This is an optimization exercise on Yosys and OpenROAD, whose aim is small area and a short achievable clock period, not a production implementation. Not every run is shown, and edits may drop behaviour that the tests do not exercise. Function was not checked in any run shown here: the RTL went through the layout flow alone.

--- flow/design.v: outline only ---
// module mul_tree: 1555 lines
// module FLP_multiplier_4: 44 lines
module FLP_multiplier_4(
    input [31:0] A,
    input [31:0] B,
    input rst,
    input clk,
    output [31:0] result
);
  // ...
==> flow/run.sh <==
#!/bin/bash
# synth_recipe.tcl (not shown) runs the flow's synth.tcl, then flattens the netlist and writes it again
# the make line also repeats each setting of config.mk as NAME=value (left out here)
make -C /OpenROAD-flow-scripts/flow DESIGN_CONFIG=/design/flow/config.mk WORK_HOME=/design/flow/orfs CLKGATE_MAP_FILE= SYNTH_SCRIPT=/design/flow/synth_recipe.tcl finish
==> flow/config.mk <==
export PLATFORM = sky130hd
export DESIGN_NAME = FLP_multiplier_4
export DESIGN_NICKNAME = FLP_multiplier_4
export VERILOG_FILES = /design/flow/design.v
export SDC_FILE = /design/flow/constraint.sdc
export NUM_CORES = 4
export LEC_CHECK = 0
export ABC_CLOCK_PERIOD_IN_PS = 2500
export CAP_MARGIN = 20
export CORE_MARGIN = 2
export CORE_UTILIZATION = 40
export SETUP_SLACK_MARGIN = 4.5
export SLEW_MARGIN = 20
==> flow/constraint.sdc <==
create_clock -name core_clock -period 7.0 [get_ports {clk}]
set_input_delay 1.4000 -clock core_clock [delete_from_list [all_inputs] [get_ports {clk}]]
set_output_delay 1.4000 -clock core_clock [all_outputs]
set_load 0.01 [all_outputs]
==> run_1/zoom.png <==
Window x 47 to 72, y 166 to 191 um. Cells in grey, sequential cells in the stronger grey; small squares are vias.
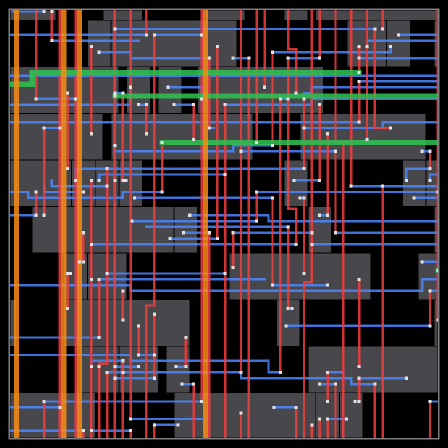
| colour | layer |
|---|---|
| blue | met1 |
| green | met3 |
| red | met2 |
| orange | met4 |
cells with their middle in the window: 33
sequential cells in the window: 0
most frequent: inv_1 (8), inv_2 (7), fa_2 (7)

==> run_1/cell_classes.png <==
Bar = 50 um. Fill, decap, tap and diode cells in grey.
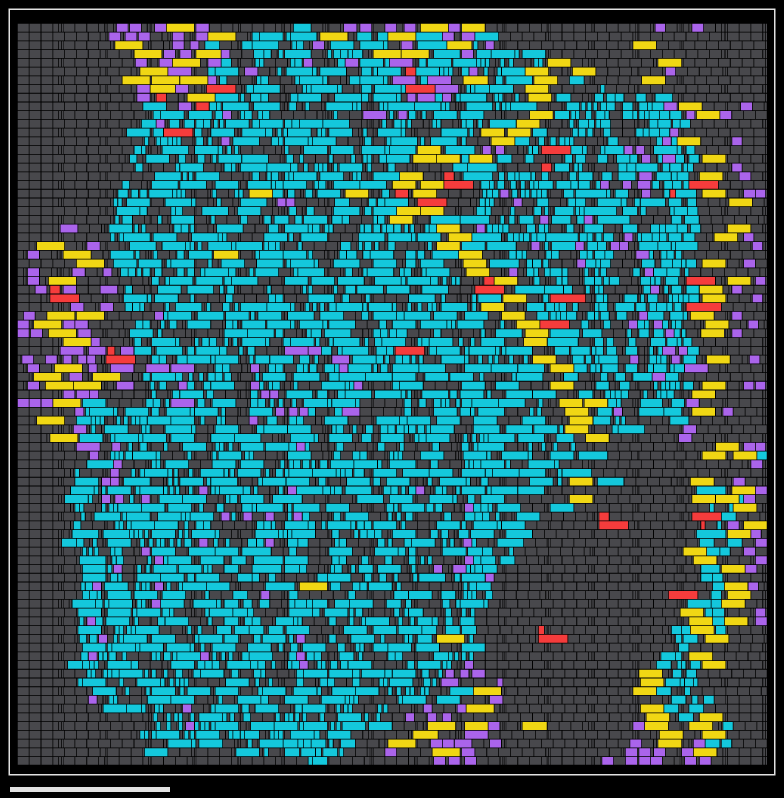
| colour | class | cells | share of their area |
|---|---|---|---|
| yellow | flip-flops | 154 | 12% |
| red | clock drivers and dummy loads | 32 | 2.3% |
| cyan | all other logic | 2,005 | 75% |
| purple | other buffers and delay cells | 274 | 10% |
Core ar.: 54,000 um^2
num rows: 85
sequential cell area share: 0.120
Design Area, Final: 26,900 um^2

==> run_1/port_nets.png <==
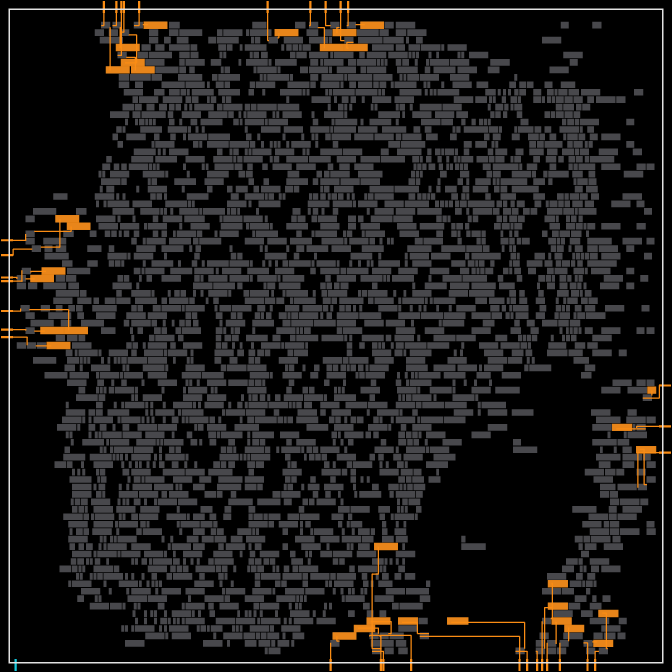
| colour | port | bits | direction | edge | end cells | buffers |
|---|---|---|---|---|---|---|
| orange | `A` | 32 | input | 12 bottom, 10 top, 7 left, 3 right | 32 | 32 |
| cyan | `rst` | 1 | input | bottom | 0 | 0 |
IO Port Bufs: 96
I/O pin cnt: 98

==> run_1/final_all.png <==
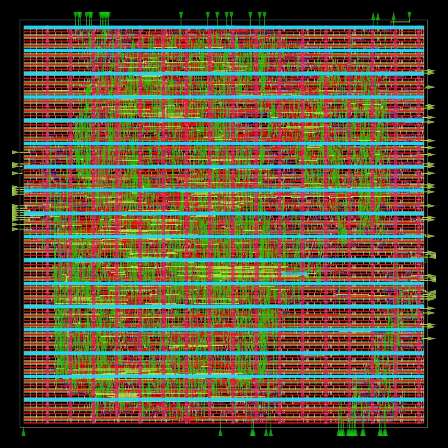
die height: 238 um
die area: 56,700 um^2

==> results.py, run 1 <==
metrics = {
    "global_route": {
        "grt_first_pass_wirelength_mm": 100,
        "grt_usage": 0.237,
        "grt_overflow": 0,
        "grt_pass1_vias": 17600,
        "grt_max_degree": 25,
        "antenna_found_initial": 3,
    },
    "min_path": {
        "hold_class": "register to register",
        "whs_path_depth": 0,
    },
    "synthesis": {
        "synth.yosys.seq_area_share": 0.141,
        "synthDistinctLibCells": 83,
        "synth_top_cell_by_area": "fa_1",
        "yosys.cell_count.top_type": "inv_1",
        "synthAdderAreaFrac": 0.503,
        "synth_nets": 2924,
        "synth_area_um2": 21900,
        "synth_compound_area_frac": 0.0510,
        "async_flop_share": 0,
        "synth_xor_area_frac": 0.0216,
        "synth_common_cells": "inv_1, fa_1, and2_1",
        "ys.flop_type": "dfxtp_1",
        "yosys-top-cells-area": "fa_1, dfxtp_1, and2_1",
        "ys_ff_latch": 154,
        "synth_top_area_share": 0.444,
        "postSynthAreaPerCell_um2": 9.67,
        "yosysWarnings": 1,
        "synth_cells": 2268,
        "synth.mux.area_fraction": 0.00342,
        "synth_top_family_by_area": "adder cells",
        "yosys.area_share.simple": 0.175,
        "synth_edf_count": 0,
    },
    "place": {
        "place_ws_ns": 1.45,
        "gp_congestion": 0.887,
        "dpl_cell_area_um2": 24100,
        "dp.cells": 2971,
        "hpwl_mm": 42.3,
    },
    "floorplan": {
        "start_util": 0.406,
        "die_w_um": 238,
    },
    "cts": {
        "cts_buffers": 17,
        "clk_path_buf_depth": 2,
        "htreeDepth": 4,
        "cts_sinks": 154,
        "clk_latency_ns": 0.48,
        "tritoncts": "done",
        "cts-root-buf": "clkbuf_16",
        "clk_pin_slew_ns": 0.08,
    },
    "sta": {
        "fin_setup_tns_ns": 0,
        "slew_headroom": 0.440,
        "holdWs_ns": 0.327,
        "final_hold_viol_count": 0,
        "fmax_mhz": 200,
        "slew_violations": 0,
        "min_period_ns": 5.00,
        "fin_ws_ns": 2.00,
        "setup_viol": 0,
        "fin_crit_sh": 0.714,
        "worst_slew_pin_slew_ns": 0.819,
        "grt_setup_unrepaired": "yes",
        "finClkSkew_ns": 0.0239,
    },
    "cells_and_area": {
        "final_util": 0.497,
        "drive_gt1_frac": 0.245,
        "syn_to_final_growth_pct": 22.6,
        "fin_cells": 3163,
        "largest_reg_flops": 32,
        "final_nets": 3108,
    },
    "critical_path": {
        "rr_worst_depth": 15,
        "criticalPathCategory": "register to register",
        "r2r_slack_ns": 2.00,
        "cp-start-kind": "register",
        "path_max_fanout": 12,
        "arrival_ns": 5.36,
        "cp-end-kind": "register",
        "worstPathRequired_ns": 7.36,
    },
    "drt": {
        "wl_per_cell_um": 20.4,
        "drc": 0,
        "drt_iter0_markers": 914,
        "routed_wl_mm": 64.5,
        "drt.antenna.violating_nets": 0,
        "vias": 16000,
        "viasPerCell": 5.07,
        "first_pass_iters": 6,
    },
    "flow_run": {
        "cap_violations": 0,
    },
    "run_status": {
        "status": "no timing/DRC/antenna violations",
    },
}
-- run 1: layer usage --
metal  vias to the layer above  wire (um)  global-route usage
li1                       7068          -                   -
met1                      8282      26800               0.301
met2                       562      30500               0.394
met3                       121       4680              0.0511
met4                         2       2450              0.0972
met5                         -         12                   0
-- run 1: timing repair --
action                                  4_1_cts  5_1_grt
buffers inserted                            115       41
gates cloned                                  2        0
endpoints found under the hold margin         0        0
hold buffers                                  0        0
endpoints found under the setup margin      110       86
pin swaps                                    52       79
resized for setup                           180      119
-- run 1: area by class of cell --
cell class	count	area, um^2
clock inverter	14	160
timing repair buffer	274	2660
fill	4958	27200
sequential	154	3240
multi-input combinational	1505	17600
inverter	499	1880
tap	696	871
clock buffer	18	429
timing repair inverter	1	6.26
antenna	2	5.00
-- run 1: cell usage in the layout (no fill, tap or decap), types with 6 or more instances in the layout --
cell | netlist | routed
inv_1 | 498 | 437
fa_1 | 486 | 356
and2_1 | 370 | 327
nand2_1 | 204 | 197
fa_2 | 0 | 130
buf_4 | 2 | 115
dfxtp_1 | 154 | 108
ha_1 | 104 | 78
clkdlybuf4s50_1 | 0 | 64
inv_2 | 1 | 61
and2_4 | 0 | 43
a21oi_1 | 45 | 41
dfxtp_4 | 0 | 39
buf_6 | 0 | 37
nor2_1 | 32 | 28
xnor2_1 | 26 | 23
dlygate4sd2_1 | 0 | 21
o21ai_0 | 31 | 20
ha_4 | 0 | 20
xor2_1 | 20 | 18
clkbuf_16 | 0 | 17
buf_12 | 0 | 15
nand3_1 | 20 | 13
nand4_1 | 11 | 11
clkdlybuf4s15_1 | 0 | 11
a211oi_1 | 11 | 9
a21o_1 | 9 | 9
buf_8 | 0 | 9
o21ai_1 | 1 | 8
nor3_1 | 10 | 8
nand2b_1 | 8 | 7
dfxtp_2 | 0 | 7
nand3_2 | 0 | 6
ha_2 | 0 | 6
-- run 1: worst max-delay path, stage by stage (launching register included) --
cell       delay (ns)
dfxtp_4          0.35
buf_4            0.19
and2_1           0.19
fa_1             0.45
fa_1             0.53
fa_1             0.43
fa_1             0.40
fa_2             0.54
fa_1             0.41
ha_1             0.29
ha_1             0.20
a21o_1           0.20
a21oi_2          0.13
nor2b_1          0.07
a2111oi_2        0.34
o211ai_1         0.13
==> run_1/metal_stack.png <==
Bar = 50 um. Only two layers are drawn.
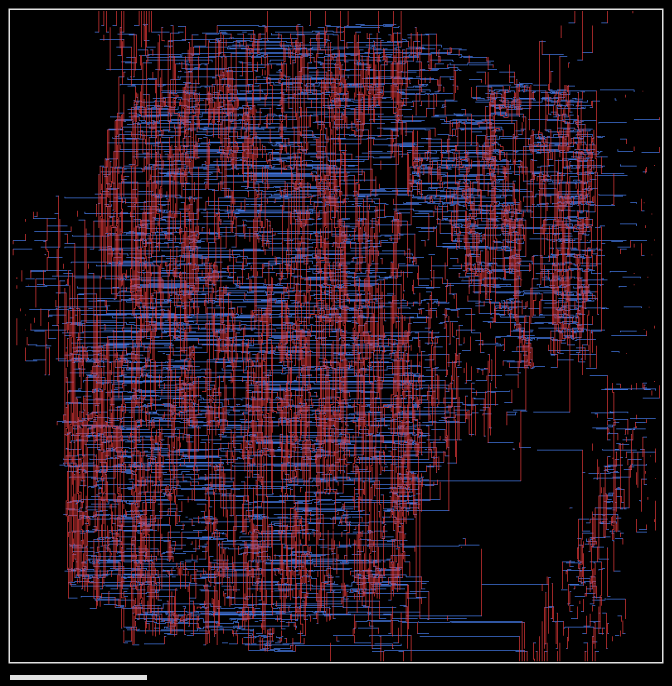

==> run 2: changes to the inputs <==
==> flow/flow/run.sh (new file) <==
#!/bin/bash
set -o pipefail
bash standard.sh ADDER_MAP_FILE= finish > flow_make.log 2>&1
==> flow/standard.sh (new file) <==
#!/bin/bash
# synth_recipe.tcl (not shown) runs the flow's synth.tcl, then flattens the netlist and writes it again
# the make line also repeats each setting of config.mk as NAME=value (left out here)
make -C /OpenROAD-flow-scripts/flow DESIGN_CONFIG=/design/flow/config.mk WORK_HOME=/design/flow/orfs CLKGATE_MAP_FILE= SYNTH_SCRIPT=/design/flow/synth_recipe.tcl "${@:-finish}"
removed: flow/run.sh
==> run_2/metal_stack.png <==
Bar = 50 um. Only two layers are drawn.
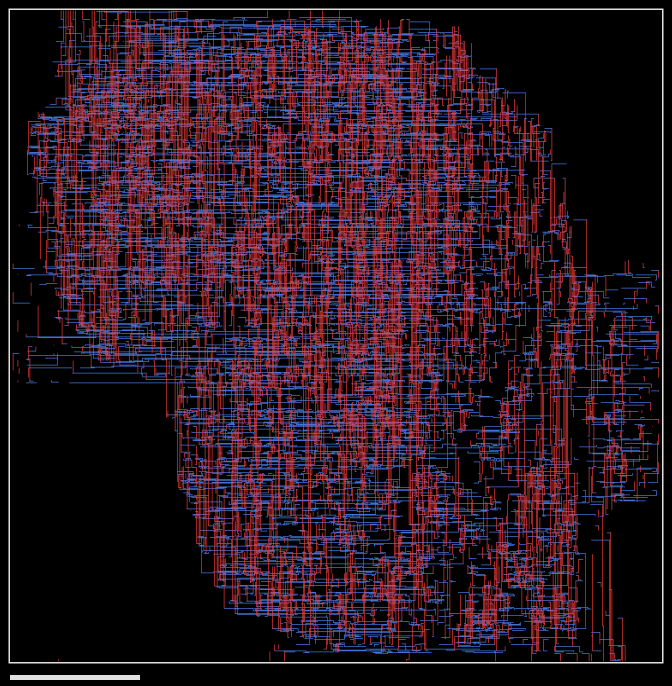
| colour | layer | wire length |
|---|---|---|
| blue | met1 | 33.0 mm |
| red | met2 | 37.3 mm |
total track usage: 0.249
drt wl/cell: 19.4 um
final wirelength: 79.6 mm
Vias: 22,400

==> run_2/cell_classes.png <==
Bar = 50 um. Fill, decap, tap and diode cells in grey.
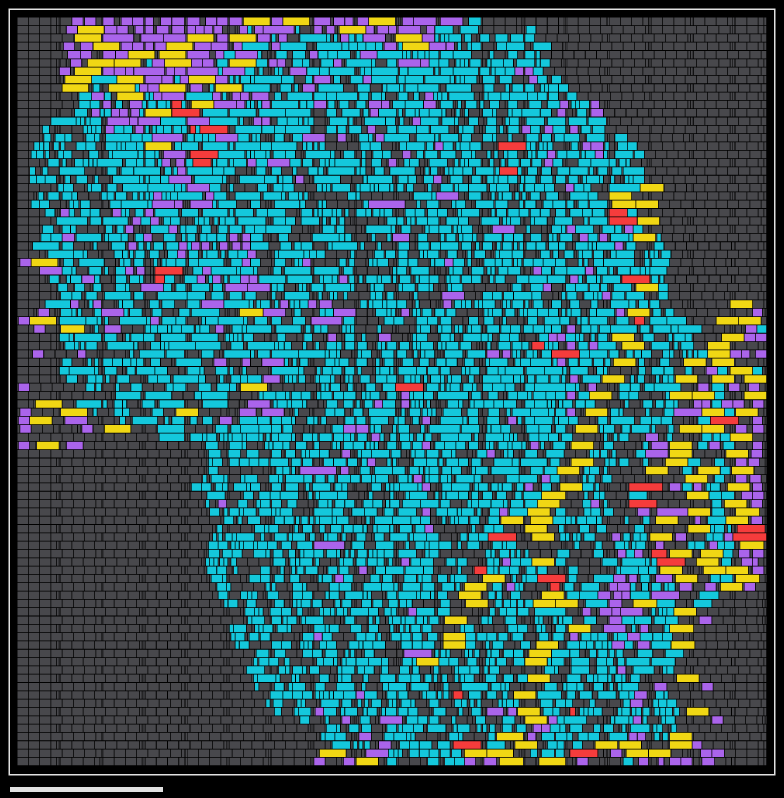
| colour | class | cells | share of their area |
|---|---|---|---|
| red | clock drivers and dummy loads | 32 | 2.0% |
| purple | other buffers and delay cells | 421 | 14% |
| cyan | all other logic | 2,721 | 73% |
| yellow | flip-flops | 154 | 10% |
Design Area, Final: 32,100 um^2
sequential cell area share: 0.101

==> run 2 against run 1 <==
Effect of this change: sequential share of layout area is 1.9 points lower; critical endpoint unchanged; highest routed layer unchanged; critical path type unchanged; routed wire length is 23% higher; still clean; largest cell class unchanged.
==> results.py, run 2 <==
metrics = {
    "cells_and_area": {
        "drive_gt1_frac": 0.301,
        "antennaDiodeCount": 0,
        "final_nets": 3381,
        "final_cell_mix": "nand2_1, xnor2_1, xor2_1, maj3_2, buf_4",
        "largest_reg_flops": 32,
        "syn_to_final_growth_pct": 32.6,
        "final_common_cell": "nand2_1",
    },
    "sta": {
        "final_hold_viol_count": 0,
        "finClkSkew_ns": 0.0281,
        "fin_setup_tns_ns": 0,
        "fmax_mhz": 235,
        "setup_viol": 0,
        "slew_headroom": 0.479,
        "worst_slew_pin_slew_ns": 0.774,
        "slew_violations": 0,
        "grt_setup_unrepaired": "yes",
        "fin_crit_sh": 0.609,
        "min_period_ns": 4.26,
    },
    "cts": {
        "cts_hold_buf": 0,
        "clk_latency_ns": 0.51,
        "htreeDepth": 4,
        "cts_sinks": 154,
        "cts_buffers": 17,
        "cts-root-buf": "clkbuf_16",
        "clk_path_buf_depth": 2,
        "clk_pin_slew_ns": 0.08,
        "tritoncts": "done",
    },
    "critical_path": {
        "rr_worst_depth": 14,
        "r2r_slack_ns": 2.74,
        "arrival_ns": 4.65,
        "cp-start-kind": "register",
        "path_max_fanout": 5,
        "worstPathRequired_ns": 7.39,
        "criticalPathCategory": "register to register",
        "cp-end-kind": "register",
    },
    "floorplan": {
        "start_util": 0.403,
        "core_um2": 60000,
        "io_pins": 98,
        "die_w_um": 250,
        "die_y_um": 250,
        "dieArea_um2": 62400,
        "rows": 90,
    },
    "synthesis": {
        "synth_edf_count": 0,
        "synth_common_cells": "nand2_1, xnor2_1, maj3_1",
        "postSynthAreaPerCell_um2": 7.97,
        "ys.flop_type": "dfxtp_1",
        "synth_cells": 3035,
        "yosys-top-cells-area": "xnor2_1, maj3_1, dfxtp_1",
        "yosys.cell_count.top_type": "nand2_1",
        "synth_top_area_share": 0.199,
        "synthDistinctLibCells": 79,
        "synth.yosys.seq_area_share": 0.127,
        "async_flop_share": 0,
        "synth_area_um2": 24200,
        "yosysWarnings": 1,
        "synth_nets": 3101,
        "ys_ff_latch": 154,
        "synth_top_cell_by_area": "xnor2_1",
    },
    "place": {
        "hpwl_mm": 47.2,
        "gp_congestion": 0.845,
        "portBuffers": 96,
    },
    "run_status": {
        "status": "no timing/DRC/antenna violations",
    },
    "global_route": {
        "grt_max_degree": 63,
        "grt_pass1_vias": 21400,
        "grt_overflow": 0,
        "grt_first_pass_wirelength_mm": 121,
        "antenna_found_initial": 4,
    },
    "drt": {
        "viasPerCell": 5.45,
        "drc": 0,
        "drt.antenna.violating_nets": 0,
        "drt_iter0_markers": 1550,
        "first_pass_iters": 7,
    },
    "min_path": {
        "whs_path_depth": 0,
        "hold_class": "register to register",
    },
    "flow_run": {
        "cap_violations": 0,
    },
}
==> run_2/zoom.png <==
Window x 50 to 75, y 175 to 200 um. Cells in grey, sequential cells in the stronger grey; small squares are vias.
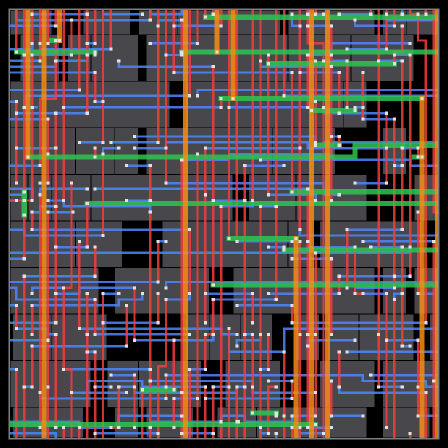
| colour | layer |
|---|---|
| blue | met1 |
| orange | met4 |
| red | met2 |
| green | met3 |
cells with their middle in the window: 58
most frequent: nand2_1 (11), buf_4 (7), maj3_1 (5)
sequential cells in the window: 0

==> run_2/port_nets.png <==
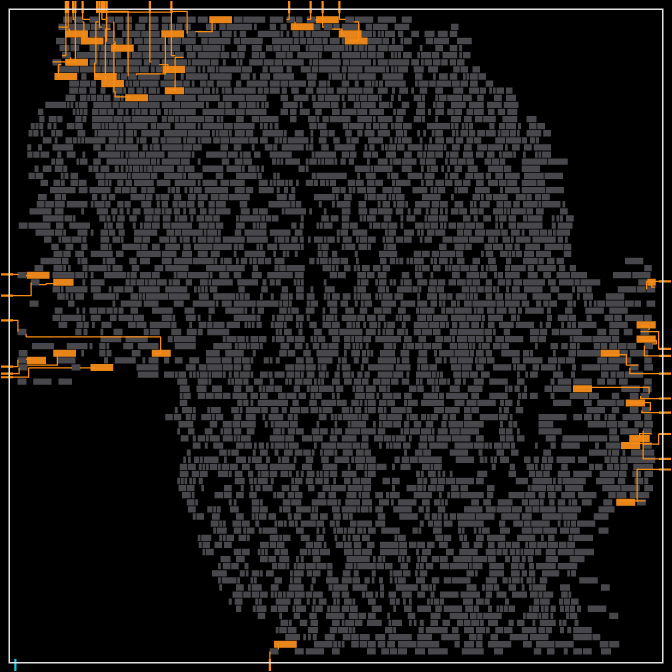
| colour | port | bits | direction | edge | end cells | buffers |
|---|---|---|---|---|---|---|
| orange | `A` | 32 | input | 16 top, 9 right, 6 left, 1 bottom | 32 | 32 |
| cyan | `rst` | 1 | input | bottom | 0 | 0 |

run 2: cell types whose count changed after synthesis, sizes merged, moves of 139 or more:
| cell | previous run | this run |
|---|---|---|
| inv | 499 | 57 |
| fa | 486 | 0 |
| and2 | 370 | 41 |
| xor2 | 20 | 277 |
| xnor2 | 29 | 551 |
| nand2 | 204 | 652 |
| maj3 | 0 | 365 |
| nor2 | 34 | 173 |
run 2: layer usage:
metal,global-route usage,routed length [um],vias up
li1,-,-,10700
met4,0.114,3660,2
met5,0,11,-
met2,0.419,37300,832
met3,0.0453,5690,237
met1,0.309,33000,10700
run 2: cells by family after synthesis:
logic type,synth area share
simple gates,0.179
xor+xnor,0.409
fa+ha+maj,0.152
compound gates,0.0876
buf+inv,0.0437
flops,0.127
mux,0.00124
run 2: timing repair:
action	CTS	global route
setup buffers	238	44
resized for setup	491	186
cloned	6	3
pin swaps	171	120
setup endpoints to repair	109	82
run 2: cell type report:
class                           instances  area [um^2]
Tap cell                              782          978
Multi-Input combinational cell       2664        22500
Inverter                               57          214
Clock buffer                           18          439
Sequential cell                       154         3240
Timing Repair Buffer                  421         4500
Fill cell                            5303        28000
Clock inverter                         14          185
run 2: per-stage QoR:
stage	instances	instance area [um^2]	hold WS [ns]	util	setup slack, ns
after floorplan	3035	25600	0.310	-	3.36
after global placement	3787	26200	0.314	0.436	2.01
after detailed placement	3787	26200	0.319	0.436	1.97
after CTS	4063	30700	0.335	0.512	2.83
after global routing	4110	32100	0.339	0.534	2.56
final	4110	32100	0.332	0.534	2.74
run 2: critical path: stages, from the launching register on:
cell       delay (ns)
dfxtp_4          0.38
buf_4            0.17
nand2_1          0.10
xnor3_1          0.43
maj3_2           0.34
maj3_2           0.36
maj3_2           0.36
xor2_2           0.20
xor3_2           0.44
or3b_1           0.41
a221oi_2         0.31
o21ai_4          0.13
a21oi_1          0.17
o2111ai_1        0.12
nand4_1          0.22
==> run_2/final_all.png <==
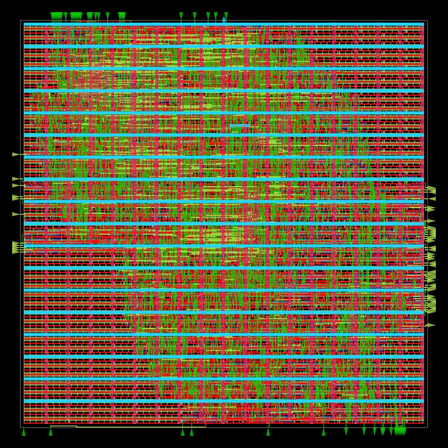

--- run 3: outline of the changes from run 2 ---
flow/design.v: 1599 -> 1609 lines; modules unchanged: 0
  mul_s1: new, 1493 lines
  mul_s2: new, 69 lines
  FLP_multiplier_4: edited, 44 -> 47 lines
  removed: mul_tree
==> module FLP_multiplier_4 as of run 3 <==
module FLP_multiplier_4(
    input [31:0] A,
    input [31:0] B,
    input rst,
    input clk,
    output [31:0] result
);
    reg [22:0] a1, b1;
    reg s1;
    reg [7:0] e1;
    wire [7:0] e0 = A[30:23] + B[30:23] + 8'd129;    
    always @(posedge clk) begin
        a1 <= A[22:0];
        b1 <= B[22:0];
        e1 <= e0;
        s1 <= A[31] ^ B[31];
    end
    wire [89:0] z;
    wire zc;
    mul_s1 st1(.a(a1), .b(b1), .z(z), .cout(zc));
    reg [89:0] z2;
    reg c2;
    reg [7:0] e2;
    reg sg2;
    always @(posedge clk) begin
        z2 <= z;
        c2 <= zc;
        e2 <= e1;
        sg2 <= s1;
    end
    wire [47:16] p;
    mul_s2 st2(.z(z2), .cin(c2), .p(p));
    reg [47:22] p3;
    reg [7:0] e3;
    reg sg3;
    always @(posedge clk) begin
        p3 <= p[47:22];
        e3 <= e2;
        sg3 <= sg2;
    end
    wire hi = p3[47];
    wire [23:0] inc_hi = p3[46:23] + 24'd1;
    wire [23:0] inc_lo = p3[45:22] + 24'd1;
    wire [22:0] m = hi ? inc_hi[23:1] : inc_lo[23:1];
    wire [7:0] e = e3 + {7'd0, hi};
    assign result = {sg3, e, m};
endmodule
==> module mul_s2 as of run 3 <==
module mul_s2(
    input  [89:0] z,
    input  cin,
    output [47:16] p
);
    wire s1482 = (z[0] ^ z[1]) ^ z[2];
    wire c1483 = (z[0] & z[1]) | (z[2] & (z[0] ^ z[1]));
    wire s1484 = (z[3] ^ z[4]) ^ z[5];
    wire c1485 = (z[3] & z[4]) | (z[5] & (z[3] ^ z[4]));
    wire s1486 = (z[6] ^ z[7]) ^ z[8];
    wire c1487 = (z[6] & z[7]) | (z[8] & (z[6] ^ z[7]));
    wire s1488 = (z[9] ^ z[10]) ^ z[11];
    wire c1489 = (z[9] & z[10]) | (z[11] & (z[9] ^ z[10]));
    wire s1490 = (z[12] ^ z[13]) ^ z[14];
    wire c1491 = (z[12] & z[13]) | (z[14] & (z[12] ^ z[13]));
    wire s1492 = (z[15] ^ z[16]) ^ z[17];
    wire c1493 = (z[15] & z[16]) | (z[17] & (z[15] ^ z[16]));
    wire s1494 = (z[18] ^ z[19]) ^ z[20];
    wire c1495 = (z[18] & z[19]) | (z[20] & (z[18] ^ z[19]));
    wire s1496 = (z[21] ^ z[22]) ^ z[23];
    wire c1497 = (z[21] & z[22]) | (z[23] & (z[21] ^ z[22]));
    wire s1498 = (z[24] ^ z[25]) ^ z[26];
    wire c1499 = (z[24] & z[25]) | (z[26] & (z[24] ^ z[25]));
    wire s1500 = (z[27] ^ z[28]) ^ z[29];
    wire c1501 = (z[27] & z[28]) | (z[29] & (z[27] ^ z[28]));
    wire s1502 = (z[30] ^ z[31]) ^ z[32];
    wire c1503 = (z[30] & z[31]) | (z[32] & (z[30] ^ z[31]));
    wire s1504 = (z[33] ^ z[34]) ^ z[35];
    wire c1505 = (z[33] & z[34]) | (z[35] & (z[33] ^ z[34]));
    wire s1506 = (z[36] ^ z[37]) ^ z[38];
    wire c1507 = (z[36] & z[37]) | (z[38] & (z[36] ^ z[37]));
    wire s1508 = (z[39] ^ z[40]) ^ z[41];
    wire c1509 = (z[39] & z[40]) | (z[41] & (z[39] ^ z[40]));
    wire s1510 = (z[42] ^ z[43]) ^ z[44];
    wire c1511 = (z[42] & z[43]) | (z[44] & (z[42] ^ z[43]));
    wire s1512 = (z[45] ^ z[46]) ^ z[47];
    wire c1513 = (z[45] & z[46]) | (z[47] & (z[45] ^ z[46]));
    wire s1514 = (z[48] ^ z[49]) ^ z[50];
    wire c1515 = (z[48] & z[49]) | (z[50] & (z[48] ^ z[49]));
    wire s1516 = (z[51] ^ z[52]) ^ z[53];
    wire c1517 = (z[51] & z[52]) | (z[53] & (z[51] ^ z[52]));
    wire s1518 = (z[54] ^ z[55]) ^ z[56];
    wire c1519 = (z[54] & z[55]) | (z[56] & (z[54] ^ z[55]));
    wire s1520 = (z[57] ^ z[58]) ^ z[59];
    wire c1521 = (z[57] & z[58]) | (z[59] & (z[57] ^ z[58]));
    wire s1522 = (z[60] ^ z[61]) ^ z[62];
    wire c1523 = (z[60] & z[61]) | (z[62] & (z[60] ^ z[61]));
    wire s1524 = (z[63] ^ z[64]) ^ z[65];
    wire c1525 = (z[63] & z[64]) | (z[65] & (z[63] ^ z[64]));
    wire s1526 = (z[66] ^ z[67]) ^ z[68];
    wire c1527 = (z[66] & z[67]) | (z[68] & (z[66] ^ z[67]));
    wire s1528 = (z[69] ^ z[70]) ^ z[71];
    wire c1529 = (z[69] & z[70]) | (z[71] & (z[69] ^ z[70]));
    wire s1530 = (z[72] ^ z[73]) ^ z[74];
    wire c1531 = (z[72] & z[73]) | (z[74] & (z[72] ^ z[73]));
    wire s1532 = (z[75] ^ z[76]) ^ z[77];
    wire c1533 = (z[75] & z[76]) | (z[77] & (z[75] ^ z[76]));
    wire s1534 = (z[78] ^ z[79]) ^ z[80];
    wire c1535 = (z[78] & z[79]) | (z[80] & (z[78] ^ z[79]));
    wire s1536 = (z[81] ^ z[82]) ^ z[83];
    wire c1537 = (z[81] & z[82]) | (z[83] & (z[81] ^ z[82]));
    wire s1538 = (z[84] ^ z[85]) ^ z[86];
    wire c1539 = (z[84] & z[85]) | (z[86] & (z[84] ^ z[85]));
    wire s1540 = (z[87] ^ z[88]) ^ z[89];
    wire c1541 = (z[87] & z[88]) | (z[89] & (z[87] ^ z[88]));
    wire [47:16] q0 = {1'b0, 1'b1, c1539, c1537, c1535, c1533, c1531, c1529, c1527, c1525, c1523, c1521, c1519, c1517, c1515, c1513, c1511, c1509, c1507, c1505, c1503, c1501, c1499, c1497, c1495, c1493, c1491, c1489, c1487, c1485, c1483, cin};
    wire [47:16] q1 = {1'b0, c1541, s1540, s1538, s1536, s1534, s1532, s1530, s1528, s1526, s1524, s1522, s1520, s1518, s1516, s1514, s1512, s1510, s1508, s1506, s1504, s1502, s1500, s1498, s1496, s1494, s1492, s1490, s1488, s1486, s1484, s1482};
    assign p = q0 + q1;
endmodule
==> flow/run.sh (new file) <==
#!/bin/bash
# synth_recipe.tcl (not shown) runs the flow's synth.tcl, then flattens the netlist and writes it again
# the make line also repeats each setting of config.mk as NAME=value (left out here)
make -C /OpenROAD-flow-scripts/flow DESIGN_CONFIG=/design/flow/config.mk WORK_HOME=/design/flow/orfs CLKGATE_MAP_FILE= SYNTH_SCRIPT=/design/flow/synth_recipe.tcl finish
--- a/flow/config.mk
+++ b/flow/config.mk
@@ -6,8 +6,7 @@
 export NUM_CORES = 4
 export LEC_CHECK = 0
-export ABC_CLOCK_PERIOD_IN_PS = 2500
 export CAP_MARGIN = 20
 export CORE_MARGIN = 2
 export CORE_UTILIZATION = 40
-export SETUP_SLACK_MARGIN = 4.5
+export SETUP_SLACK_MARGIN = 3.5
 export SLEW_MARGIN = 20
removed: flow/flow/run.sh
removed: flow/standard.sh
==> run_3/final_all.png <==
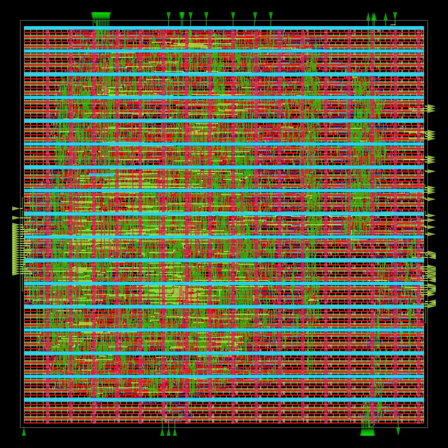
die width: 238 um
final wirelength: 64.4 mm
die height: 238 um

==> run_3/zoom.png <==
Window x 47 to 72, y 166 to 191 um. Cells in grey, sequential cells in the stronger grey; small squares are vias.
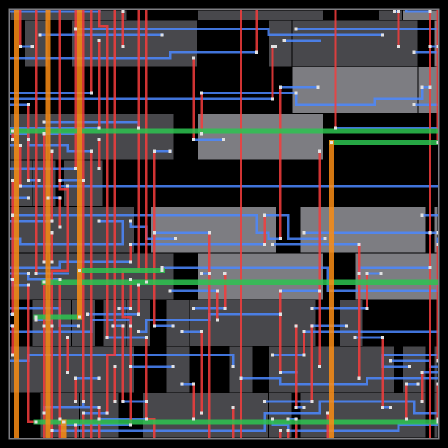
| colour | layer |
|---|---|
| red | met2 |
| orange | met4 |
| green | met3 |
| blue | met1 |
cells with their middle in the window: 34
most frequent: fa_1 (10), inv_1 (9)
sequential cells in the window: 6

==> run 3 against run 2 <==
Effect of this change: cell count fell by 25%; global-route usage shrank 1.5 points; synthesized cell count down 28%; non-clock buffer count decreased by 147; sequential share of layout area is 4.5 points higher; critical path type unchanged; critical endpoint is now c2$_DFF_P_; highest routed layer unchanged.
==> results.py, run 3 <==
metrics = {
    "synthesis": {
        "yosys-top-cells-area": "fa_1, dfxtp_1, and2_1",
        "synth_area_um2": 21900,
        "async_flop_share": 0,
        "synthDistinctLibCells": 63,
        "synth_nets": 2848,
        "yosys.cell_count.top_type": "fa_1",
        "synth_top_area_share": 0.442,
        "synth_top_cell_by_area": "fa_1",
        "postSynthAreaPerCell_um2": 10.0,
        "synth.yosys.seq_area_share": 0.173,
        "ys_ff_latch": 190,
        "synth_edf_count": 0,
        "synth_cells": 2195,
        "synth_common_cells": "fa_1, inv_1, and2_1",
        "ys.flop_type": "dfxtp_1",
        "yosysWarnings": 1,
    },
    "global_route": {
        "grt_first_pass_wirelength_mm": 99.0,
        "antenna_found_initial": 4,
        "grt_overflow": 0,
        "grt_max_degree": 27,
        "grt_pass1_vias": 17300,
    },
    "cells_and_area": {
        "final_cell_mix": "inv_1, fa_1, and2_1, nand2_1, dfxtp_1",
        "syn_to_final_growth_pct": 22.8,
        "fin_cells": 3099,
        "largest_reg_flops": 90,
        "final_nets": 3041,
        "drive_gt1_frac": 0.222,
        "final_common_cell": "inv_1",
    },
    "floorplan": {
        "core_um2": 54000,
        "rows": 85,
        "io_pins": 98,
        "dieArea_um2": 56800,
        "start_util": 0.406,
    },
    "cts": {
        "cts-root-buf": "clkbuf_16",
        "htreeDepth": 4,
        "clk_path_buf_depth": 2,
        "clk_latency_ns": 0.50,
        "cts_buffers": 17,
        "cts_sinks": 190,
        "clk_pin_slew_ns": 0.08,
        "tritoncts": "done",
    },
    "place": {
        "place_ws_ns": 2.23,
        "hpwl_mm": 40.7,
        "portBuffers": 96,
        "dp.cells": 2914,
        "gp_congestion": 0.812,
    },
    "drt": {
        "first_pass_iters": 5,
        "drt.antenna.violating_nets": 0,
        "drc": 0,
        "viasPerCell": 5.12,
        "drt_iter0_markers": 1056,
    },
    "sta": {
        "fin_setup_tns_ns": 0,
        "slew_violations": 0,
        "finClkSkew_ns": 0.0207,
        "slew_headroom": 0.552,
        "fmax_mhz": 237,
        "min_period_ns": 4.22,
        "worst_slew_pin_slew_ns": 0.667,
        "setup_viol": 0,
        "grt_setup_unrepaired": "yes",
        "fin_crit_sh": 0.603,
        "holdWs_ns": 0.328,
        "fin_ws_ns": 2.78,
        "final_hold_viol_count": 0,
    },
    "min_path": {
        "hold_class": "register to register",
        "whs_path_depth": 0,
    },
    "critical_path": {
        "arrival_ns": 4.60,
        "rr_worst_depth": 17,
        "cp-end-kind": "register",
        "cp-start-kind": "register",
        "criticalPathCategory": "register to register",
        "path_max_fanout": 4,
        "worstPathRequired_ns": 7.38,
        "r2r_slack_ns": 2.78,
    },
    "run_status": {
        "status": "no timing/DRC/antenna violations",
    },
    "flow_run": {
        "cap_violations": 0,
    },
}
==> run_3/metal_stack.png <==
Bar = 50 um. Only two layers are drawn.
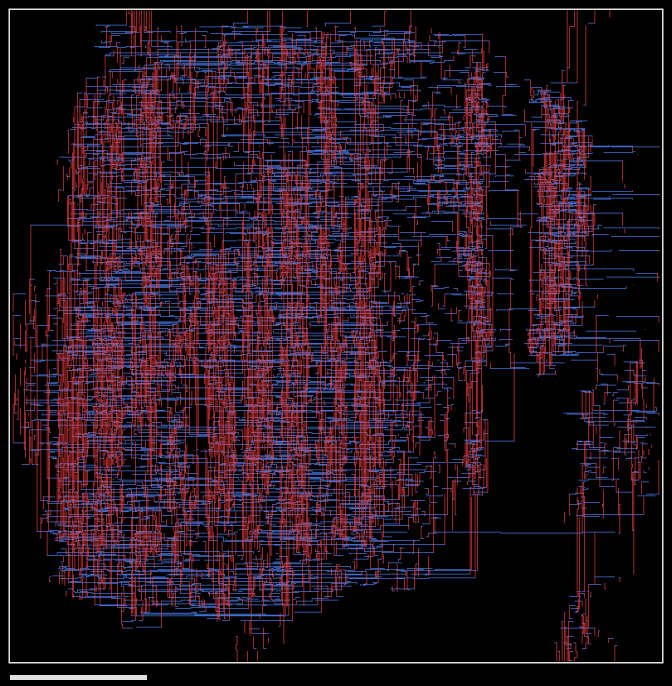
| colour | layer | wire length |
|---|---|---|
| blue | met1 | 26.7 mm |
| red | met2 | 30.3 mm |
total track usage: 0.234
drt wl/cell: 20.8 um
Vias: 15,900

==> run_3/cell_classes.png <==
Bar = 50 um. Fill, decap, tap and diode cells in grey.
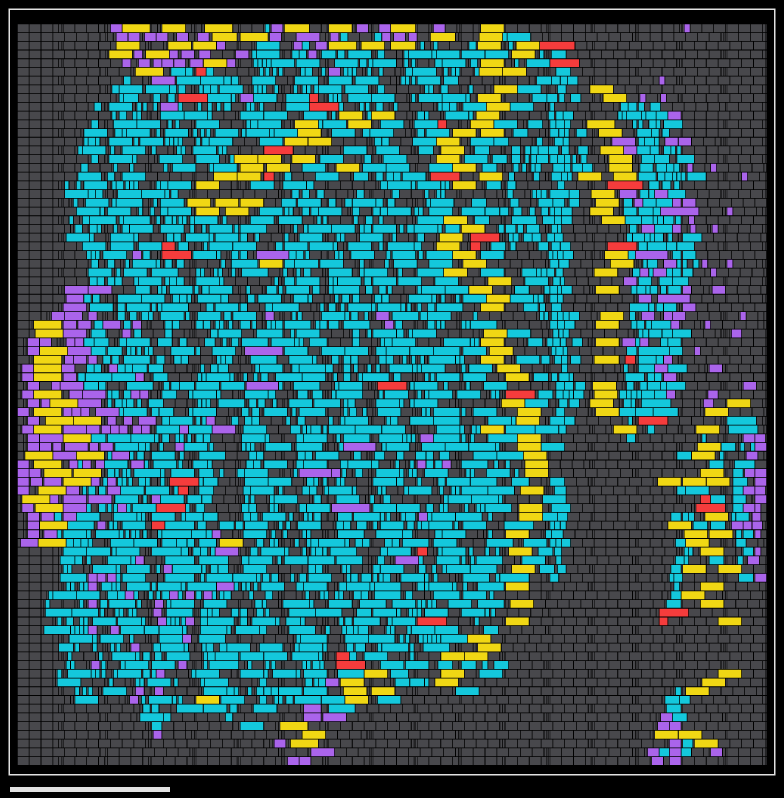
| colour | class | cells | share of their area |
|---|---|---|---|
| red | clock drivers and dummy loads | 32 | 2.3% |
| purple | other buffers and delay cells | 274 | 11% |
| cyan | all other logic | 1,905 | 71% |
| yellow | flip-flops | 190 | 15% |
sequential cell area share: 0.146
Design Area, Final: 27,000 um^2

==> run 3: changes by cell type after synthesis, sizes merged, moves of 102 or more <==
cell	change
inv	+409
ha	+102
xor2	-256
buf	-104
nor2	-152
and2	+300
fa	+485
maj3	-365
xnor2	-522
nand2	-438
==> run 3: final cells by class <==
class,instances,area [um^2]
diodes,2,5.00
clock buffers,17,425
clock inverters,15,178
fillers,4863,27100
inverters,466,1750
multi-input cells,1439,16900
flip-flops and latches,190,3930
well taps,696,871
repair buffers,274,2920
==> run 3: critical path, cell delays in order (launching register included) <==
cell      delay, ns
dfxtp_4        0.38
buf_6          0.12
nand2_1        0.07
fa_2           0.34
inv_2          0.06
fa_1           0.44
fa_2           0.43
fa_1           0.51
inv_1          0.05
fa_1           0.47
inv_1          0.06
ha_4           0.27
ha_4           0.19
nor2b_1        0.13
o21ai_1        0.15
nand2b_1       0.09
a221oi_2       0.26
o21ai_1        0.09
==> run 3: logic make-up (layout without fill, tap and decap cells) <==
logic type | after synthesis | count (layout) | share of synthesized area
XOR/XNOR | 50 | 50 | 0.0200
AO/OA/AOI/OAI | 159 | 159 | 0.0508
buffers and inverters | 566 | 772 | 0.0978
flip-flops | 190 | 190 | 0.173
multiplexers | 4 | 4 | 0.00194
other | 0 | 2 | 0
AND/OR/NAND/NOR | 639 | 639 | 0.156
adder cells (fa/ha/maj) | 587 | 587 | 0.501
==> run 3: layer usage <==
layer  GRT usage  vias to the layer above  part of all wire
met5           0                        -           0.00019
met4      0.0994                        2             0.039
met3      0.0407                      176             0.075
met2       0.386                      671              0.47
met1       0.305                     8164              0.42
li1            -                     6861                 -
==> run 3: repair_timing <==
item | CTS | global route
hold buffers | 0 | 0
pin swaps | 88 | 107
cloned | 9 | 0
endpoints found under the setup margin | 73 | 63
gates resized for setup | 328 | 166
buffers inserted | 93 | 49
==> run 3: stage by stage <==
stage	utilization	area [um^2]
6_report	0.499	27000
4_1_cts	0.482	26000
3_5_place_dp	0.439	23700
3_3_place_gp	0.439	23700
2_1_floorplan	-	22500
5_1_grt	0.499	27000
==> run_3/port_nets.png <==
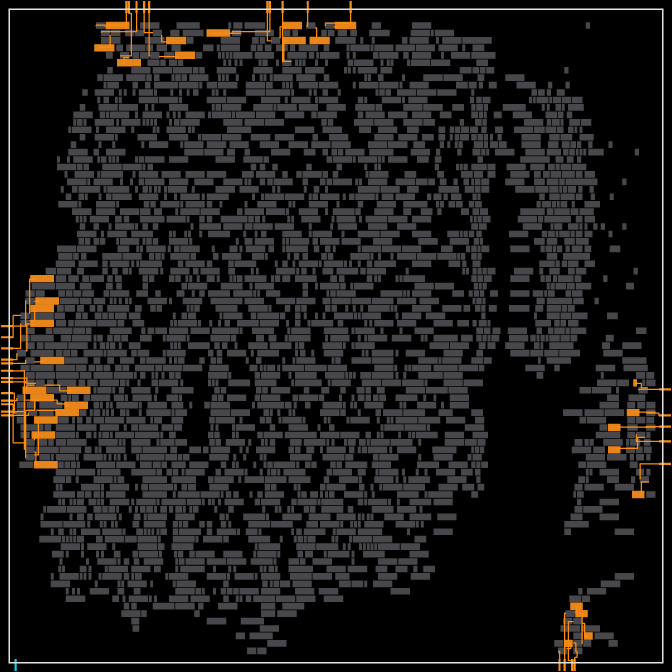

## Run 4: large edit since run 3, in outline
flow/design.v: 1609 -> 1611 lines; modules unchanged: 0
  mul_s1: edited, 1493 -> 1421 lines
  mul_s2: edited, 69 -> 143 lines
  FLP_multiplier_4: edited, 47 -> 47 lines
==> module FLP_multiplier_4 as of run 4 <==
module FLP_multiplier_4(
    input [31:0] A,
    input [31:0] B,
    input rst,
    input clk,
    output [31:0] result
);
    reg [22:0] a1, b1;
    reg s1;
    reg [7:0] e1;
    wire [7:0] e0 = A[30:23] + B[30:23] + 8'd129;    
    always @(posedge clk) begin
        a1 <= A[22:0];
        b1 <= B[22:0];
        e1 <= e0;
        s1 <= A[31] ^ B[31];
    end
    wire [133:0] z;
    wire zc;
    mul_s1 st1(.a(a1), .b(b1), .z(z), .cout(zc));
    reg [133:0] z2;
    reg c2;
    reg [7:0] e2;
    reg sg2;
    always @(posedge clk) begin
        z2 <= z;
        c2 <= zc;
        e2 <= e1;
        sg2 <= s1;
    end
    wire [47:12] p;
    mul_s2 st2(.z(z2), .cin(c2), .p(p));
    reg [47:22] p3;
    reg [7:0] e3;
    reg sg3;
    always @(posedge clk) begin
        p3 <= p[47:22];
        e3 <= e2;
        sg3 <= sg2;
    end
    wire hi = p3[47];
    wire [23:0] inc_hi = p3[46:23] + 24'd1;
    wire [23:0] inc_lo = p3[45:22] + 24'd1;
    wire [22:0] m = hi ? inc_hi[23:1] : inc_lo[23:1];
    wire [7:0] e = e3 + {7'd0, hi};
    assign result = {sg3, e, m};
endmodule
==> module mul_s2 as of run 4 <==
module mul_s2(
    input  [133:0] z,
    input  cin,
    output [47:12] p
);
    wire s1410 = (z[0] ^ z[1]) ^ z[2];
    wire c1411 = (z[0] & z[1]) | (z[2] & (z[0] ^ z[1]));
    wire s1412 = z[3] ^ cin;
    wire c1413 = z[3] & cin;
    wire s1414 = (z[4] ^ z[5]) ^ z[6];
    wire c1415 = (z[4] & z[5]) | (z[6] & (z[4] ^ z[5]));
    wire s1416 = (z[7] ^ c1413) ^ c1411;
    wire c1417 = (z[7] & c1413) | (c1411 & (z[7] ^ c1413));
    wire s1418 = (z[8] ^ z[9]) ^ z[10];
    wire c1419 = (z[8] & z[9]) | (z[10] & (z[8] ^ z[9]));
    wire s1420 = (z[11] ^ c1415) ^ s1418;
    wire c1421 = (z[11] & c1415) | (s1418 & (z[11] ^ c1415));
    wire s1422 = (z[12] ^ z[13]) ^ z[14];
    wire c1423 = (z[12] & z[13]) | (z[14] & (z[12] ^ z[13]));
    wire s1424 = (z[15] ^ c1419) ^ s1422;
    wire c1425 = (z[15] & c1419) | (s1422 & (z[15] ^ c1419));
    wire s1426 = (z[16] ^ z[17]) ^ z[18];
    wire c1427 = (z[16] & z[17]) | (z[18] & (z[16] ^ z[17]));
    wire s1428 = (z[19] ^ c1423) ^ s1426;
    wire c1429 = (z[19] & c1423) | (s1426 & (z[19] ^ c1423));
    wire s1430 = (z[20] ^ z[21]) ^ z[22];
    wire c1431 = (z[20] & z[21]) | (z[22] & (z[20] ^ z[21]));
    wire s1432 = (z[23] ^ c1427) ^ s1430;
    wire c1433 = (z[23] & c1427) | (s1430 & (z[23] ^ c1427));
    wire s1434 = (z[24] ^ z[25]) ^ z[26];
    wire c1435 = (z[24] & z[25]) | (z[26] & (z[24] ^ z[25]));
    wire s1436 = (z[27] ^ c1431) ^ s1434;
    wire c1437 = (z[27] & c1431) | (s1434 & (z[27] ^ c1431));
    wire s1438 = (z[28] ^ z[29]) ^ z[30];
    wire c1439 = (z[28] & z[29]) | (z[30] & (z[28] ^ z[29]));
    wire s1440 = (z[31] ^ c1435) ^ s1438;
    wire c1441 = (z[31] & c1435) | (s1438 & (z[31] ^ c1435));
    wire s1442 = (z[32] ^ z[33]) ^ z[34];
    wire c1443 = (z[32] & z[33]) | (z[34] & (z[32] ^ z[33]));
    wire s1444 = (z[35] ^ c1439) ^ s1442;
    wire c1445 = (z[35] & c1439) | (s1442 & (z[35] ^ c1439));
    wire s1446 = (z[36] ^ z[37]) ^ z[38];
    wire c1447 = (z[36] & z[37]) | (z[38] & (z[36] ^ z[37]));
    wire s1448 = (z[39] ^ c1443) ^ s1446;
    wire c1449 = (z[39] & c1443) | (s1446 & (z[39] ^ c1443));
    wire s1450 = (z[40] ^ z[41]) ^ z[42];
    wire c1451 = (z[40] & z[41]) | (z[42] & (z[40] ^ z[41]));
    wire s1452 = (z[43] ^ c1447) ^ s1450;
    wire c1453 = (z[43] & c1447) | (s1450 & (z[43] ^ c1447));
    wire s1454 = (z[44] ^ z[45]) ^ z[46];
    wire c1455 = (z[44] & z[45]) | (z[46] & (z[44] ^ z[45]));
    wire s1456 = (z[47] ^ c1451) ^ s1454;
    wire c1457 = (z[47] & c1451) | (s1454 & (z[47] ^ c1451));
    wire s1458 = (z[48] ^ z[49]) ^ z[50];
    wire c1459 = (z[48] & z[49]) | (z[50] & (z[48] ^ z[49]));
    wire s1460 = (z[51] ^ c1455) ^ s1458;
    wire c1461 = (z[51] & c1455) | (s1458 & (z[51] ^ c1455));
    wire s1462 = (z[52] ^ z[53]) ^ z[54];
    wire c1463 = (z[52] & z[53]) | (z[54] & (z[52] ^ z[53]));
    wire s1464 = (z[55] ^ c1459) ^ s1462;
    wire c1465 = (z[55] & c1459) | (s1462 & (z[55] ^ c1459));
    wire s1466 = (z[56] ^ z[57]) ^ z[58];
    wire c1467 = (z[56] & z[57]) | (z[58] & (z[56] ^ z[57]));
    wire s1468 = (z[59] ^ c1463) ^ s1466;
    wire c1469 = (z[59] & c1463) | (s1466 & (z[59] ^ c1463));
    wire s1470 = (z[60] ^ z[61]) ^ z[62];
    wire c1471 = (z[60] & z[61]) | (z[62] & (z[60] ^ z[61]));
    wire s1472 = (z[63] ^ c1467) ^ s1470;
    wire c1473 = (z[63] & c1467) | (s1470 & (z[63] ^ c1467));
    wire s1474 = (z[64] ^ z[65]) ^ z[66];
    wire c1475 = (z[64] & z[65]) | (z[66] & (z[64] ^ z[65]));
    wire s1476 = (z[67] ^ c1471) ^ s1474;
    wire c1477 = (z[67] & c1471) | (s1474 & (z[67] ^ c1471));
    wire s1478 = (z[68] ^ z[69]) ^ z[70];
    wire c1479 = (z[68] & z[69]) | (z[70] & (z[68] ^ z[69]));
    wire s1480 = (z[71] ^ c1475) ^ s1478;
    wire c1481 = (z[71] & c1475) | (s1478 & (z[71] ^ c1475));
    wire s1482 = (z[72] ^ z[73]) ^ z[74];
    wire c1483 = (z[72] & z[73]) | (z[74] & (z[72] ^ z[73]));
    wire s1484 = (z[75] ^ c1479) ^ s1482;
    wire c1485 = (z[75] & c1479) | (s1482 & (z[75] ^ c1479));
    wire s1486 = (z[76] ^ z[77]) ^ z[78];
    wire c1487 = (z[76] & z[77]) | (z[78] & (z[76] ^ z[77]));
    wire s1488 = (z[79] ^ c1483) ^ s1486;
    wire c1489 = (z[79] & c1483) | (s1486 & (z[79] ^ c1483));
    wire s1490 = (z[80] ^ z[81]) ^ z[82];
    wire c1491 = (z[80] & z[81]) | (z[82] & (z[80] ^ z[81]));
    wire s1492 = (z[83] ^ c1487) ^ s1490;
    wire c1493 = (z[83] & c1487) | (s1490 & (z[83] ^ c1487));
    wire s1494 = (z[84] ^ z[85]) ^ z[86];
    wire c1495 = (z[84] & z[85]) | (z[86] & (z[84] ^ z[85]));
    wire s1496 = (z[87] ^ c1491) ^ s1494;
    wire c1497 = (z[87] & c1491) | (s1494 & (z[87] ^ c1491));
    wire s1498 = (z[88] ^ z[89]) ^ z[90];
    wire c1499 = (z[88] & z[89]) | (z[90] & (z[88] ^ z[89]));
    wire s1500 = (z[91] ^ c1495) ^ s1498;
    wire c1501 = (z[91] & c1495) | (s1498 & (z[91] ^ c1495));
    wire s1502 = (z[92] ^ z[93]) ^ z[94];
    wire c1503 = (z[92] & z[93]) | (z[94] & (z[92] ^ z[93]));
    wire s1504 = (z[95] ^ c1499) ^ s1502;
    wire c1505 = (z[95] & c1499) | (s1502 & (z[95] ^ c1499));
    wire s1506 = (z[96] ^ z[97]) ^ z[98];
    wire c1507 = (z[96] & z[97]) | (z[98] & (z[96] ^ z[97]));
    wire s1508 = (z[99] ^ c1503) ^ s1506;
    wire c1509 = (z[99] & c1503) | (s1506 & (z[99] ^ c1503));
    wire s1510 = (z[100] ^ z[101]) ^ z[102];
    wire c1511 = (z[100] & z[101]) | (z[102] & (z[100] ^ z[101]));
    wire s1512 = (z[103] ^ c1507) ^ s1510;
    wire c1513 = (z[103] & c1507) | (s1510 & (z[103] ^ c1507));
    wire s1514 = (z[104] ^ z[105]) ^ z[106];
    wire c1515 = (z[104] & z[105]) | (z[106] & (z[104] ^ z[105]));
    wire s1516 = (z[107] ^ c1511) ^ s1514;
    wire c1517 = (z[107] & c1511) | (s1514 & (z[107] ^ c1511));
    wire s1518 = (z[108] ^ z[109]) ^ z[110];
    wire c1519 = (z[108] & z[109]) | (z[110] & (z[108] ^ z[109]));
    wire s1520 = (z[111] ^ c1515) ^ s1518;
    wire c1521 = (z[111] & c1515) | (s1518 & (z[111] ^ c1515));
    wire s1522 = (z[112] ^ z[113]) ^ z[114];
    wire c1523 = (z[112] & z[113]) | (z[114] & (z[112] ^ z[113]));
    wire s1524 = (z[115] ^ c1519) ^ s1522;
    wire c1525 = (z[115] & c1519) | (s1522 & (z[115] ^ c1519));
    wire s1526 = (z[116] ^ z[117]) ^ z[118];
    wire c1527 = (z[116] & z[117]) | (z[118] & (z[116] ^ z[117]));
    wire s1528 = (z[119] ^ c1523) ^ s1526;
    wire c1529 = (z[119] & c1523) | (s1526 & (z[119] ^ c1523));
    wire s1530 = (z[120] ^ z[121]) ^ z[122];
    wire c1531 = (z[120] & z[121]) | (z[122] & (z[120] ^ z[121]));
    wire s1532 = (z[123] ^ c1527) ^ s1530;
    wire c1533 = (z[123] & c1527) | (s1530 & (z[123] ^ c1527));
    wire s1534 = (z[124] ^ z[125]) ^ z[126];
    wire c1535 = (z[124] & z[125]) | (z[126] & (z[124] ^ z[125]));
    wire s1536 = (z[127] ^ c1531) ^ s1534;
    wire c1537 = (z[127] & c1531) | (s1534 & (z[127] ^ c1531));
    wire s1538 = (z[128] ^ z[129]) ^ z[130];
    wire c1539 = (z[128] & z[129]) | (z[130] & (z[128] ^ z[129]));
    wire s1540 = (z[131] ^ c1535) ^ s1538;
    wire c1541 = (z[131] & c1535) | (s1538 & (z[131] ^ c1535));
    wire s1542 = (z[132] ^ z[133]) ^ c1539;
    wire c1543 = (z[132] & z[133]) | (c1539 & (z[132] ^ z[133]));
    wire [47:12] q0 = {1'b0, 1'b1, c1541, c1537, c1533, c1529, c1525, c1521, c1517, c1513, c1509, c1505, c1501, c1497, c1493, c1489, c1485, c1481, c1477, c1473, c1469, c1465, c1461, c1457, c1453, c1449, c1445, c1441, c1437, c1433, c1429, c1425, c1421, c1417, s1414, s1412};
    wire [47:12] q1 = {1'b0, c1543, s1542, s1540, s1536, s1532, s1528, s1524, s1520, s1516, s1512, s1508, s1504, s1500, s1496, s1492, s1488, s1484, s1480, s1476, s1472, s1468, s1464, s1460, s1456, s1452, s1448, s1444, s1440, s1436, s1432, s1428, s1424, s1420, s1416, s1410};
    assign p = q0 + q1;
endmodule
--- a/flow/config.mk
+++ b/flow/config.mk
@@ -9,4 +9,4 @@
 export CORE_MARGIN = 2
 export CORE_UTILIZATION = 40
-export SETUP_SLACK_MARGIN = 3.5
+export SETUP_SLACK_MARGIN = 4.0
 export SLEW_MARGIN = 20
==> run_4/port_nets.png <==
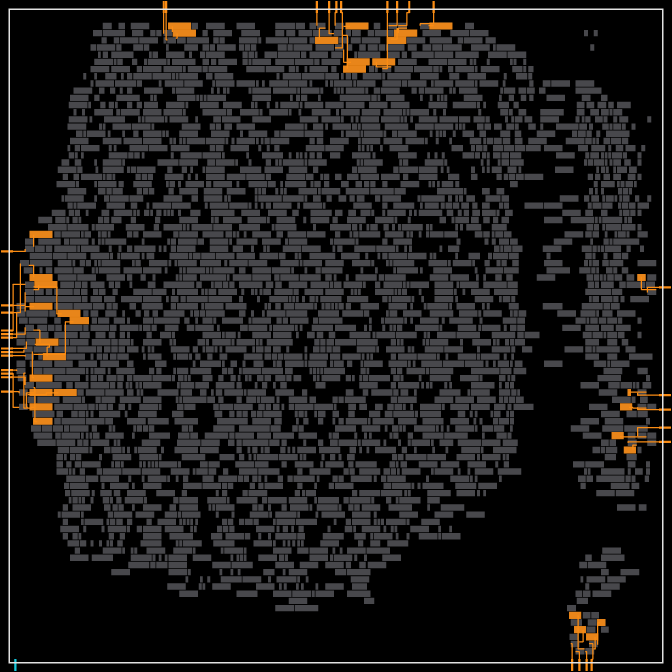
| colour | port | bits | direction | edge | end cells | buffers |
|---|---|---|---|---|---|---|
| cyan | `rst` | 1 | input | bottom | 0 | 0 |
| orange | `A` | 32 | input | 13 left, 10 top, 5 right, 4 bottom | 32 | 32 |

==> run_4/zoom.png <==
Window x 49 to 74, y 173 to 198 um. Cells in grey, sequential cells in the stronger grey; small squares are vias.
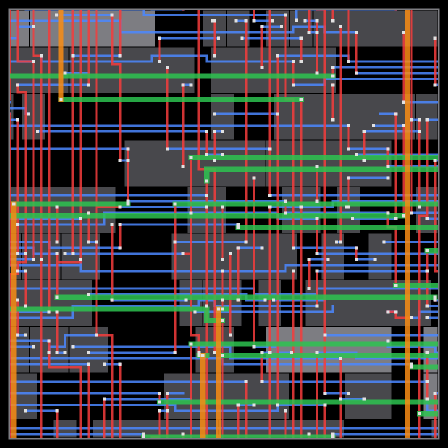
| colour | layer |
|---|---|
| green | met3 |
| blue | met1 |
| red | met2 |
| orange | met4 |
sequential cells in the window: 2
cells with their middle in the window: 34
most frequent: inv_1 (10), fa_1 (9), and2_1 (8)

==> run 4 against run 3 <==
Effect of this change: critical endpoint is now result[19]; die area increased by 7.3%; routed wire length increased by 18%; maximum frequency decreased by 1.9%; non-clock buffer count increased by 86; utilization increased by 2.9 points; critical path depth decreased by 6; via count increased by 10%.
==> results.py, run 4 <==
metrics = {
    "run_status": {
        "status": "no timing/DRC/antenna violations",
    },
    "cts": {
        "clk_path_buf_depth": 3,
        "clk_pin_slew_ns": 0.06,
        "cts_sinks": 234,
        "cts_buffers": 29,
        "clk_latency_ns": 0.58,
        "cts-root-buf": "clkbuf_16",
        "tritoncts": "done",
        "htreeDepth": 1,
    },
    "critical_path": {
        "arrival_ns": 2.90,
        "path_max_fanout": 6,
        "path_delay_family": "simple AND/OR/NAND/NOR gates",
        "path_cells": "buf_6, buf_12, nand2b_4, a211o_4, nor4_4, and3_4, buf_6, nand3_1, xor2_1, mux2i_1, buf_2",
        "r2r_slack_ns": 3.33,
        "rr_worst_depth": 12,
        "cp-start-kind": "register",
        "worst-path-stages": 11,
        "criticalPathCategory": "register to output port",
        "cp_num_buf_inv": 4,
        "slowest_stage": "dfxtp_4",
        "cp-end-kind": "output port",
        "worstPathRequired_ns": 5.60,
    },
    "synthesis": {
        "postSynthAreaPerCell_um2": 9.73,
        "synth_top_area_share": 0.412,
        "ys_ff_latch": 234,
        "synth_edf_count": 0,
        "synth.yosys.seq_area_share": 0.199,
        "yosys-top-cells-area": "fa_1, dfxtp_1, and2_1",
        "synth_cells": 2422,
        "ys.flop_type": "dfxtp_1",
        "yosys.cell_count.top_type": "inv_1",
        "yosysWarnings": 1,
        "synth_nets": 3075,
        "synth_top_cell_by_area": "fa_1",
        "async_flop_share": 0,
        "synthDistinctLibCells": 58,
    },
    "min_path": {
        "hold_class": "register to register",
        "whs_path_depth": 0,
    },
    "cells_and_area": {
        "fillerInstances": 5064,
        "syn_to_final_growth_pct": 30.0,
        "multi_input_area_um2": 17400,
        "seq_area_um2": 4850,
        "final_nets": 3360,
        "largest_reg_flops": 134,
        "fin_cells": 3494,
        "final_common_cell": "inv_1",
        "drive_gt1_frac": 0.284,
    },
    "sta": {
        "slew_violations": 0,
        "min_period_ns": 4.30,
        "worst_slew_pin_slew_ns": 0.438,
        "finClkSkew_ns": 0.0288,
        "fin_crit_sh": 0.615,
        "grt_setup_unrepaired": "yes",
        "final_hold_viol_count": 0,
        "fmax_mhz": 232,
        "slew_headroom": 0.705,
        "holdWs_ns": 0.321,
        "fin_setup_tns_ns": 0,
    },
    "drt": {
        "wl_per_cell_um": 21.7,
        "viasPerCell": 5.01,
        "first_pass_iters": 5,
        "drt_iter0_markers": 1301,
        "drc": 0,
    },
    "floorplan": {
        "die_y_um": 247,
        "dieArea_um2": 60900,
        "die_w_um": 247,
        "io_pins": 98,
        "start_util": 0.406,
    },
    "global_route": {
        "grt_overflow": 0,
        "grt_max_degree": 25,
        "grt_first_pass_wirelength_mm": 113,
        "grt_pass1_vias": 18900,
        "antenna_found_initial": 6,
    },
    "place": {
        "dpl_cell_area_um2": 25600,
        "gp_congestion": 0.810,
        "hpwl_mm": 42.3,
        "dp.cells": 3192,
        "portBuffers": 96,
    },
    "flow_run": {
        "cap_violations": 0,
    },
}
==> run_4/cell_classes.png <==
Bar = 50 um. Fill, decap, tap and diode cells in grey.
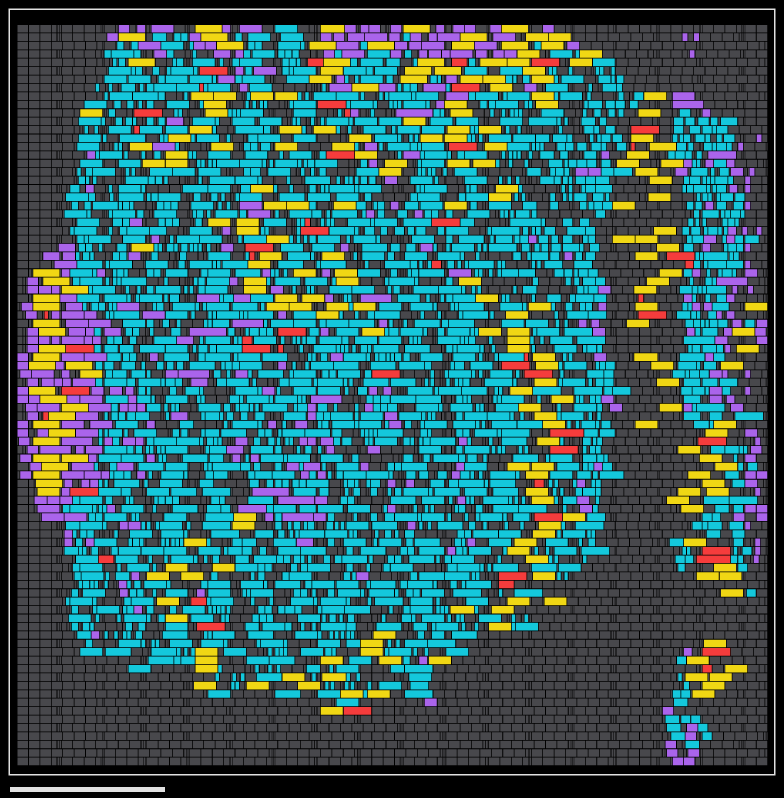
| colour | class | cells | share of their area |
|---|---|---|---|
| purple | other buffers and delay cells | 360 | 14% |
| red | clock drivers and dummy loads | 52 | 3.2% |
| cyan | all other logic | 2,082 | 67% |
| yellow | flip-flops | 234 | 16% |
Core ar.: 58,000 um^2
num rows: 88
sequential cell area share: 0.158
Design Area, Final: 30,600 um^2
final core occ: 0.528

==> run_4/metal_stack.png <==
Bar = 50 um. Only two layers are drawn.
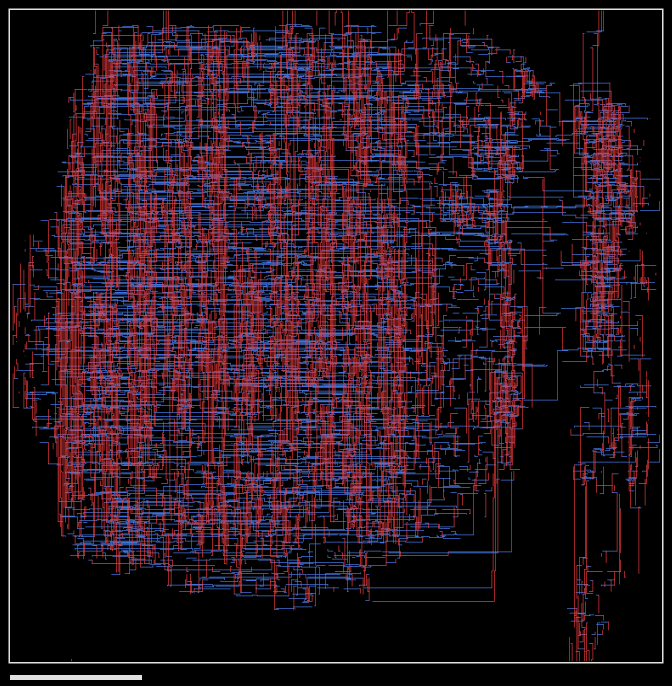
| colour | layer | wire length |
|---|---|---|
| blue | met1 | 30.2 mm |
| red | met2 | 34.8 mm |
final wirelength: 75.8 mm
total track usage: 0.252
Vias: 17,500

run 4: metrics by stage:
step | setup slack [ns]
detailed placement | 2.04
floorplan | 3.05
finish | 2.70
global route | 2.49
global placement | 2.04
CTS | 2.50
run 4: kinds of logic (layout without fill, tap and decap cells):
group	count (synthesis)	in the layout	synth area share
DFF	234	234	0.199
and+or+nand+nor	645	645	0.152
xor gates and xnor gates	52	52	0.0193
AOI/OAI and AO/OA	145	145	0.0408
muxes	7	7	0.00308
adders and majority gates	587	587	0.466
other	0	1	0
buffers and inverters	752	1058	0.120
run 4: routing by layer:
metal	share of wire	GRT usage	vias to the layer above	wire [um]
li1	-	-	7547	-
met1	0.40	0.329	8907	30200
met2	0.46	0.413	827	34800
met3	0.090	0.0472	209	6790
met4	0.052	0.0999	2	3940
met5	0.00021	0	-	16
run 4: worst register-to-register path: cells and delay by family, from the launching register on:
| family | cells | cell delay, ns |
|---|---|---|
| AO/OA/AOI/OAI | 6 | 1.35 |
| adder cells (fa/ha/maj) | 3 | 1.38 |
| buffers and inverters | 2 | 0.09 |
| AND/OR/NAND/NOR | 1 | 0.44 |
| flip-flops | 1 | 0.30 |
run 4: cell type report:
class | count | area share
diodes | 1 | 0.0000817
clock buffers | 38 | 0.0264
clock inverters | 14 | 0.00449
inverters | 646 | 0.0791
multi-input cells | 1436 | 0.568
flip-flops and latches | 234 | 0.158
well taps | 765 | 0.0312
repair buffers | 360 | 0.133
run 4: timing repair:
item                       CTS  global route
cloned                      10             2
pin swaps                  143           137
setup endpoints to repair  126           129
setup buffers              194            43
resized for setup          476           185
==> run_4/final_all.png <==
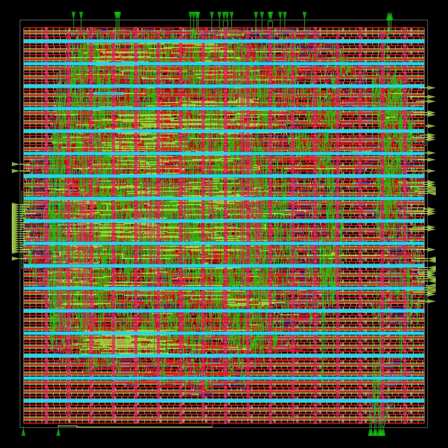

## Run 5: large edit since run 4, in outline
flow/design.v: 1611 -> 1897 lines; modules unchanged: 0
  mul_s1: edited, 1421 -> 1485 lines
  mul_s2: edited, 143 -> 374 lines
  FLP_multiplier_4: edited, 47 -> 38 lines
==> module FLP_multiplier_4 as of run 5 <==
module FLP_multiplier_4(
    input [31:0] A,
    input [31:0] B,
    input rst,
    input clk,
    output [31:0] result
);
    reg [22:0] a1, b1;
    reg s1;
    reg [7:0] e1;
    wire [7:0] e0 = A[30:23] + B[30:23] + 8'd129;    
    always @(posedge clk) begin
        a1 <= A[22:0];
        b1 <= B[22:0];
        e1 <= e0;
        s1 <= A[31] ^ B[31];
    end
    wire [101:0] z;
    wire zc;
    mul_s1 st1(.a(a1), .b(b1), .z(z), .cout(zc));
    reg [101:0] z2;
    reg c2;
    reg [7:0] e2;
    reg sg2;
    always @(posedge clk) begin
        z2 <= z;
        c2 <= zc;
        e2 <= e1;
        sg2 <= s1;
    end
    wire hi;
    wire [22:0] m;
    mul_s2 st2(.z(z2), .cin(c2), .hi(hi), .m(m));
    wire [7:0] e = e2 + {7'd0, hi};
    reg [31:0] r3;
    always @(posedge clk) r3 <= {sg2, e, m};
    assign result = r3;
endmodule
--- a/flow/config.mk
+++ b/flow/config.mk
@@ -9,4 +9,4 @@
 export CORE_MARGIN = 2
 export CORE_UTILIZATION = 40
-export SETUP_SLACK_MARGIN = 4.0
+export SETUP_SLACK_MARGIN = 3.5
 export SLEW_MARGIN = 20
==> run_5/final_all.png <==
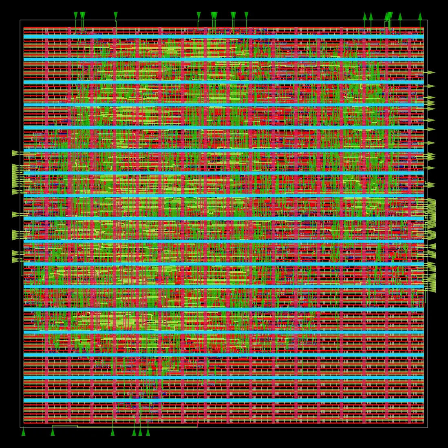
die width: 244 um
final wirelength: 73.7 mm
die height: 244 um

==> run_5/port_nets.png <==
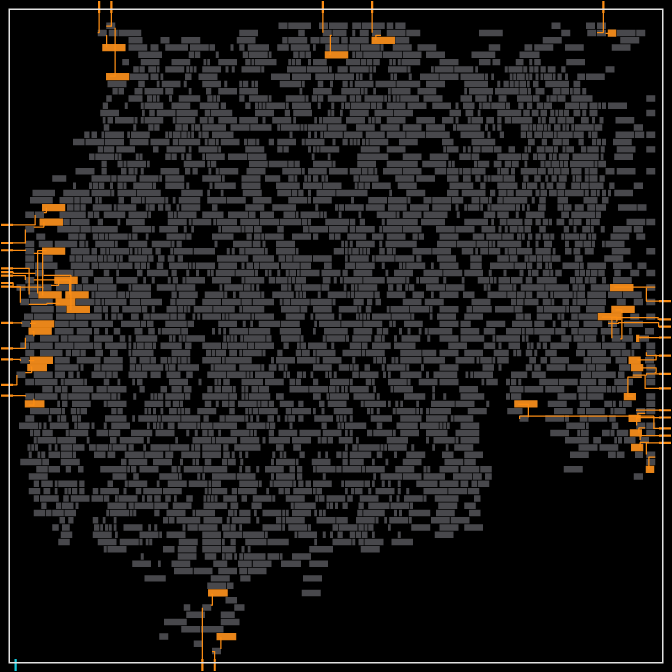
| colour | port | bits | direction | edge | end cells | buffers |
|---|---|---|---|---|---|---|
| orange | `A` | 32 | input | 13 left, 12 right, 5 top, 2 bottom | 32 | 32 |
| cyan | `rst` | 1 | input | bottom | 0 | 0 |

==> run_5/metal_stack.png <==
Bar = 50 um. Only two layers are drawn.
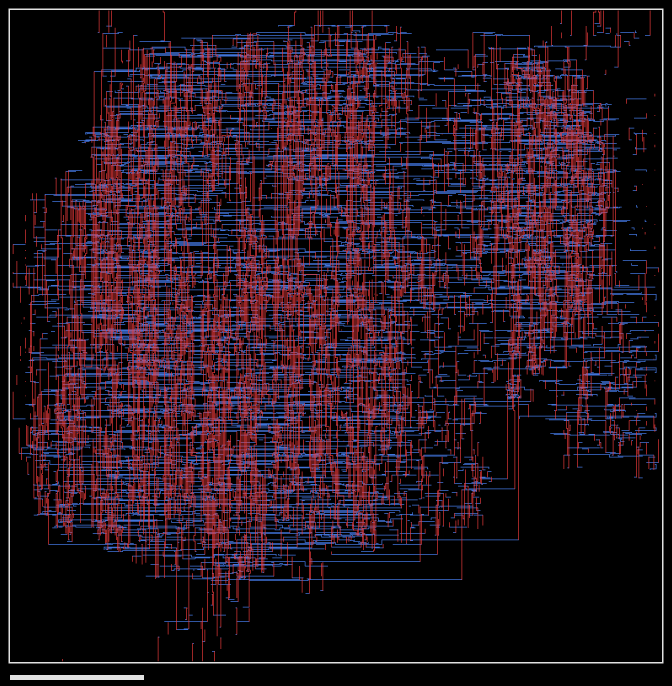
| colour | layer | wire length |
|---|---|---|
| blue | met1 | 29.8 mm |
| red | met2 | 33.3 mm |
drt wl/cell: 22.2 um
total track usage: 0.251
Vias: 17,000

==> run_5/zoom.png <==
Window x 48 to 73, y 170 to 195 um. Cells in grey, sequential cells in the stronger grey; small squares are vias.
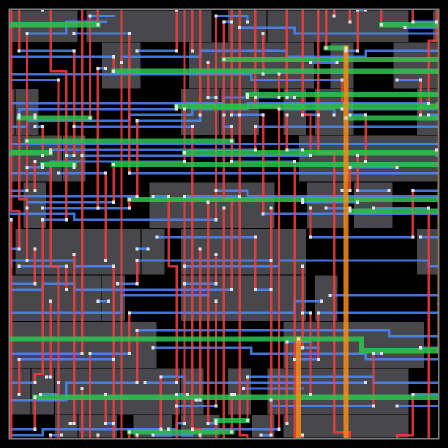
| colour | layer |
|---|---|
| green | met3 |
| red | met2 |
| blue | met1 |
| orange | met4 |
sequential cells in the window: 0
most frequent: and2_1 (10), fa_1 (10), inv_1 (9)
cells with their middle in the window: 39

==> run 5 against run 4 <==
Effect of this change: synthesized cell count down 3.8%; count of clock-buffer cells in the layout is 21 lower; design area decreased by 4.2%; critical path type is now register to register; highest routed layer is now met4; maximum frequency increased by 13%; still clean on timing, DRC and antenna.
==> results.py, run 5 <==
metrics = {
    "synthesis": {
        "async_flop_share": 0,
        "yosys.area_share.simple": 0.147,
        "ys.flop_type": "dfxtp_1",
        "synth_edf_count": 0,
        "synth_top_cell_by_area": "fa_1",
        "synth.mux.area_fraction": 0.00310,
        "synth_compound_area_frac": 0.0397,
        "synth_top_family_by_area": "adder cells",
        "yosys-top-cells-area": "fa_1, dfxtp_1, and2_1",
        "synth_xor_area_frac": 0.0274,
        "synthDistinctLibCells": 62,
        "synth_top_area_share": 0.424,
        "synth_nets": 3031,
        "synth.yosys.seq_area_share": 0.173,
        "synthAdderAreaFrac": 0.504,
        "synth_cells": 2330,
        "ys_ff_latch": 199,
        "yosys.cell_count.top_type": "inv_1",
        "postSynthAreaPerCell_um2": 9.88,
    },
    "sta": {
        "finClkSkew_ns": 0.0154,
        "min_period_ns": 3.81,
        "fin_crit_sh": 0.544,
        "slew_violations": 0,
        "worst_slew_pin_slew_ns": 0.453,
        "final_hold_viol_count": 0,
        "grt_setup_unrepaired": "yes",
        "fmax_mhz": 263,
        "fin_setup_tns_ns": 0,
        "holdWs_ns": 0.330,
    },
    "drt": {
        "first_pass_iters": 5,
        "viasPerCell": 5.11,
        "drt_iter0_markers": 1499,
        "drc": 0,
    },
    "cells_and_area": {
        "syn_to_final_growth_pct": 27.6,
        "final_common_cell": "inv_1",
        "finalInstanceArea_um2": 29400,
        "drive_gt1_frac": 0.238,
        "fillerInstances": 4963,
        "multi_input_area_um2": 17900,
        "seq_area_um2": 4120,
        "largest_reg_flops": 102,
        "fin_cells": 3326,
    },
    "cts": {
        "htreeDepth": 4,
        "cts-root-buf": "clkbuf_16",
        "cts_sinks": 199,
        "clk_path_buf_depth": 2,
    },
    "critical_path": {
        "rr_worst_depth": 15,
        "slowest_stage": "fa_1",
        "cp-end-kind": "register",
        "arrival_ns": 4.20,
        "worstPathRequired_ns": 7.39,
        "criticalPathCategory": "register to register",
        "path_cells": "fa_1, ha_4, ha_4, a2111o_1, a31o_4, nand4_1, a21oi_2, a211oi_4, mux2_4, inv_8, ha_4, and3_4, nand3_4, or2_4, xnor2_1",
        "path_max_fanout": 4,
        "r2r_slack_ns": 3.19,
        "cp-start-kind": "register",
    },
    "place": {
        "hpwl_mm": 42.9,
        "dpl_cell_area_um2": 24800,
        "portBuffers": 96,
        "dp.cells": 3086,
    },
    "min_path": {
        "hold_class": "register to register",
        "whs_path_depth": 0,
    },
    "run_status": {
        "status": "no timing/DRC/antenna violations",
    },
    "global_route": {
        "grt_pass1_vias": 18200,
        "grt_max_degree": 25,
        "antenna_found_initial": 1,
        "grt_overflow": 0,
        "grt_first_pass_wirelength_mm": 110,
    },
    "floorplan": {
        "core_um2": 56600,
        "start_util": 0.407,
        "rows": 87,
    },
    "flow_run": {
        "cap_violations": 0,
    },
}
## run 5: cell types whose count changed in the layout (fill, tap and decap cells not counted), sizes merged, moves of 31 or more
cell,before,now
inv,647,530
and2,395,325
buf,286,216
nand2,174,224
ha,102,148
dfxtp,234,199
clkdlybuf4s50,65,96
## run 5: logic make-up after synthesis
group	after synthesis
and+or+nand+nor	643
buffers and inverters	641
adders and majority gates	635
DFF	199
AOI/OAI and AO/OA	135
xor gates and xnor gates	70
muxes	7
## run 5: stage by stage
stage	utilization	setup slack, ns
floorplan	-	3.22
finish	0.519	3.19
global placement	0.438	2.33
CTS	0.499	3.16
detailed placement	0.438	2.31
global route	0.519	3.10
## run 5: worst max-delay path, delay by kind of cell (launching register included)
family / cells / cell delay [ns]
adders and majority gates: 4 / 1.21
muxes: 1 / 0.37
xor gates and xnor gates: 1 / 0.11
buffers and inverters: 1 / 0.07
and+or+nand+nor: 4 / 0.68
DFF: 1 / 0.33
AOI/OAI and AO/OA: 4 / 0.92
## run 5: area by class of cell
class | count | area share
multi-input cells | 1493 | 0.610
clock inverters | 15 | 0.00575
flip-flops and latches | 199 | 0.140
diodes | 2 | 0.000170
repair buffers | 322 | 0.130
clock buffers | 17 | 0.0145
inverters | 522 | 0.0671
well taps | 756 | 0.0322
## run 5: what timing repair did
action	4_1_cts	5_1_grt
resized for setup	303	166
pin swaps	83	85
endpoints found under the setup margin	91	64
hold buffers	0	0
cloned	11	5
setup buffers	147	43
## run 5: routing by layer
metal	global-route usage	routed length, um
met5	0	0
met4	0.108	3310
met3	0.0606	7280
met2	0.388	33300
met1	0.337	29800
==> run_5/cell_classes.png <==
Bar = 50 um. Fill, decap, tap and diode cells in grey.
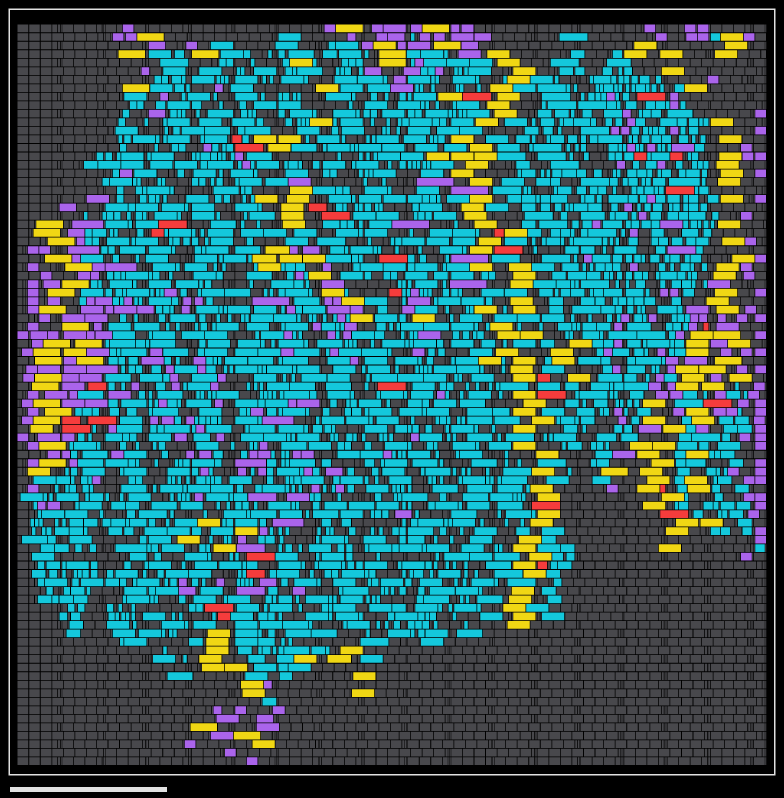

==> run 6: changes to the inputs <==
--- a/flow/design.v
+++ b/flow/design.v
@@ -1891,5 +1891,6 @@
     wire [22:0] m;
     mul_s2 st2(.z(z2), .cin(c2), .hi(hi), .m(m));
-    wire [7:0] e = e2 + {7'd0, hi};
+    wire [7:0] e2i = e2 + 8'd1;
+    wire [7:0] e = hi ? e2i : e2;
     reg [31:0] r3;
     always @(posedge clk) r3 <= {sg2, e, m};
==> flow/flow/run.sh (new file) <==
#!/bin/bash
set -o pipefail
bash standard.sh ADDER_MAP_FILE= finish > flow_make.log 2>&1
==> flow/standard.sh (new file) <==
#!/bin/bash
# synth_recipe.tcl (not shown) runs the flow's synth.tcl, then flattens the netlist and writes it again
# the make line also repeats each setting of config.mk as NAME=value (left out here)
make -C /OpenROAD-flow-scripts/flow DESIGN_CONFIG=/design/flow/config.mk WORK_HOME=/design/flow/orfs CLKGATE_MAP_FILE= SYNTH_SCRIPT=/design/flow/synth_recipe.tcl "${@:-finish}"
removed: flow/run.sh
==> run_6/cell_classes.png <==
Bar = 100 um. Fill, decap, tap and diode cells in grey.
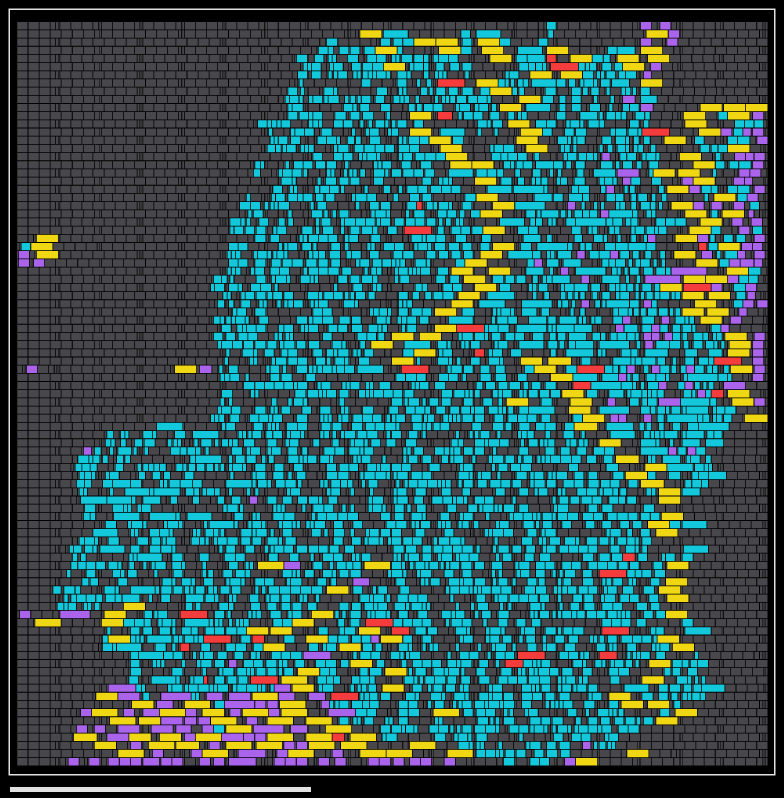
| colour | class | cells | share of their area |
|---|---|---|---|
| red | clock drivers and dummy loads | 32 | 2.1% |
| purple | other buffers and delay cells | 182 | 7.4% |
| cyan | all other logic | 2,872 | 76% |
| yellow | flip-flops | 199 | 15% |
Core ar.: 61,800 um^2
Design Area, Final: 28,800 um^2

==> run_6/port_nets.png <==
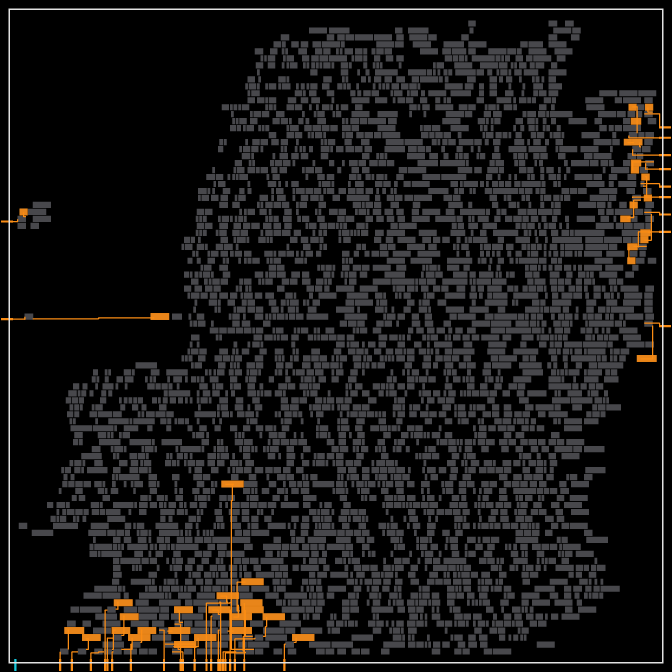
| colour | port | bits | direction | edge | end cells | buffers |
|---|---|---|---|---|---|---|
| cyan | `rst` | 1 | input | bottom | 0 | 0 |
| orange | `A` | 32 | input | 21 bottom, 9 right, 2 left | 39 | 32 |

==> run 6 against run 5 <==
Effect of this change: design area decreased by 2.0%; die area grew 8.6%; non-clock buffer count fell by 140; area after synthesis increased by 8.7%; critical path type unchanged; still clean; synthesized cell count up 39%; via count rose by 29%; highest routed layer unchanged; flip-flop and latch count stayed put; routed wire length rose by 1.5%; first-iteration DRC count is 0.33% higher; hold slack gained 0.00089 ns.
==> results.py, run 6 <==
metrics = {
    "run_status": {
        "status": "no timing/DRC/antenna violations",
    },
    "sta": {
        "fmax_mhz": 281,
        "fin_setup_tns_ns": 0,
        "fin_crit_sh": 0.508,
        "slew_violations": 0,
        "min_period_ns": 3.56,
        "fin_ws_ns": 3.44,
        "grt_setup_unrepaired": "yes",
        "final_hold_viol_count": 0,
        "holdWs_ns": 0.331,
        "finClkSkew_ns": 0.0193,
        "worst_slew_pin_slew_ns": 0.730,
    },
    "min_path": {
        "hold_class": "register to register",
        "whs_path_depth": 0,
    },
    "synthesis": {
        "async_flop_share": 0,
        "synth_top_cell_by_area": "xnor2_1",
        "synth_top_area_share": 0.229,
        "synth_cells": 3232,
        "yosys.cell_count.top_type": "nand2_1",
        "synth.yosys.seq_area_share": 0.159,
        "yosys-top-cells-area": "xnor2_1, dfxtp_1, maj3_1",
        "synth_common_cells": "nand2_1, xnor2_1, maj3_1",
        "ys_ff_latch": 199,
        "synth_area_um2": 25000,
        "synth_nets": 3298,
        "synth_edf_count": 0,
        "postSynthAreaPerCell_um2": 7.74,
    },
    "cts": {
        "htreeDepth": 4,
        "cts_sinks": 199,
        "clk_path_buf_depth": 2,
        "cts_hold_buf": 0,
        "cts-root-buf": "clkbuf_16",
        "clk_pin_slew_ns": 0.08,
    },
    "critical_path": {
        "criticalPathCategory": "register to register",
        "arrival_ns": 3.94,
        "cp_num_buf_inv": 3,
        "rr_worst_depth": 13,
        "slowest_stage": "xor3_2",
        "worst-path-stages": 13,
        "path_delay_family": "compound AO/OA/AOI/OAI gates",
        "r2r_slack_ns": 3.44,
        "path_max_fanout": 23,
        "worstPathRequired_ns": 7.38,
        "path_cells": "xor3_2, o211ai_2, a21oi_2, a211oi_2, maj3_2, a21oi_4, a221o_1, buf_4, o211ai_1, a211oi_4, buf_4, bufbuf_16, o211a_1",
        "cp-end-kind": "register",
        "cp-start-kind": "register",
    },
    "global_route": {
        "grt_overflow": 0,
        "antenna_found_initial": 0,
        "grt_max_degree": 66,
        "grt_first_pass_wirelength_mm": 113,
        "grt_pass1_vias": 20700,
    },
    "drt": {
        "drt_iter0_markers": 1504,
        "wl_met1_mm": 32.7,
        "met3WireLength_mm": 5.55,
        "viasPerCell": 5.31,
        "maxUsedRoutingLayer": "met4",
        "drc": 0,
        "first_pass_iters": 6,
        "dr_wl_met2_mm": 33.8,
    },
    "cells_and_area": {
        "largest_reg_flops": 102,
        "final_util": 0.465,
        "final_common_cell": "nand2_1",
        "fin_cells": 4122,
        "syn_to_final_growth_pct": 14.9,
        "drive_gt1_frac": 0.0855,
        "antennaDiodeCount": 0,
    },
    "place": {
        "hpwl_mm": 47.7,
        "dp.cells": 4021,
        "place_ws_ns": 2.47,
        "portBuffers": 96,
    },
    "floorplan": {
        "rows": 91,
        "start_util": 0.405,
    },
    "flow_run": {
        "cap_violations": 0,
    },
}
==> run_6/pdn.png <==
Bar = 100 um. Pins as bars on the die edge. Tap cells in grey.
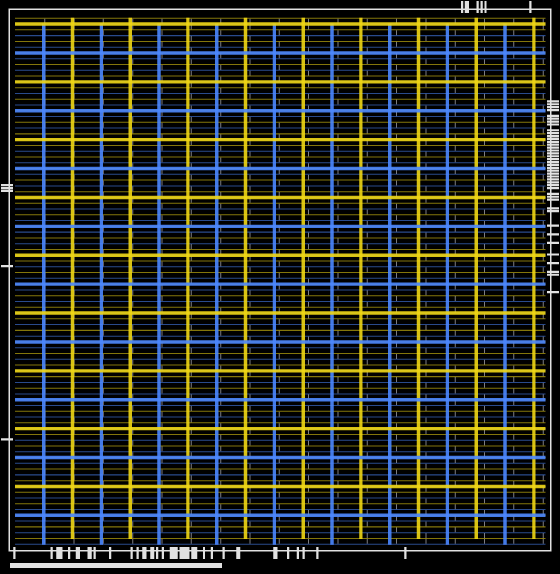
| colour | net |
|---|---|
| blue | VSS |
| yellow | VDD |
signal pins: 98
rows: 91
met4 straps: 18
met5 straps: 18
met1 rails: 92
die height: 254 um
die width: 254 um

==> run_6/metal_stack.png <==
Bar = 100 um. Only two layers are drawn.
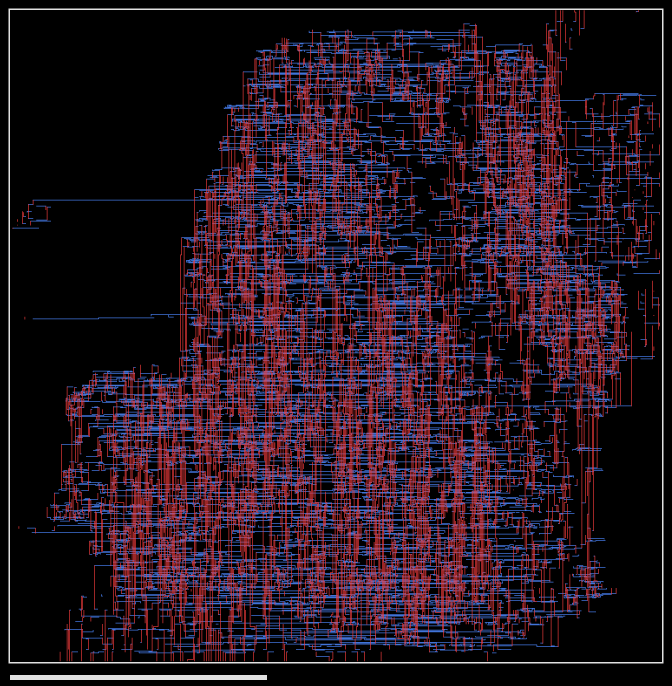
| colour | layer | wire length |
|---|---|---|
| red | met2 | 33.8 mm |
| blue | met1 | 32.7 mm |
final wirelength: 74.8 mm
total track usage: 0.225
Vias: 21,900
drt wl/cell: 18.2 um

[run 6: layer usage]
layer | up-vias | track usage
li1 | 10800 | -
met1 | 10300 | 0.291
met2 | 701 | 0.374
met3 | 161 | 0.0367
met4 | 0 | 0.0871
met5 | - | 0
[run 6: what timing repair did]
action | 4_1_cts | 5_1_grt
gates cloned | 2 | 0
pin swaps | 30 | 33
setup buffers | 33 | 34
endpoints found under the setup margin | 56 | 44
gates resized for setup | 131 | 65
[run 6: worst register-to-register path: cells and delay by family (launching register included)]
family	cells	cell delay, ns
adders and majority gates	1	0.30
AOI/OAI and AO/OA	8	1.68
buffers and inverters	3	0.61
DFF	1	0.34
xor gates and xnor gates	1	0.51
[run 6: metrics by stage]
step	area (um^2)
global placement	26500
finish	28800
CTS	28000
detailed placement	26500
global route	28800
floorplan	25000
[run 6: layout make-up]
type	count	area, um^2
clock buffers	19	443
clock inverters	13	149
fillers	5971	33100
multi-input cells	2830	20800
flip-flops and latches	199	4120
repair buffers	182	2050
well taps	837	1050
inverters	42	158
[run 6: cells by family (layout without fill, tap and decap cells)]
kind of cell | count (synthesis) | in the layout | share of synthesized area
and+or+nand+nor | 1062 | 1062 | 0.176
muxes | 12 | 12 | 0.00495
xor gates and xnor gates | 1030 | 1030 | 0.391
DFF | 199 | 199 | 0.159
adders and majority gates | 358 | 358 | 0.143
buffers and inverters | 203 | 256 | 0.0347
AOI/OAI and AO/OA | 368 | 368 | 0.0909
==> run_6/final_all.png <==
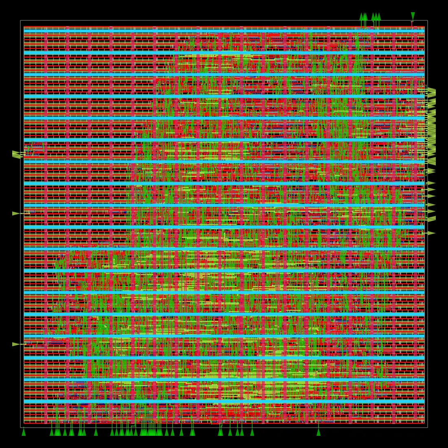

==> run 7: changes to the inputs <==
==> flow/flow/run.sh (replaced) <==
#!/bin/bash
set -o pipefail
bash standard.sh SYNTH_ARGS=-noabc finish > flow_make.log 2>&1
==> run_7/final_all.png <==
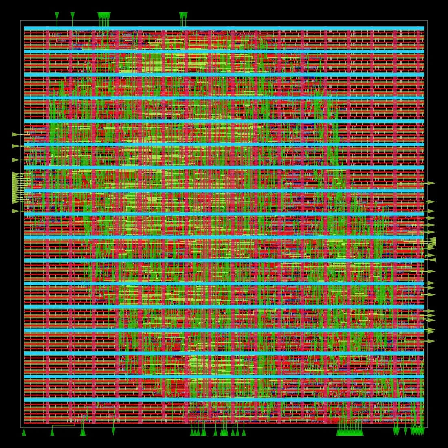
die area: 56,900 um^2
die width: 239 um
Layout Cells excl Fill: 2,845
num rows: 85

==> run_7/cell_classes.png <==
Bar = 50 um. Fill, decap, tap and diode cells in grey.
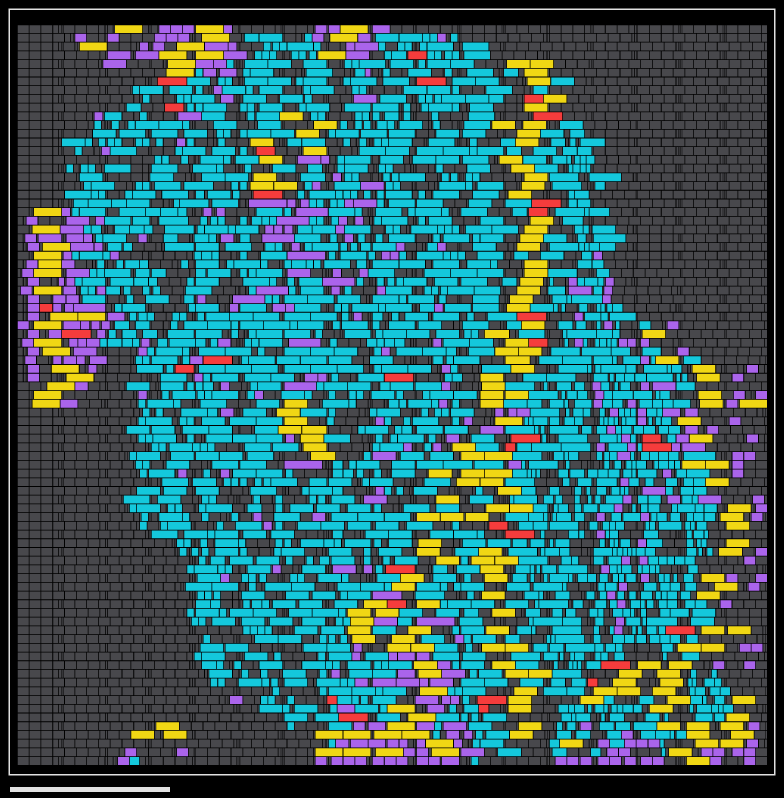
| colour | class | cells | share of their area |
|---|---|---|---|
| cyan | all other logic | 1,577 | 69% |
| yellow | flip-flops | 199 | 15% |
| red | clock drivers and dummy loads | 32 | 2.3% |
| purple | other buffers and delay cells | 338 | 14% |
final core occ: 0.529
Design Area, Final: 28,700 um^2
sequential cell area share: 0.145

==> run 7 against run 6 <==
Effect of this change: critical path depth is 5 lower; global-route usage grew 3.8 points; non-clock buffer count rose by 156; design area down 0.38%; critical path type unchanged; still clean on timing, DRC and antenna; die area fell by 12%; largest cell class unchanged; sequential share of layout area is 0.19 points higher; utilization rose by 6.4 points; highest routed layer unchanged; synthesized cell count is 42% lower.
==> results.py, run 7 <==
metrics = {
    "cts": {
        "clk_pin_slew_ns": 0.09,
        "tritoncts": "done",
        "cts-root-buf": "clkbuf_16",
        "clk_path_buf_depth": 2,
        "cts_sinks": 199,
        "htreeDepth": 4,
    },
    "min_path": {
        "hold_class": "register to register",
        "whs_path_depth": 0,
    },
    "critical_path": {
        "rr_worst_depth": 8,
        "path_max_fanout": 6,
        "path_cells": "buf_12, and2_4, fa_1, fa_1, fa_2, fa_1, fa_2, fa_2",
        "arrival_ns": 4.09,
        "r2r_slack_ns": 3.29,
        "cp-end-kind": "register",
        "slowest_stage": "fa_2",
        "cp-start-kind": "register",
        "worstPathRequired_ns": 7.38,
        "criticalPathCategory": "register to register",
    },
    "sta": {
        "fin_crit_sh": 0.531,
        "final_hold_viol_count": 0,
        "fin_ws_ns": 3.29,
        "fmax_mhz": 269,
        "finClkSkew_ns": 0.0186,
        "worst_slew_pin_slew_ns": 0.533,
        "fin_setup_tns_ns": 0,
        "slew_violations": 0,
    },
    "synthesis": {
        "synth_area_um2": 22000,
        "yosys.cell_count.top_type": "and2_1",
        "yosys-top-cells-area": "fa_1, dfxtp_1, and2_1",
        "postSynthAreaPerCell_um2": 11.7,
        "async_flop_share": 0,
        "synth_top_cell_by_area": "fa_1",
        "synth_nets": 2584,
        "synth.yosys.seq_area_share": 0.181,
        "ys_ff_latch": 199,
        "synth_top_area_share": 0.443,
        "synth_edf_count": 0,
        "synth_common_cells": "and2_1, fa_1, dfxtp_1",
        "synth_cells": 1883,
    },
    "global_route": {
        "grt_max_degree": 25,
        "grt_first_pass_wirelength_mm": 108,
        "grt_usage": 0.263,
        "grt_pass1_vias": 17200,
        "antenna_found_initial": 5,
        "grt_overflow": 0,
    },
    "drt": {
        "vias": 15700,
        "routed_wl_mm": 75.2,
        "wl_per_cell_um": 26.4,
        "drc": 0,
        "viasPerCell": 5.50,
        "first_pass_iters": 5,
    },
    "floorplan": {
        "core_um2": 54100,
        "start_util": 0.406,
    },
    "cells_and_area": {
        "seq_area_um2": 4160,
        "final_common_cell": "and2_1",
        "largest_reg_flops": 102,
        "multi_input_area_um2": 18900,
        "syn_to_final_growth_pct": 30.3,
        "drive_gt1_frac": 0.317,
    },
    "place": {
        "place_ws_ns": 2.23,
        "portBuffers": 96,
        "hpwl_mm": 41.2,
        "dp.cells": 2580,
        "gp_congestion": 0.906,
    },
    "run_status": {
        "status": "no timing/DRC/antenna violations",
    },
    "flow_run": {
        "cap_violations": 0,
    },
}
==> run_7/zoom.png <==
Window x 47 to 72, y 166 to 191 um. Cells in grey, sequential cells in the stronger grey; small squares are vias.
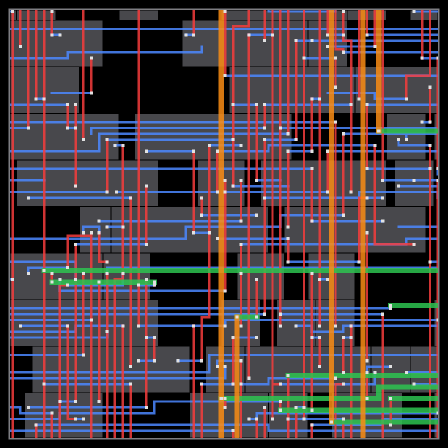
| colour | layer |
|---|---|
| green | met3 |
| orange | met4 |
| red | met2 |
| blue | met1 |
sequential cells in the window: 0
cells with their middle in the window: 32
most frequent: and2_1 (9), fa_1 (6)

==> run_7/port_nets.png <==
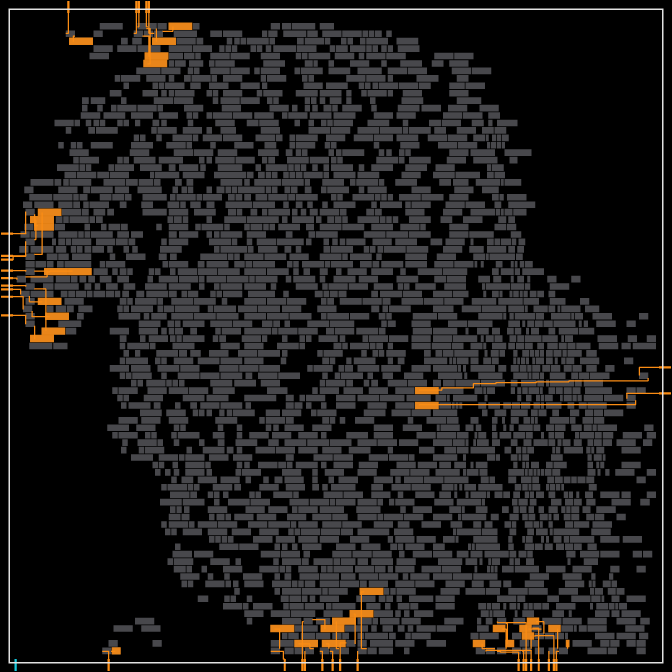
| colour | port | bits | direction | edge | end cells | buffers |
|---|---|---|---|---|---|---|
| orange | `A` | 32 | input | 16 bottom, 9 left, 5 top, 2 right | 32 | 32 |
| cyan | `rst` | 1 | input | bottom | 0 | 0 |

-- run 7: layout make-up --
| class | instances | area share |
|---|---|---|
| multi-input combinational | 1504 | 0.660 |
| sequential | 199 | 0.145 |
| tap | 696 | 0.0304 |
| antenna | 3 | 0.000262 |
| clock inverter | 15 | 0.00729 |
| timing repair buffer | 338 | 0.132 |
| inverter | 73 | 0.0105 |
| clock buffer | 17 | 0.0148 |
-- run 7: metal layers --
layer  track usage  vias to the layer above  part of all wire
met1         0.334                     8096              0.39
met5             0                        -                 0
met2         0.424                      872              0.47
met4         0.132                        0             0.060
li1              -                     6456                 -
met3        0.0600                      232             0.085
-- run 7: cell families (layout without fill, tap and decap cells) --
kind of cell | Yosys count | after routing | share of synthesized area
DFF | 199 | 199 | 0.181
other | 0 | 3 | 0
AOI/OAI and AO/OA | 145 | 145 | 0.0467
muxes | 19 | 19 | 0.00899
adders and majority gates | 635 | 635 | 0.527
xor gates and xnor gates | 74 | 74 | 0.0298
and+or+nand+nor | 626 | 631 | 0.173
buffers and inverters | 185 | 443 | 0.0326
-- run 7: stage by stage --
stage / instance area (um^2) / hold WS (ns)
after floorplan: 22200 / 0.310
after global placement: 23700 / 0.311
after detailed placement: 23700 / 0.314
after CTS: 27300 / 0.333
after global routing: 28700 / 0.339
final: 28700 / 0.334
-- run 7: critical path, delay by kind of cell (launching register included) --
family        cells  cell delay, ns
flops             1            0.39
fa+ha+maj         6            2.88
buf+inv           1            0.16
simple gates      1            0.15
-- run 7: what timing repair did --
item,CTS,global route
pin swaps,132,153
resized for setup,331,193
endpoints found under the setup margin,93,64
buffers inserted,146,66
gates cloned,14,4
==> run_7/metal_stack.png <==
Bar = 50 um. Only two layers are drawn.
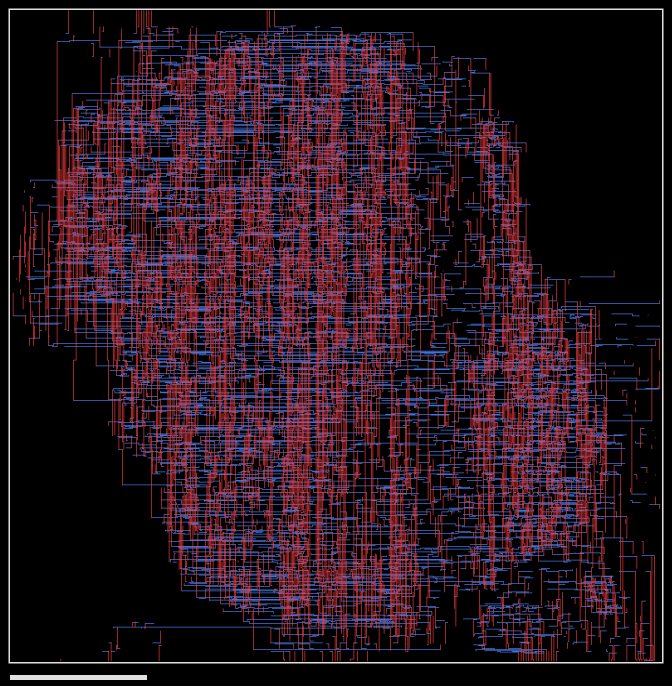

## Run 8: large edit since run 7, in outline
flow/design.v: 1898 -> 2030 lines; modules unchanged: 0
  mul_s1: edited, 1485 -> 1544 lines
  mul_s2: edited, 374 -> 446 lines
  FLP_multiplier_4: edited, 39 -> 40 lines
==> module FLP_multiplier_4 as of run 8 <==
module FLP_multiplier_4(
    input [31:0] A,
    input [31:0] B,
    input rst,
    input clk,
    output [31:0] result
);
    reg [22:0] a1, b1;
    reg s1;
    reg [7:0] ea1, eb1;
    always @(posedge clk) begin
        a1 <= A[22:0];
        b1 <= B[22:0];
        ea1 <= A[30:23];
        eb1 <= B[30:23];
        s1 <= A[31] ^ B[31];
    end
    wire [7:0] e1 = ea1 + eb1 + 8'd129;
    wire [101:0] z;
    wire zc;
    mul_s1 st1(.a(a1), .b(b1), .z(z), .cout(zc));
    reg [101:0] z2;
    reg c2;
    reg [7:0] e2;
    reg sg2;
    always @(posedge clk) begin
        z2 <= z;
        c2 <= zc;
        e2 <= e1;
        sg2 <= s1;
    end
    wire hi;
    wire [22:0] m;
    mul_s2 st2(.z(z2), .cin(c2), .hi(hi), .m(m));
    wire [7:0] e2i = e2 + 8'd1;
    wire [7:0] e = hi ? e2i : e2;
    reg [31:0] r3;
    always @(posedge clk) r3 <= {sg2, e, m};
    assign result = r3;
endmodule
==> flow/flow/run.sh (replaced) <==
#!/bin/bash
set -o pipefail
bash standard.sh ADDER_MAP_FILE= "BUFFER_PORTS_ARGS=-buffer_cell sky130_fd_sc_hd__buf_2" finish > flow_make.log 2>&1
==> run_8/metal_stack.png <==
Bar = 100 um. Only two layers are drawn.
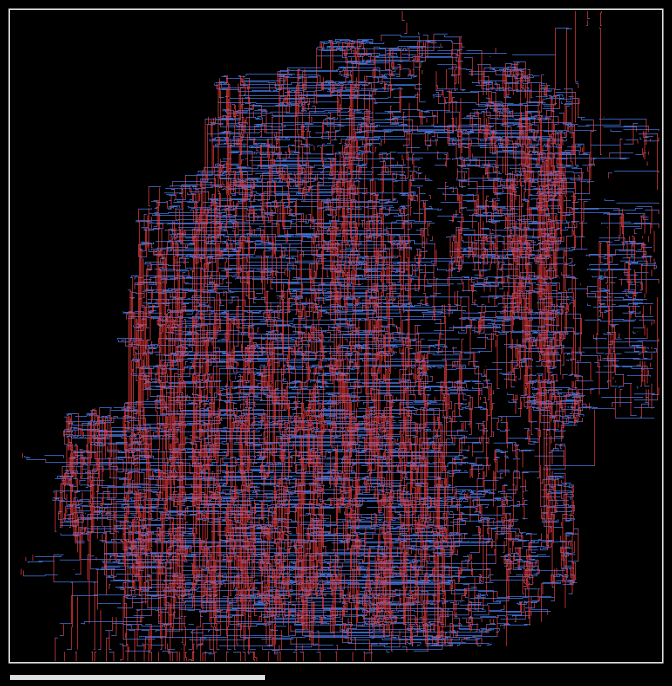
| colour | layer | wire length |
|---|---|---|
| blue | met1 | 33.1 mm |
| red | met2 | 33.8 mm |
final wirelength: 75.3 mm
total track usage: 0.213

==> run_8/zoom.png <==
Window x 51 to 76, y 179 to 204 um. Cells in grey, sequential cells in the stronger grey; small squares are vias.
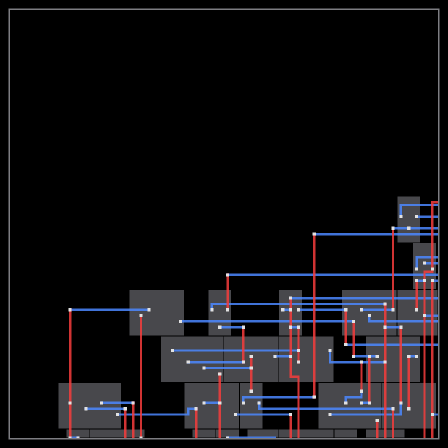
| colour | layer |
|---|---|
| blue | met1 |
| red | met2 |
most frequent: nand2_1 (5), xnor2_1 (5)
cells with their middle in the window: 16
sequential cells in the window: 0

==> run 8 against run 7 <==
Effect of this change: global-route usage shrank 5.1 points; design area grew 3.7%.
==> results.py, run 8 <==
metrics = {
    "cells_and_area": {
        "final_common_cell": "nand2_1",
        "drive_gt1_frac": 0.143,
        "fillerInstances": 6099,
        "final_cell_mix": "nand2_1, xnor2_1, maj3_1, xor2_1, dfxtp_1",
        "final_nets": 3445,
        "antennaDiodeCount": 0,
        "largest_reg_flops": 102,
        "fin_cells": 4244,
        "syn_to_final_growth_pct": 17.1,
    },
    "critical_path": {
        "cp-end-kind": "register",
        "r2r_slack_ns": 3.49,
        "arrival_ns": 3.97,
        "criticalPathCategory": "register to register",
        "path_max_fanout": 14,
        "cp-start-kind": "register",
        "worstPathRequired_ns": 7.46,
        "rr_worst_depth": 12,
    },
    "flow_run": {
        "cap_violations": 0,
    },
    "synthesis": {
        "synth_top_cell_by_area": "xnor2_1",
        "async_flop_share": 0,
        "synth_common_cells": "nand2_1, xnor2_1, xor2_1",
        "synth.yosys.seq_area_share": 0.163,
        "ys_ff_latch": 207,
        "yosys.cell_count.top_type": "nand2_1",
        "synth_area_um2": 25400,
        "synth_edf_count": 0,
        "synth_nets": 3361,
        "synthDistinctLibCells": 85,
        "synth_cells": 3295,
        "synth_top_area_share": 0.230,
        "ys.flop_type": "dfxtp_1",
        "yosys-top-cells-area": "xnor2_1, dfxtp_1, maj3_1",
        "postSynthAreaPerCell_um2": 7.70,
        "yosysWarnings": 1,
    },
    "cts": {
        "htreeDepth": 1,
        "cts_sinks": 207,
        "clk_pin_slew_ns": 0.06,
        "cts-root-buf": "clkbuf_16",
        "clk_path_buf_depth": 3,
        "cts_buffers": 26,
        "tritoncts": "done",
        "clk_latency_ns": 0.59,
        "cts_hold_buf": 0,
    },
    "global_route": {
        "grt_pass1_vias": 20200,
        "antenna_found_initial": 0,
        "grt_max_degree": 40,
        "grt_overflow": 0,
        "grt_first_pass_wirelength_mm": 111,
    },
    "sta": {
        "slew_headroom": 0.517,
        "fin_setup_tns_ns": 0,
        "fin_crit_sh": 0.502,
        "final_hold_viol_count": 0,
        "fmax_mhz": 285,
        "worst_slew_pin_slew_ns": 0.719,
        "finClkSkew_ns": 0.0406,
        "setup_viol": 0,
        "slew_violations": 0,
        "min_period_ns": 3.51,
        "grt_setup_unrepaired": "yes",
    },
    "min_path": {
        "hold_class": "register to register",
        "whs_path_depth": 0,
    },
    "drt": {
        "wl_per_cell_um": 17.7,
        "drc": 0,
        "drt.antenna.violating_nets": 0,
        "drt_iter0_markers": 1599,
        "viasPerCell": 5.23,
        "vias": 22200,
        "first_pass_iters": 6,
    },
    "floorplan": {
        "die_y_um": 256,
        "core_um2": 62900,
        "die_w_um": 256,
        "io_pins": 98,
        "dieArea_um2": 65400,
        "start_util": 0.404,
    },
    "run_status": {
        "status": "no timing/DRC/antenna violations",
    },
    "place": {
        "hpwl_mm": 48.9,
        "dp.cells": 4112,
        "portBuffers": 96,
        "gp_congestion": 0.845,
    },
}
==> run_8/port_nets.png <==
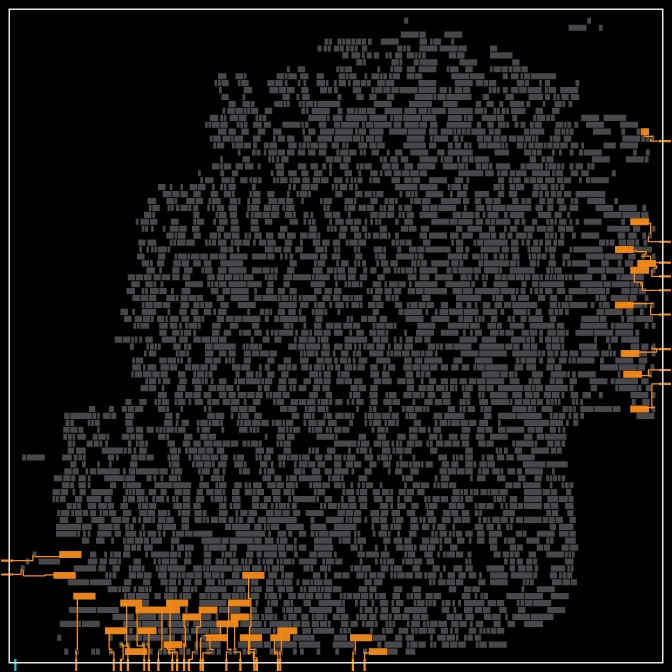
| colour | port | bits | direction | edge | end cells | buffers |
|---|---|---|---|---|---|---|
| cyan | `rst` | 1 | input | bottom | 0 | 0 |
| orange | `A` | 32 | input | 21 bottom, 9 right, 2 left | 32 | 32 |

==> run_8/cell_classes.png <==
Bar = 100 um. Fill, decap, tap and diode cells in grey.
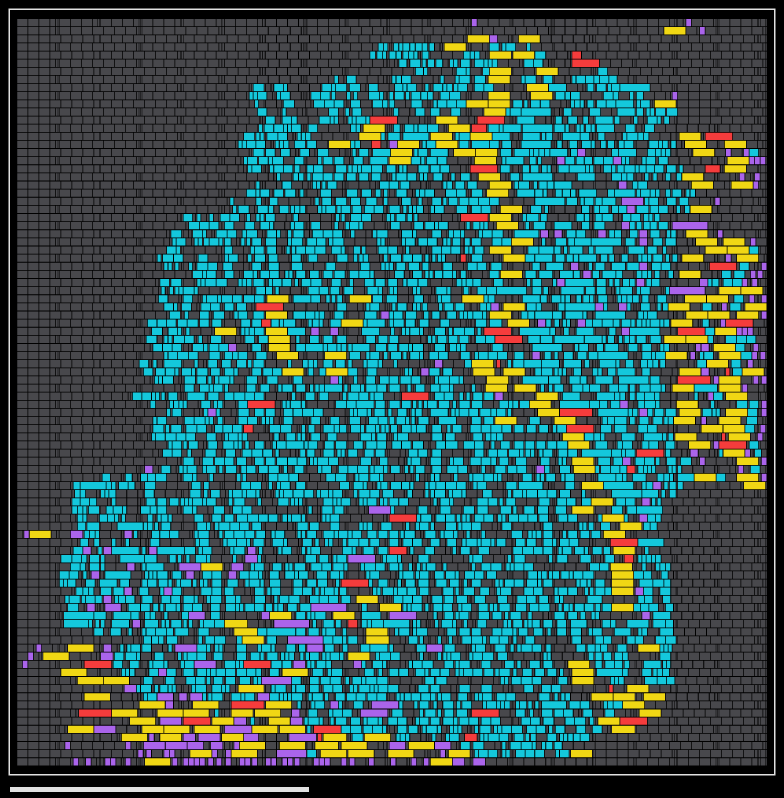
| colour | class | cells | share of their area |
|---|---|---|---|
| cyan | all other logic | 2,932 | 75% |
| red | clock drivers and dummy loads | 47 | 3.2% |
| purple | other buffers and delay cells | 212 | 6.5% |
| yellow | flip-flops | 207 | 15% |
num rows: 92
final core occ: 0.473
Design Area, Final: 29,700 um^2

==> run 8: logic make-up (layout without fill, tap and decap cells) <==
kind of cell             count (synthesis)  count (layout)  synth area share
multiplexers                            16              16           0.00636
AO/OA/AOI/OAI                          361             361            0.0896
XOR/XNOR                              1071            1071             0.385
buffers and inverters                  235             338            0.0386
adder cells (fa/ha/maj)                372             372             0.147
AND/OR/NAND/NOR                       1033            1033             0.171
flip-flops                             207             207             0.163
==> run 8: stage by stage <==
step	cell area, um^2	hold WS [ns]	worst slack, ns
2_1_floorplan	25400	0.310	3.65
3_3_place_gp	26500	0.311	2.54
3_5_place_dp	26500	0.316	2.58
4_1_cts	28400	0.334	3.33
5_1_grt	29700	0.334	3.35
6_report	29700	0.328	3.49
==> run 8: area by class of cell <==
class,instances,area [um^2],share of cell area
Sequential cell,207,4270,0.144
Timing Repair Buffer,212,1870,0.0628
Inverter,79,297,0.00998
Tap cell,846,1060,0.0356
Clock inverter,14,213,0.00716
Multi-Input combinational cell,2853,21300,0.717
Clock buffer,33,697,0.0235
==> run 8: per-layer routing <==
metal  routed length, um  vias up  track usage
met2               33800      716        0.360
met4                3220        0       0.0762
met1               33100    10300        0.275
met3                5160      178       0.0298
li1                    -    11000            -
met5                   0        -            0
==> run 8: critical path, stage by stage, from the launching register on <==
cell,delay (ns)
dfxtp_4,0.37
buf_12,0.16
nand2_2,0.07
xor3_2,0.46
xnor2_2,0.16
buf_4,0.14
xor2_1,0.13
maj3_1,0.38
or3_1,0.51
or4b_1,0.60
nand2_1,0.12
nor2b_1,0.17
o22ai_2,0.09
==> run 8: timing repair <==
item	4_1_cts	5_1_grt
pin swaps	30	47
gates cloned	5	2
resized for setup	145	136
buffers inserted	32	46
setup endpoints to repair	68	35

re-timing with driven ports:
No port has a modelled driver above. Below, the same layouts with a new extraction and two added sets of constraints.
Step 1 assumes that a clkbuf_16 drives the clock port and a buf_2 every other input.
Step 2, shift: input delay + t, output delay - t, t = (earliest + latest rising clock arrival at the registers) / 2. This alone moves slack from input paths to output paths.
a / b / c = no drivers / after step 1 / after step 2; a / b = the first two.
run | shift t [ns] | setup slack, ns | hold slack, ns | worst slew at a driven data input, ns | pins driven straight from the clock port
run 1 | 0.530 | 1.999 / 1.999 / 1.999 | 0.327 / 0.327 / 0.327 | 0.06 | 1
run 2 | 0.552 | 2.736 / 2.736 / 2.736 | 0.332 / 0.332 / 0.332 | 0.05 | 1
run 3 | 0.546 | 2.778 / 2.771 / 2.778 | 0.328 / 0.328 / 0.328 | 0.04 | 1
run 4 | 0.622 | 2.697 / 2.641 / 3.263 | 0.321 / 0.321 / 0.321 | 0.04 | 1
run 5 | 0.552 | 3.192 / 3.192 / 3.192 | 0.330 / 0.330 / 0.330 | 0.07 | 1
run 6 | 0.552 | 3.442 / 3.442 / 3.038 | 0.331 / 0.331 / 0.331 | 0.05 | 1
run 7 | 0.558 | 3.286 / 3.286 / 3.286 | 0.334 / 0.334 / 0.334 | 0.05 | 1
run 8 | 0.634 | 3.487 / 3.487 / 3.487 | 0.328 / 0.328 / 0.328 | 0.03 | 1
After both steps setup and hold are still met in every run listed. The setup slack of run 6, which loses most, moves by 0.000 ns with the drivers and by -0.404 ns with both steps.
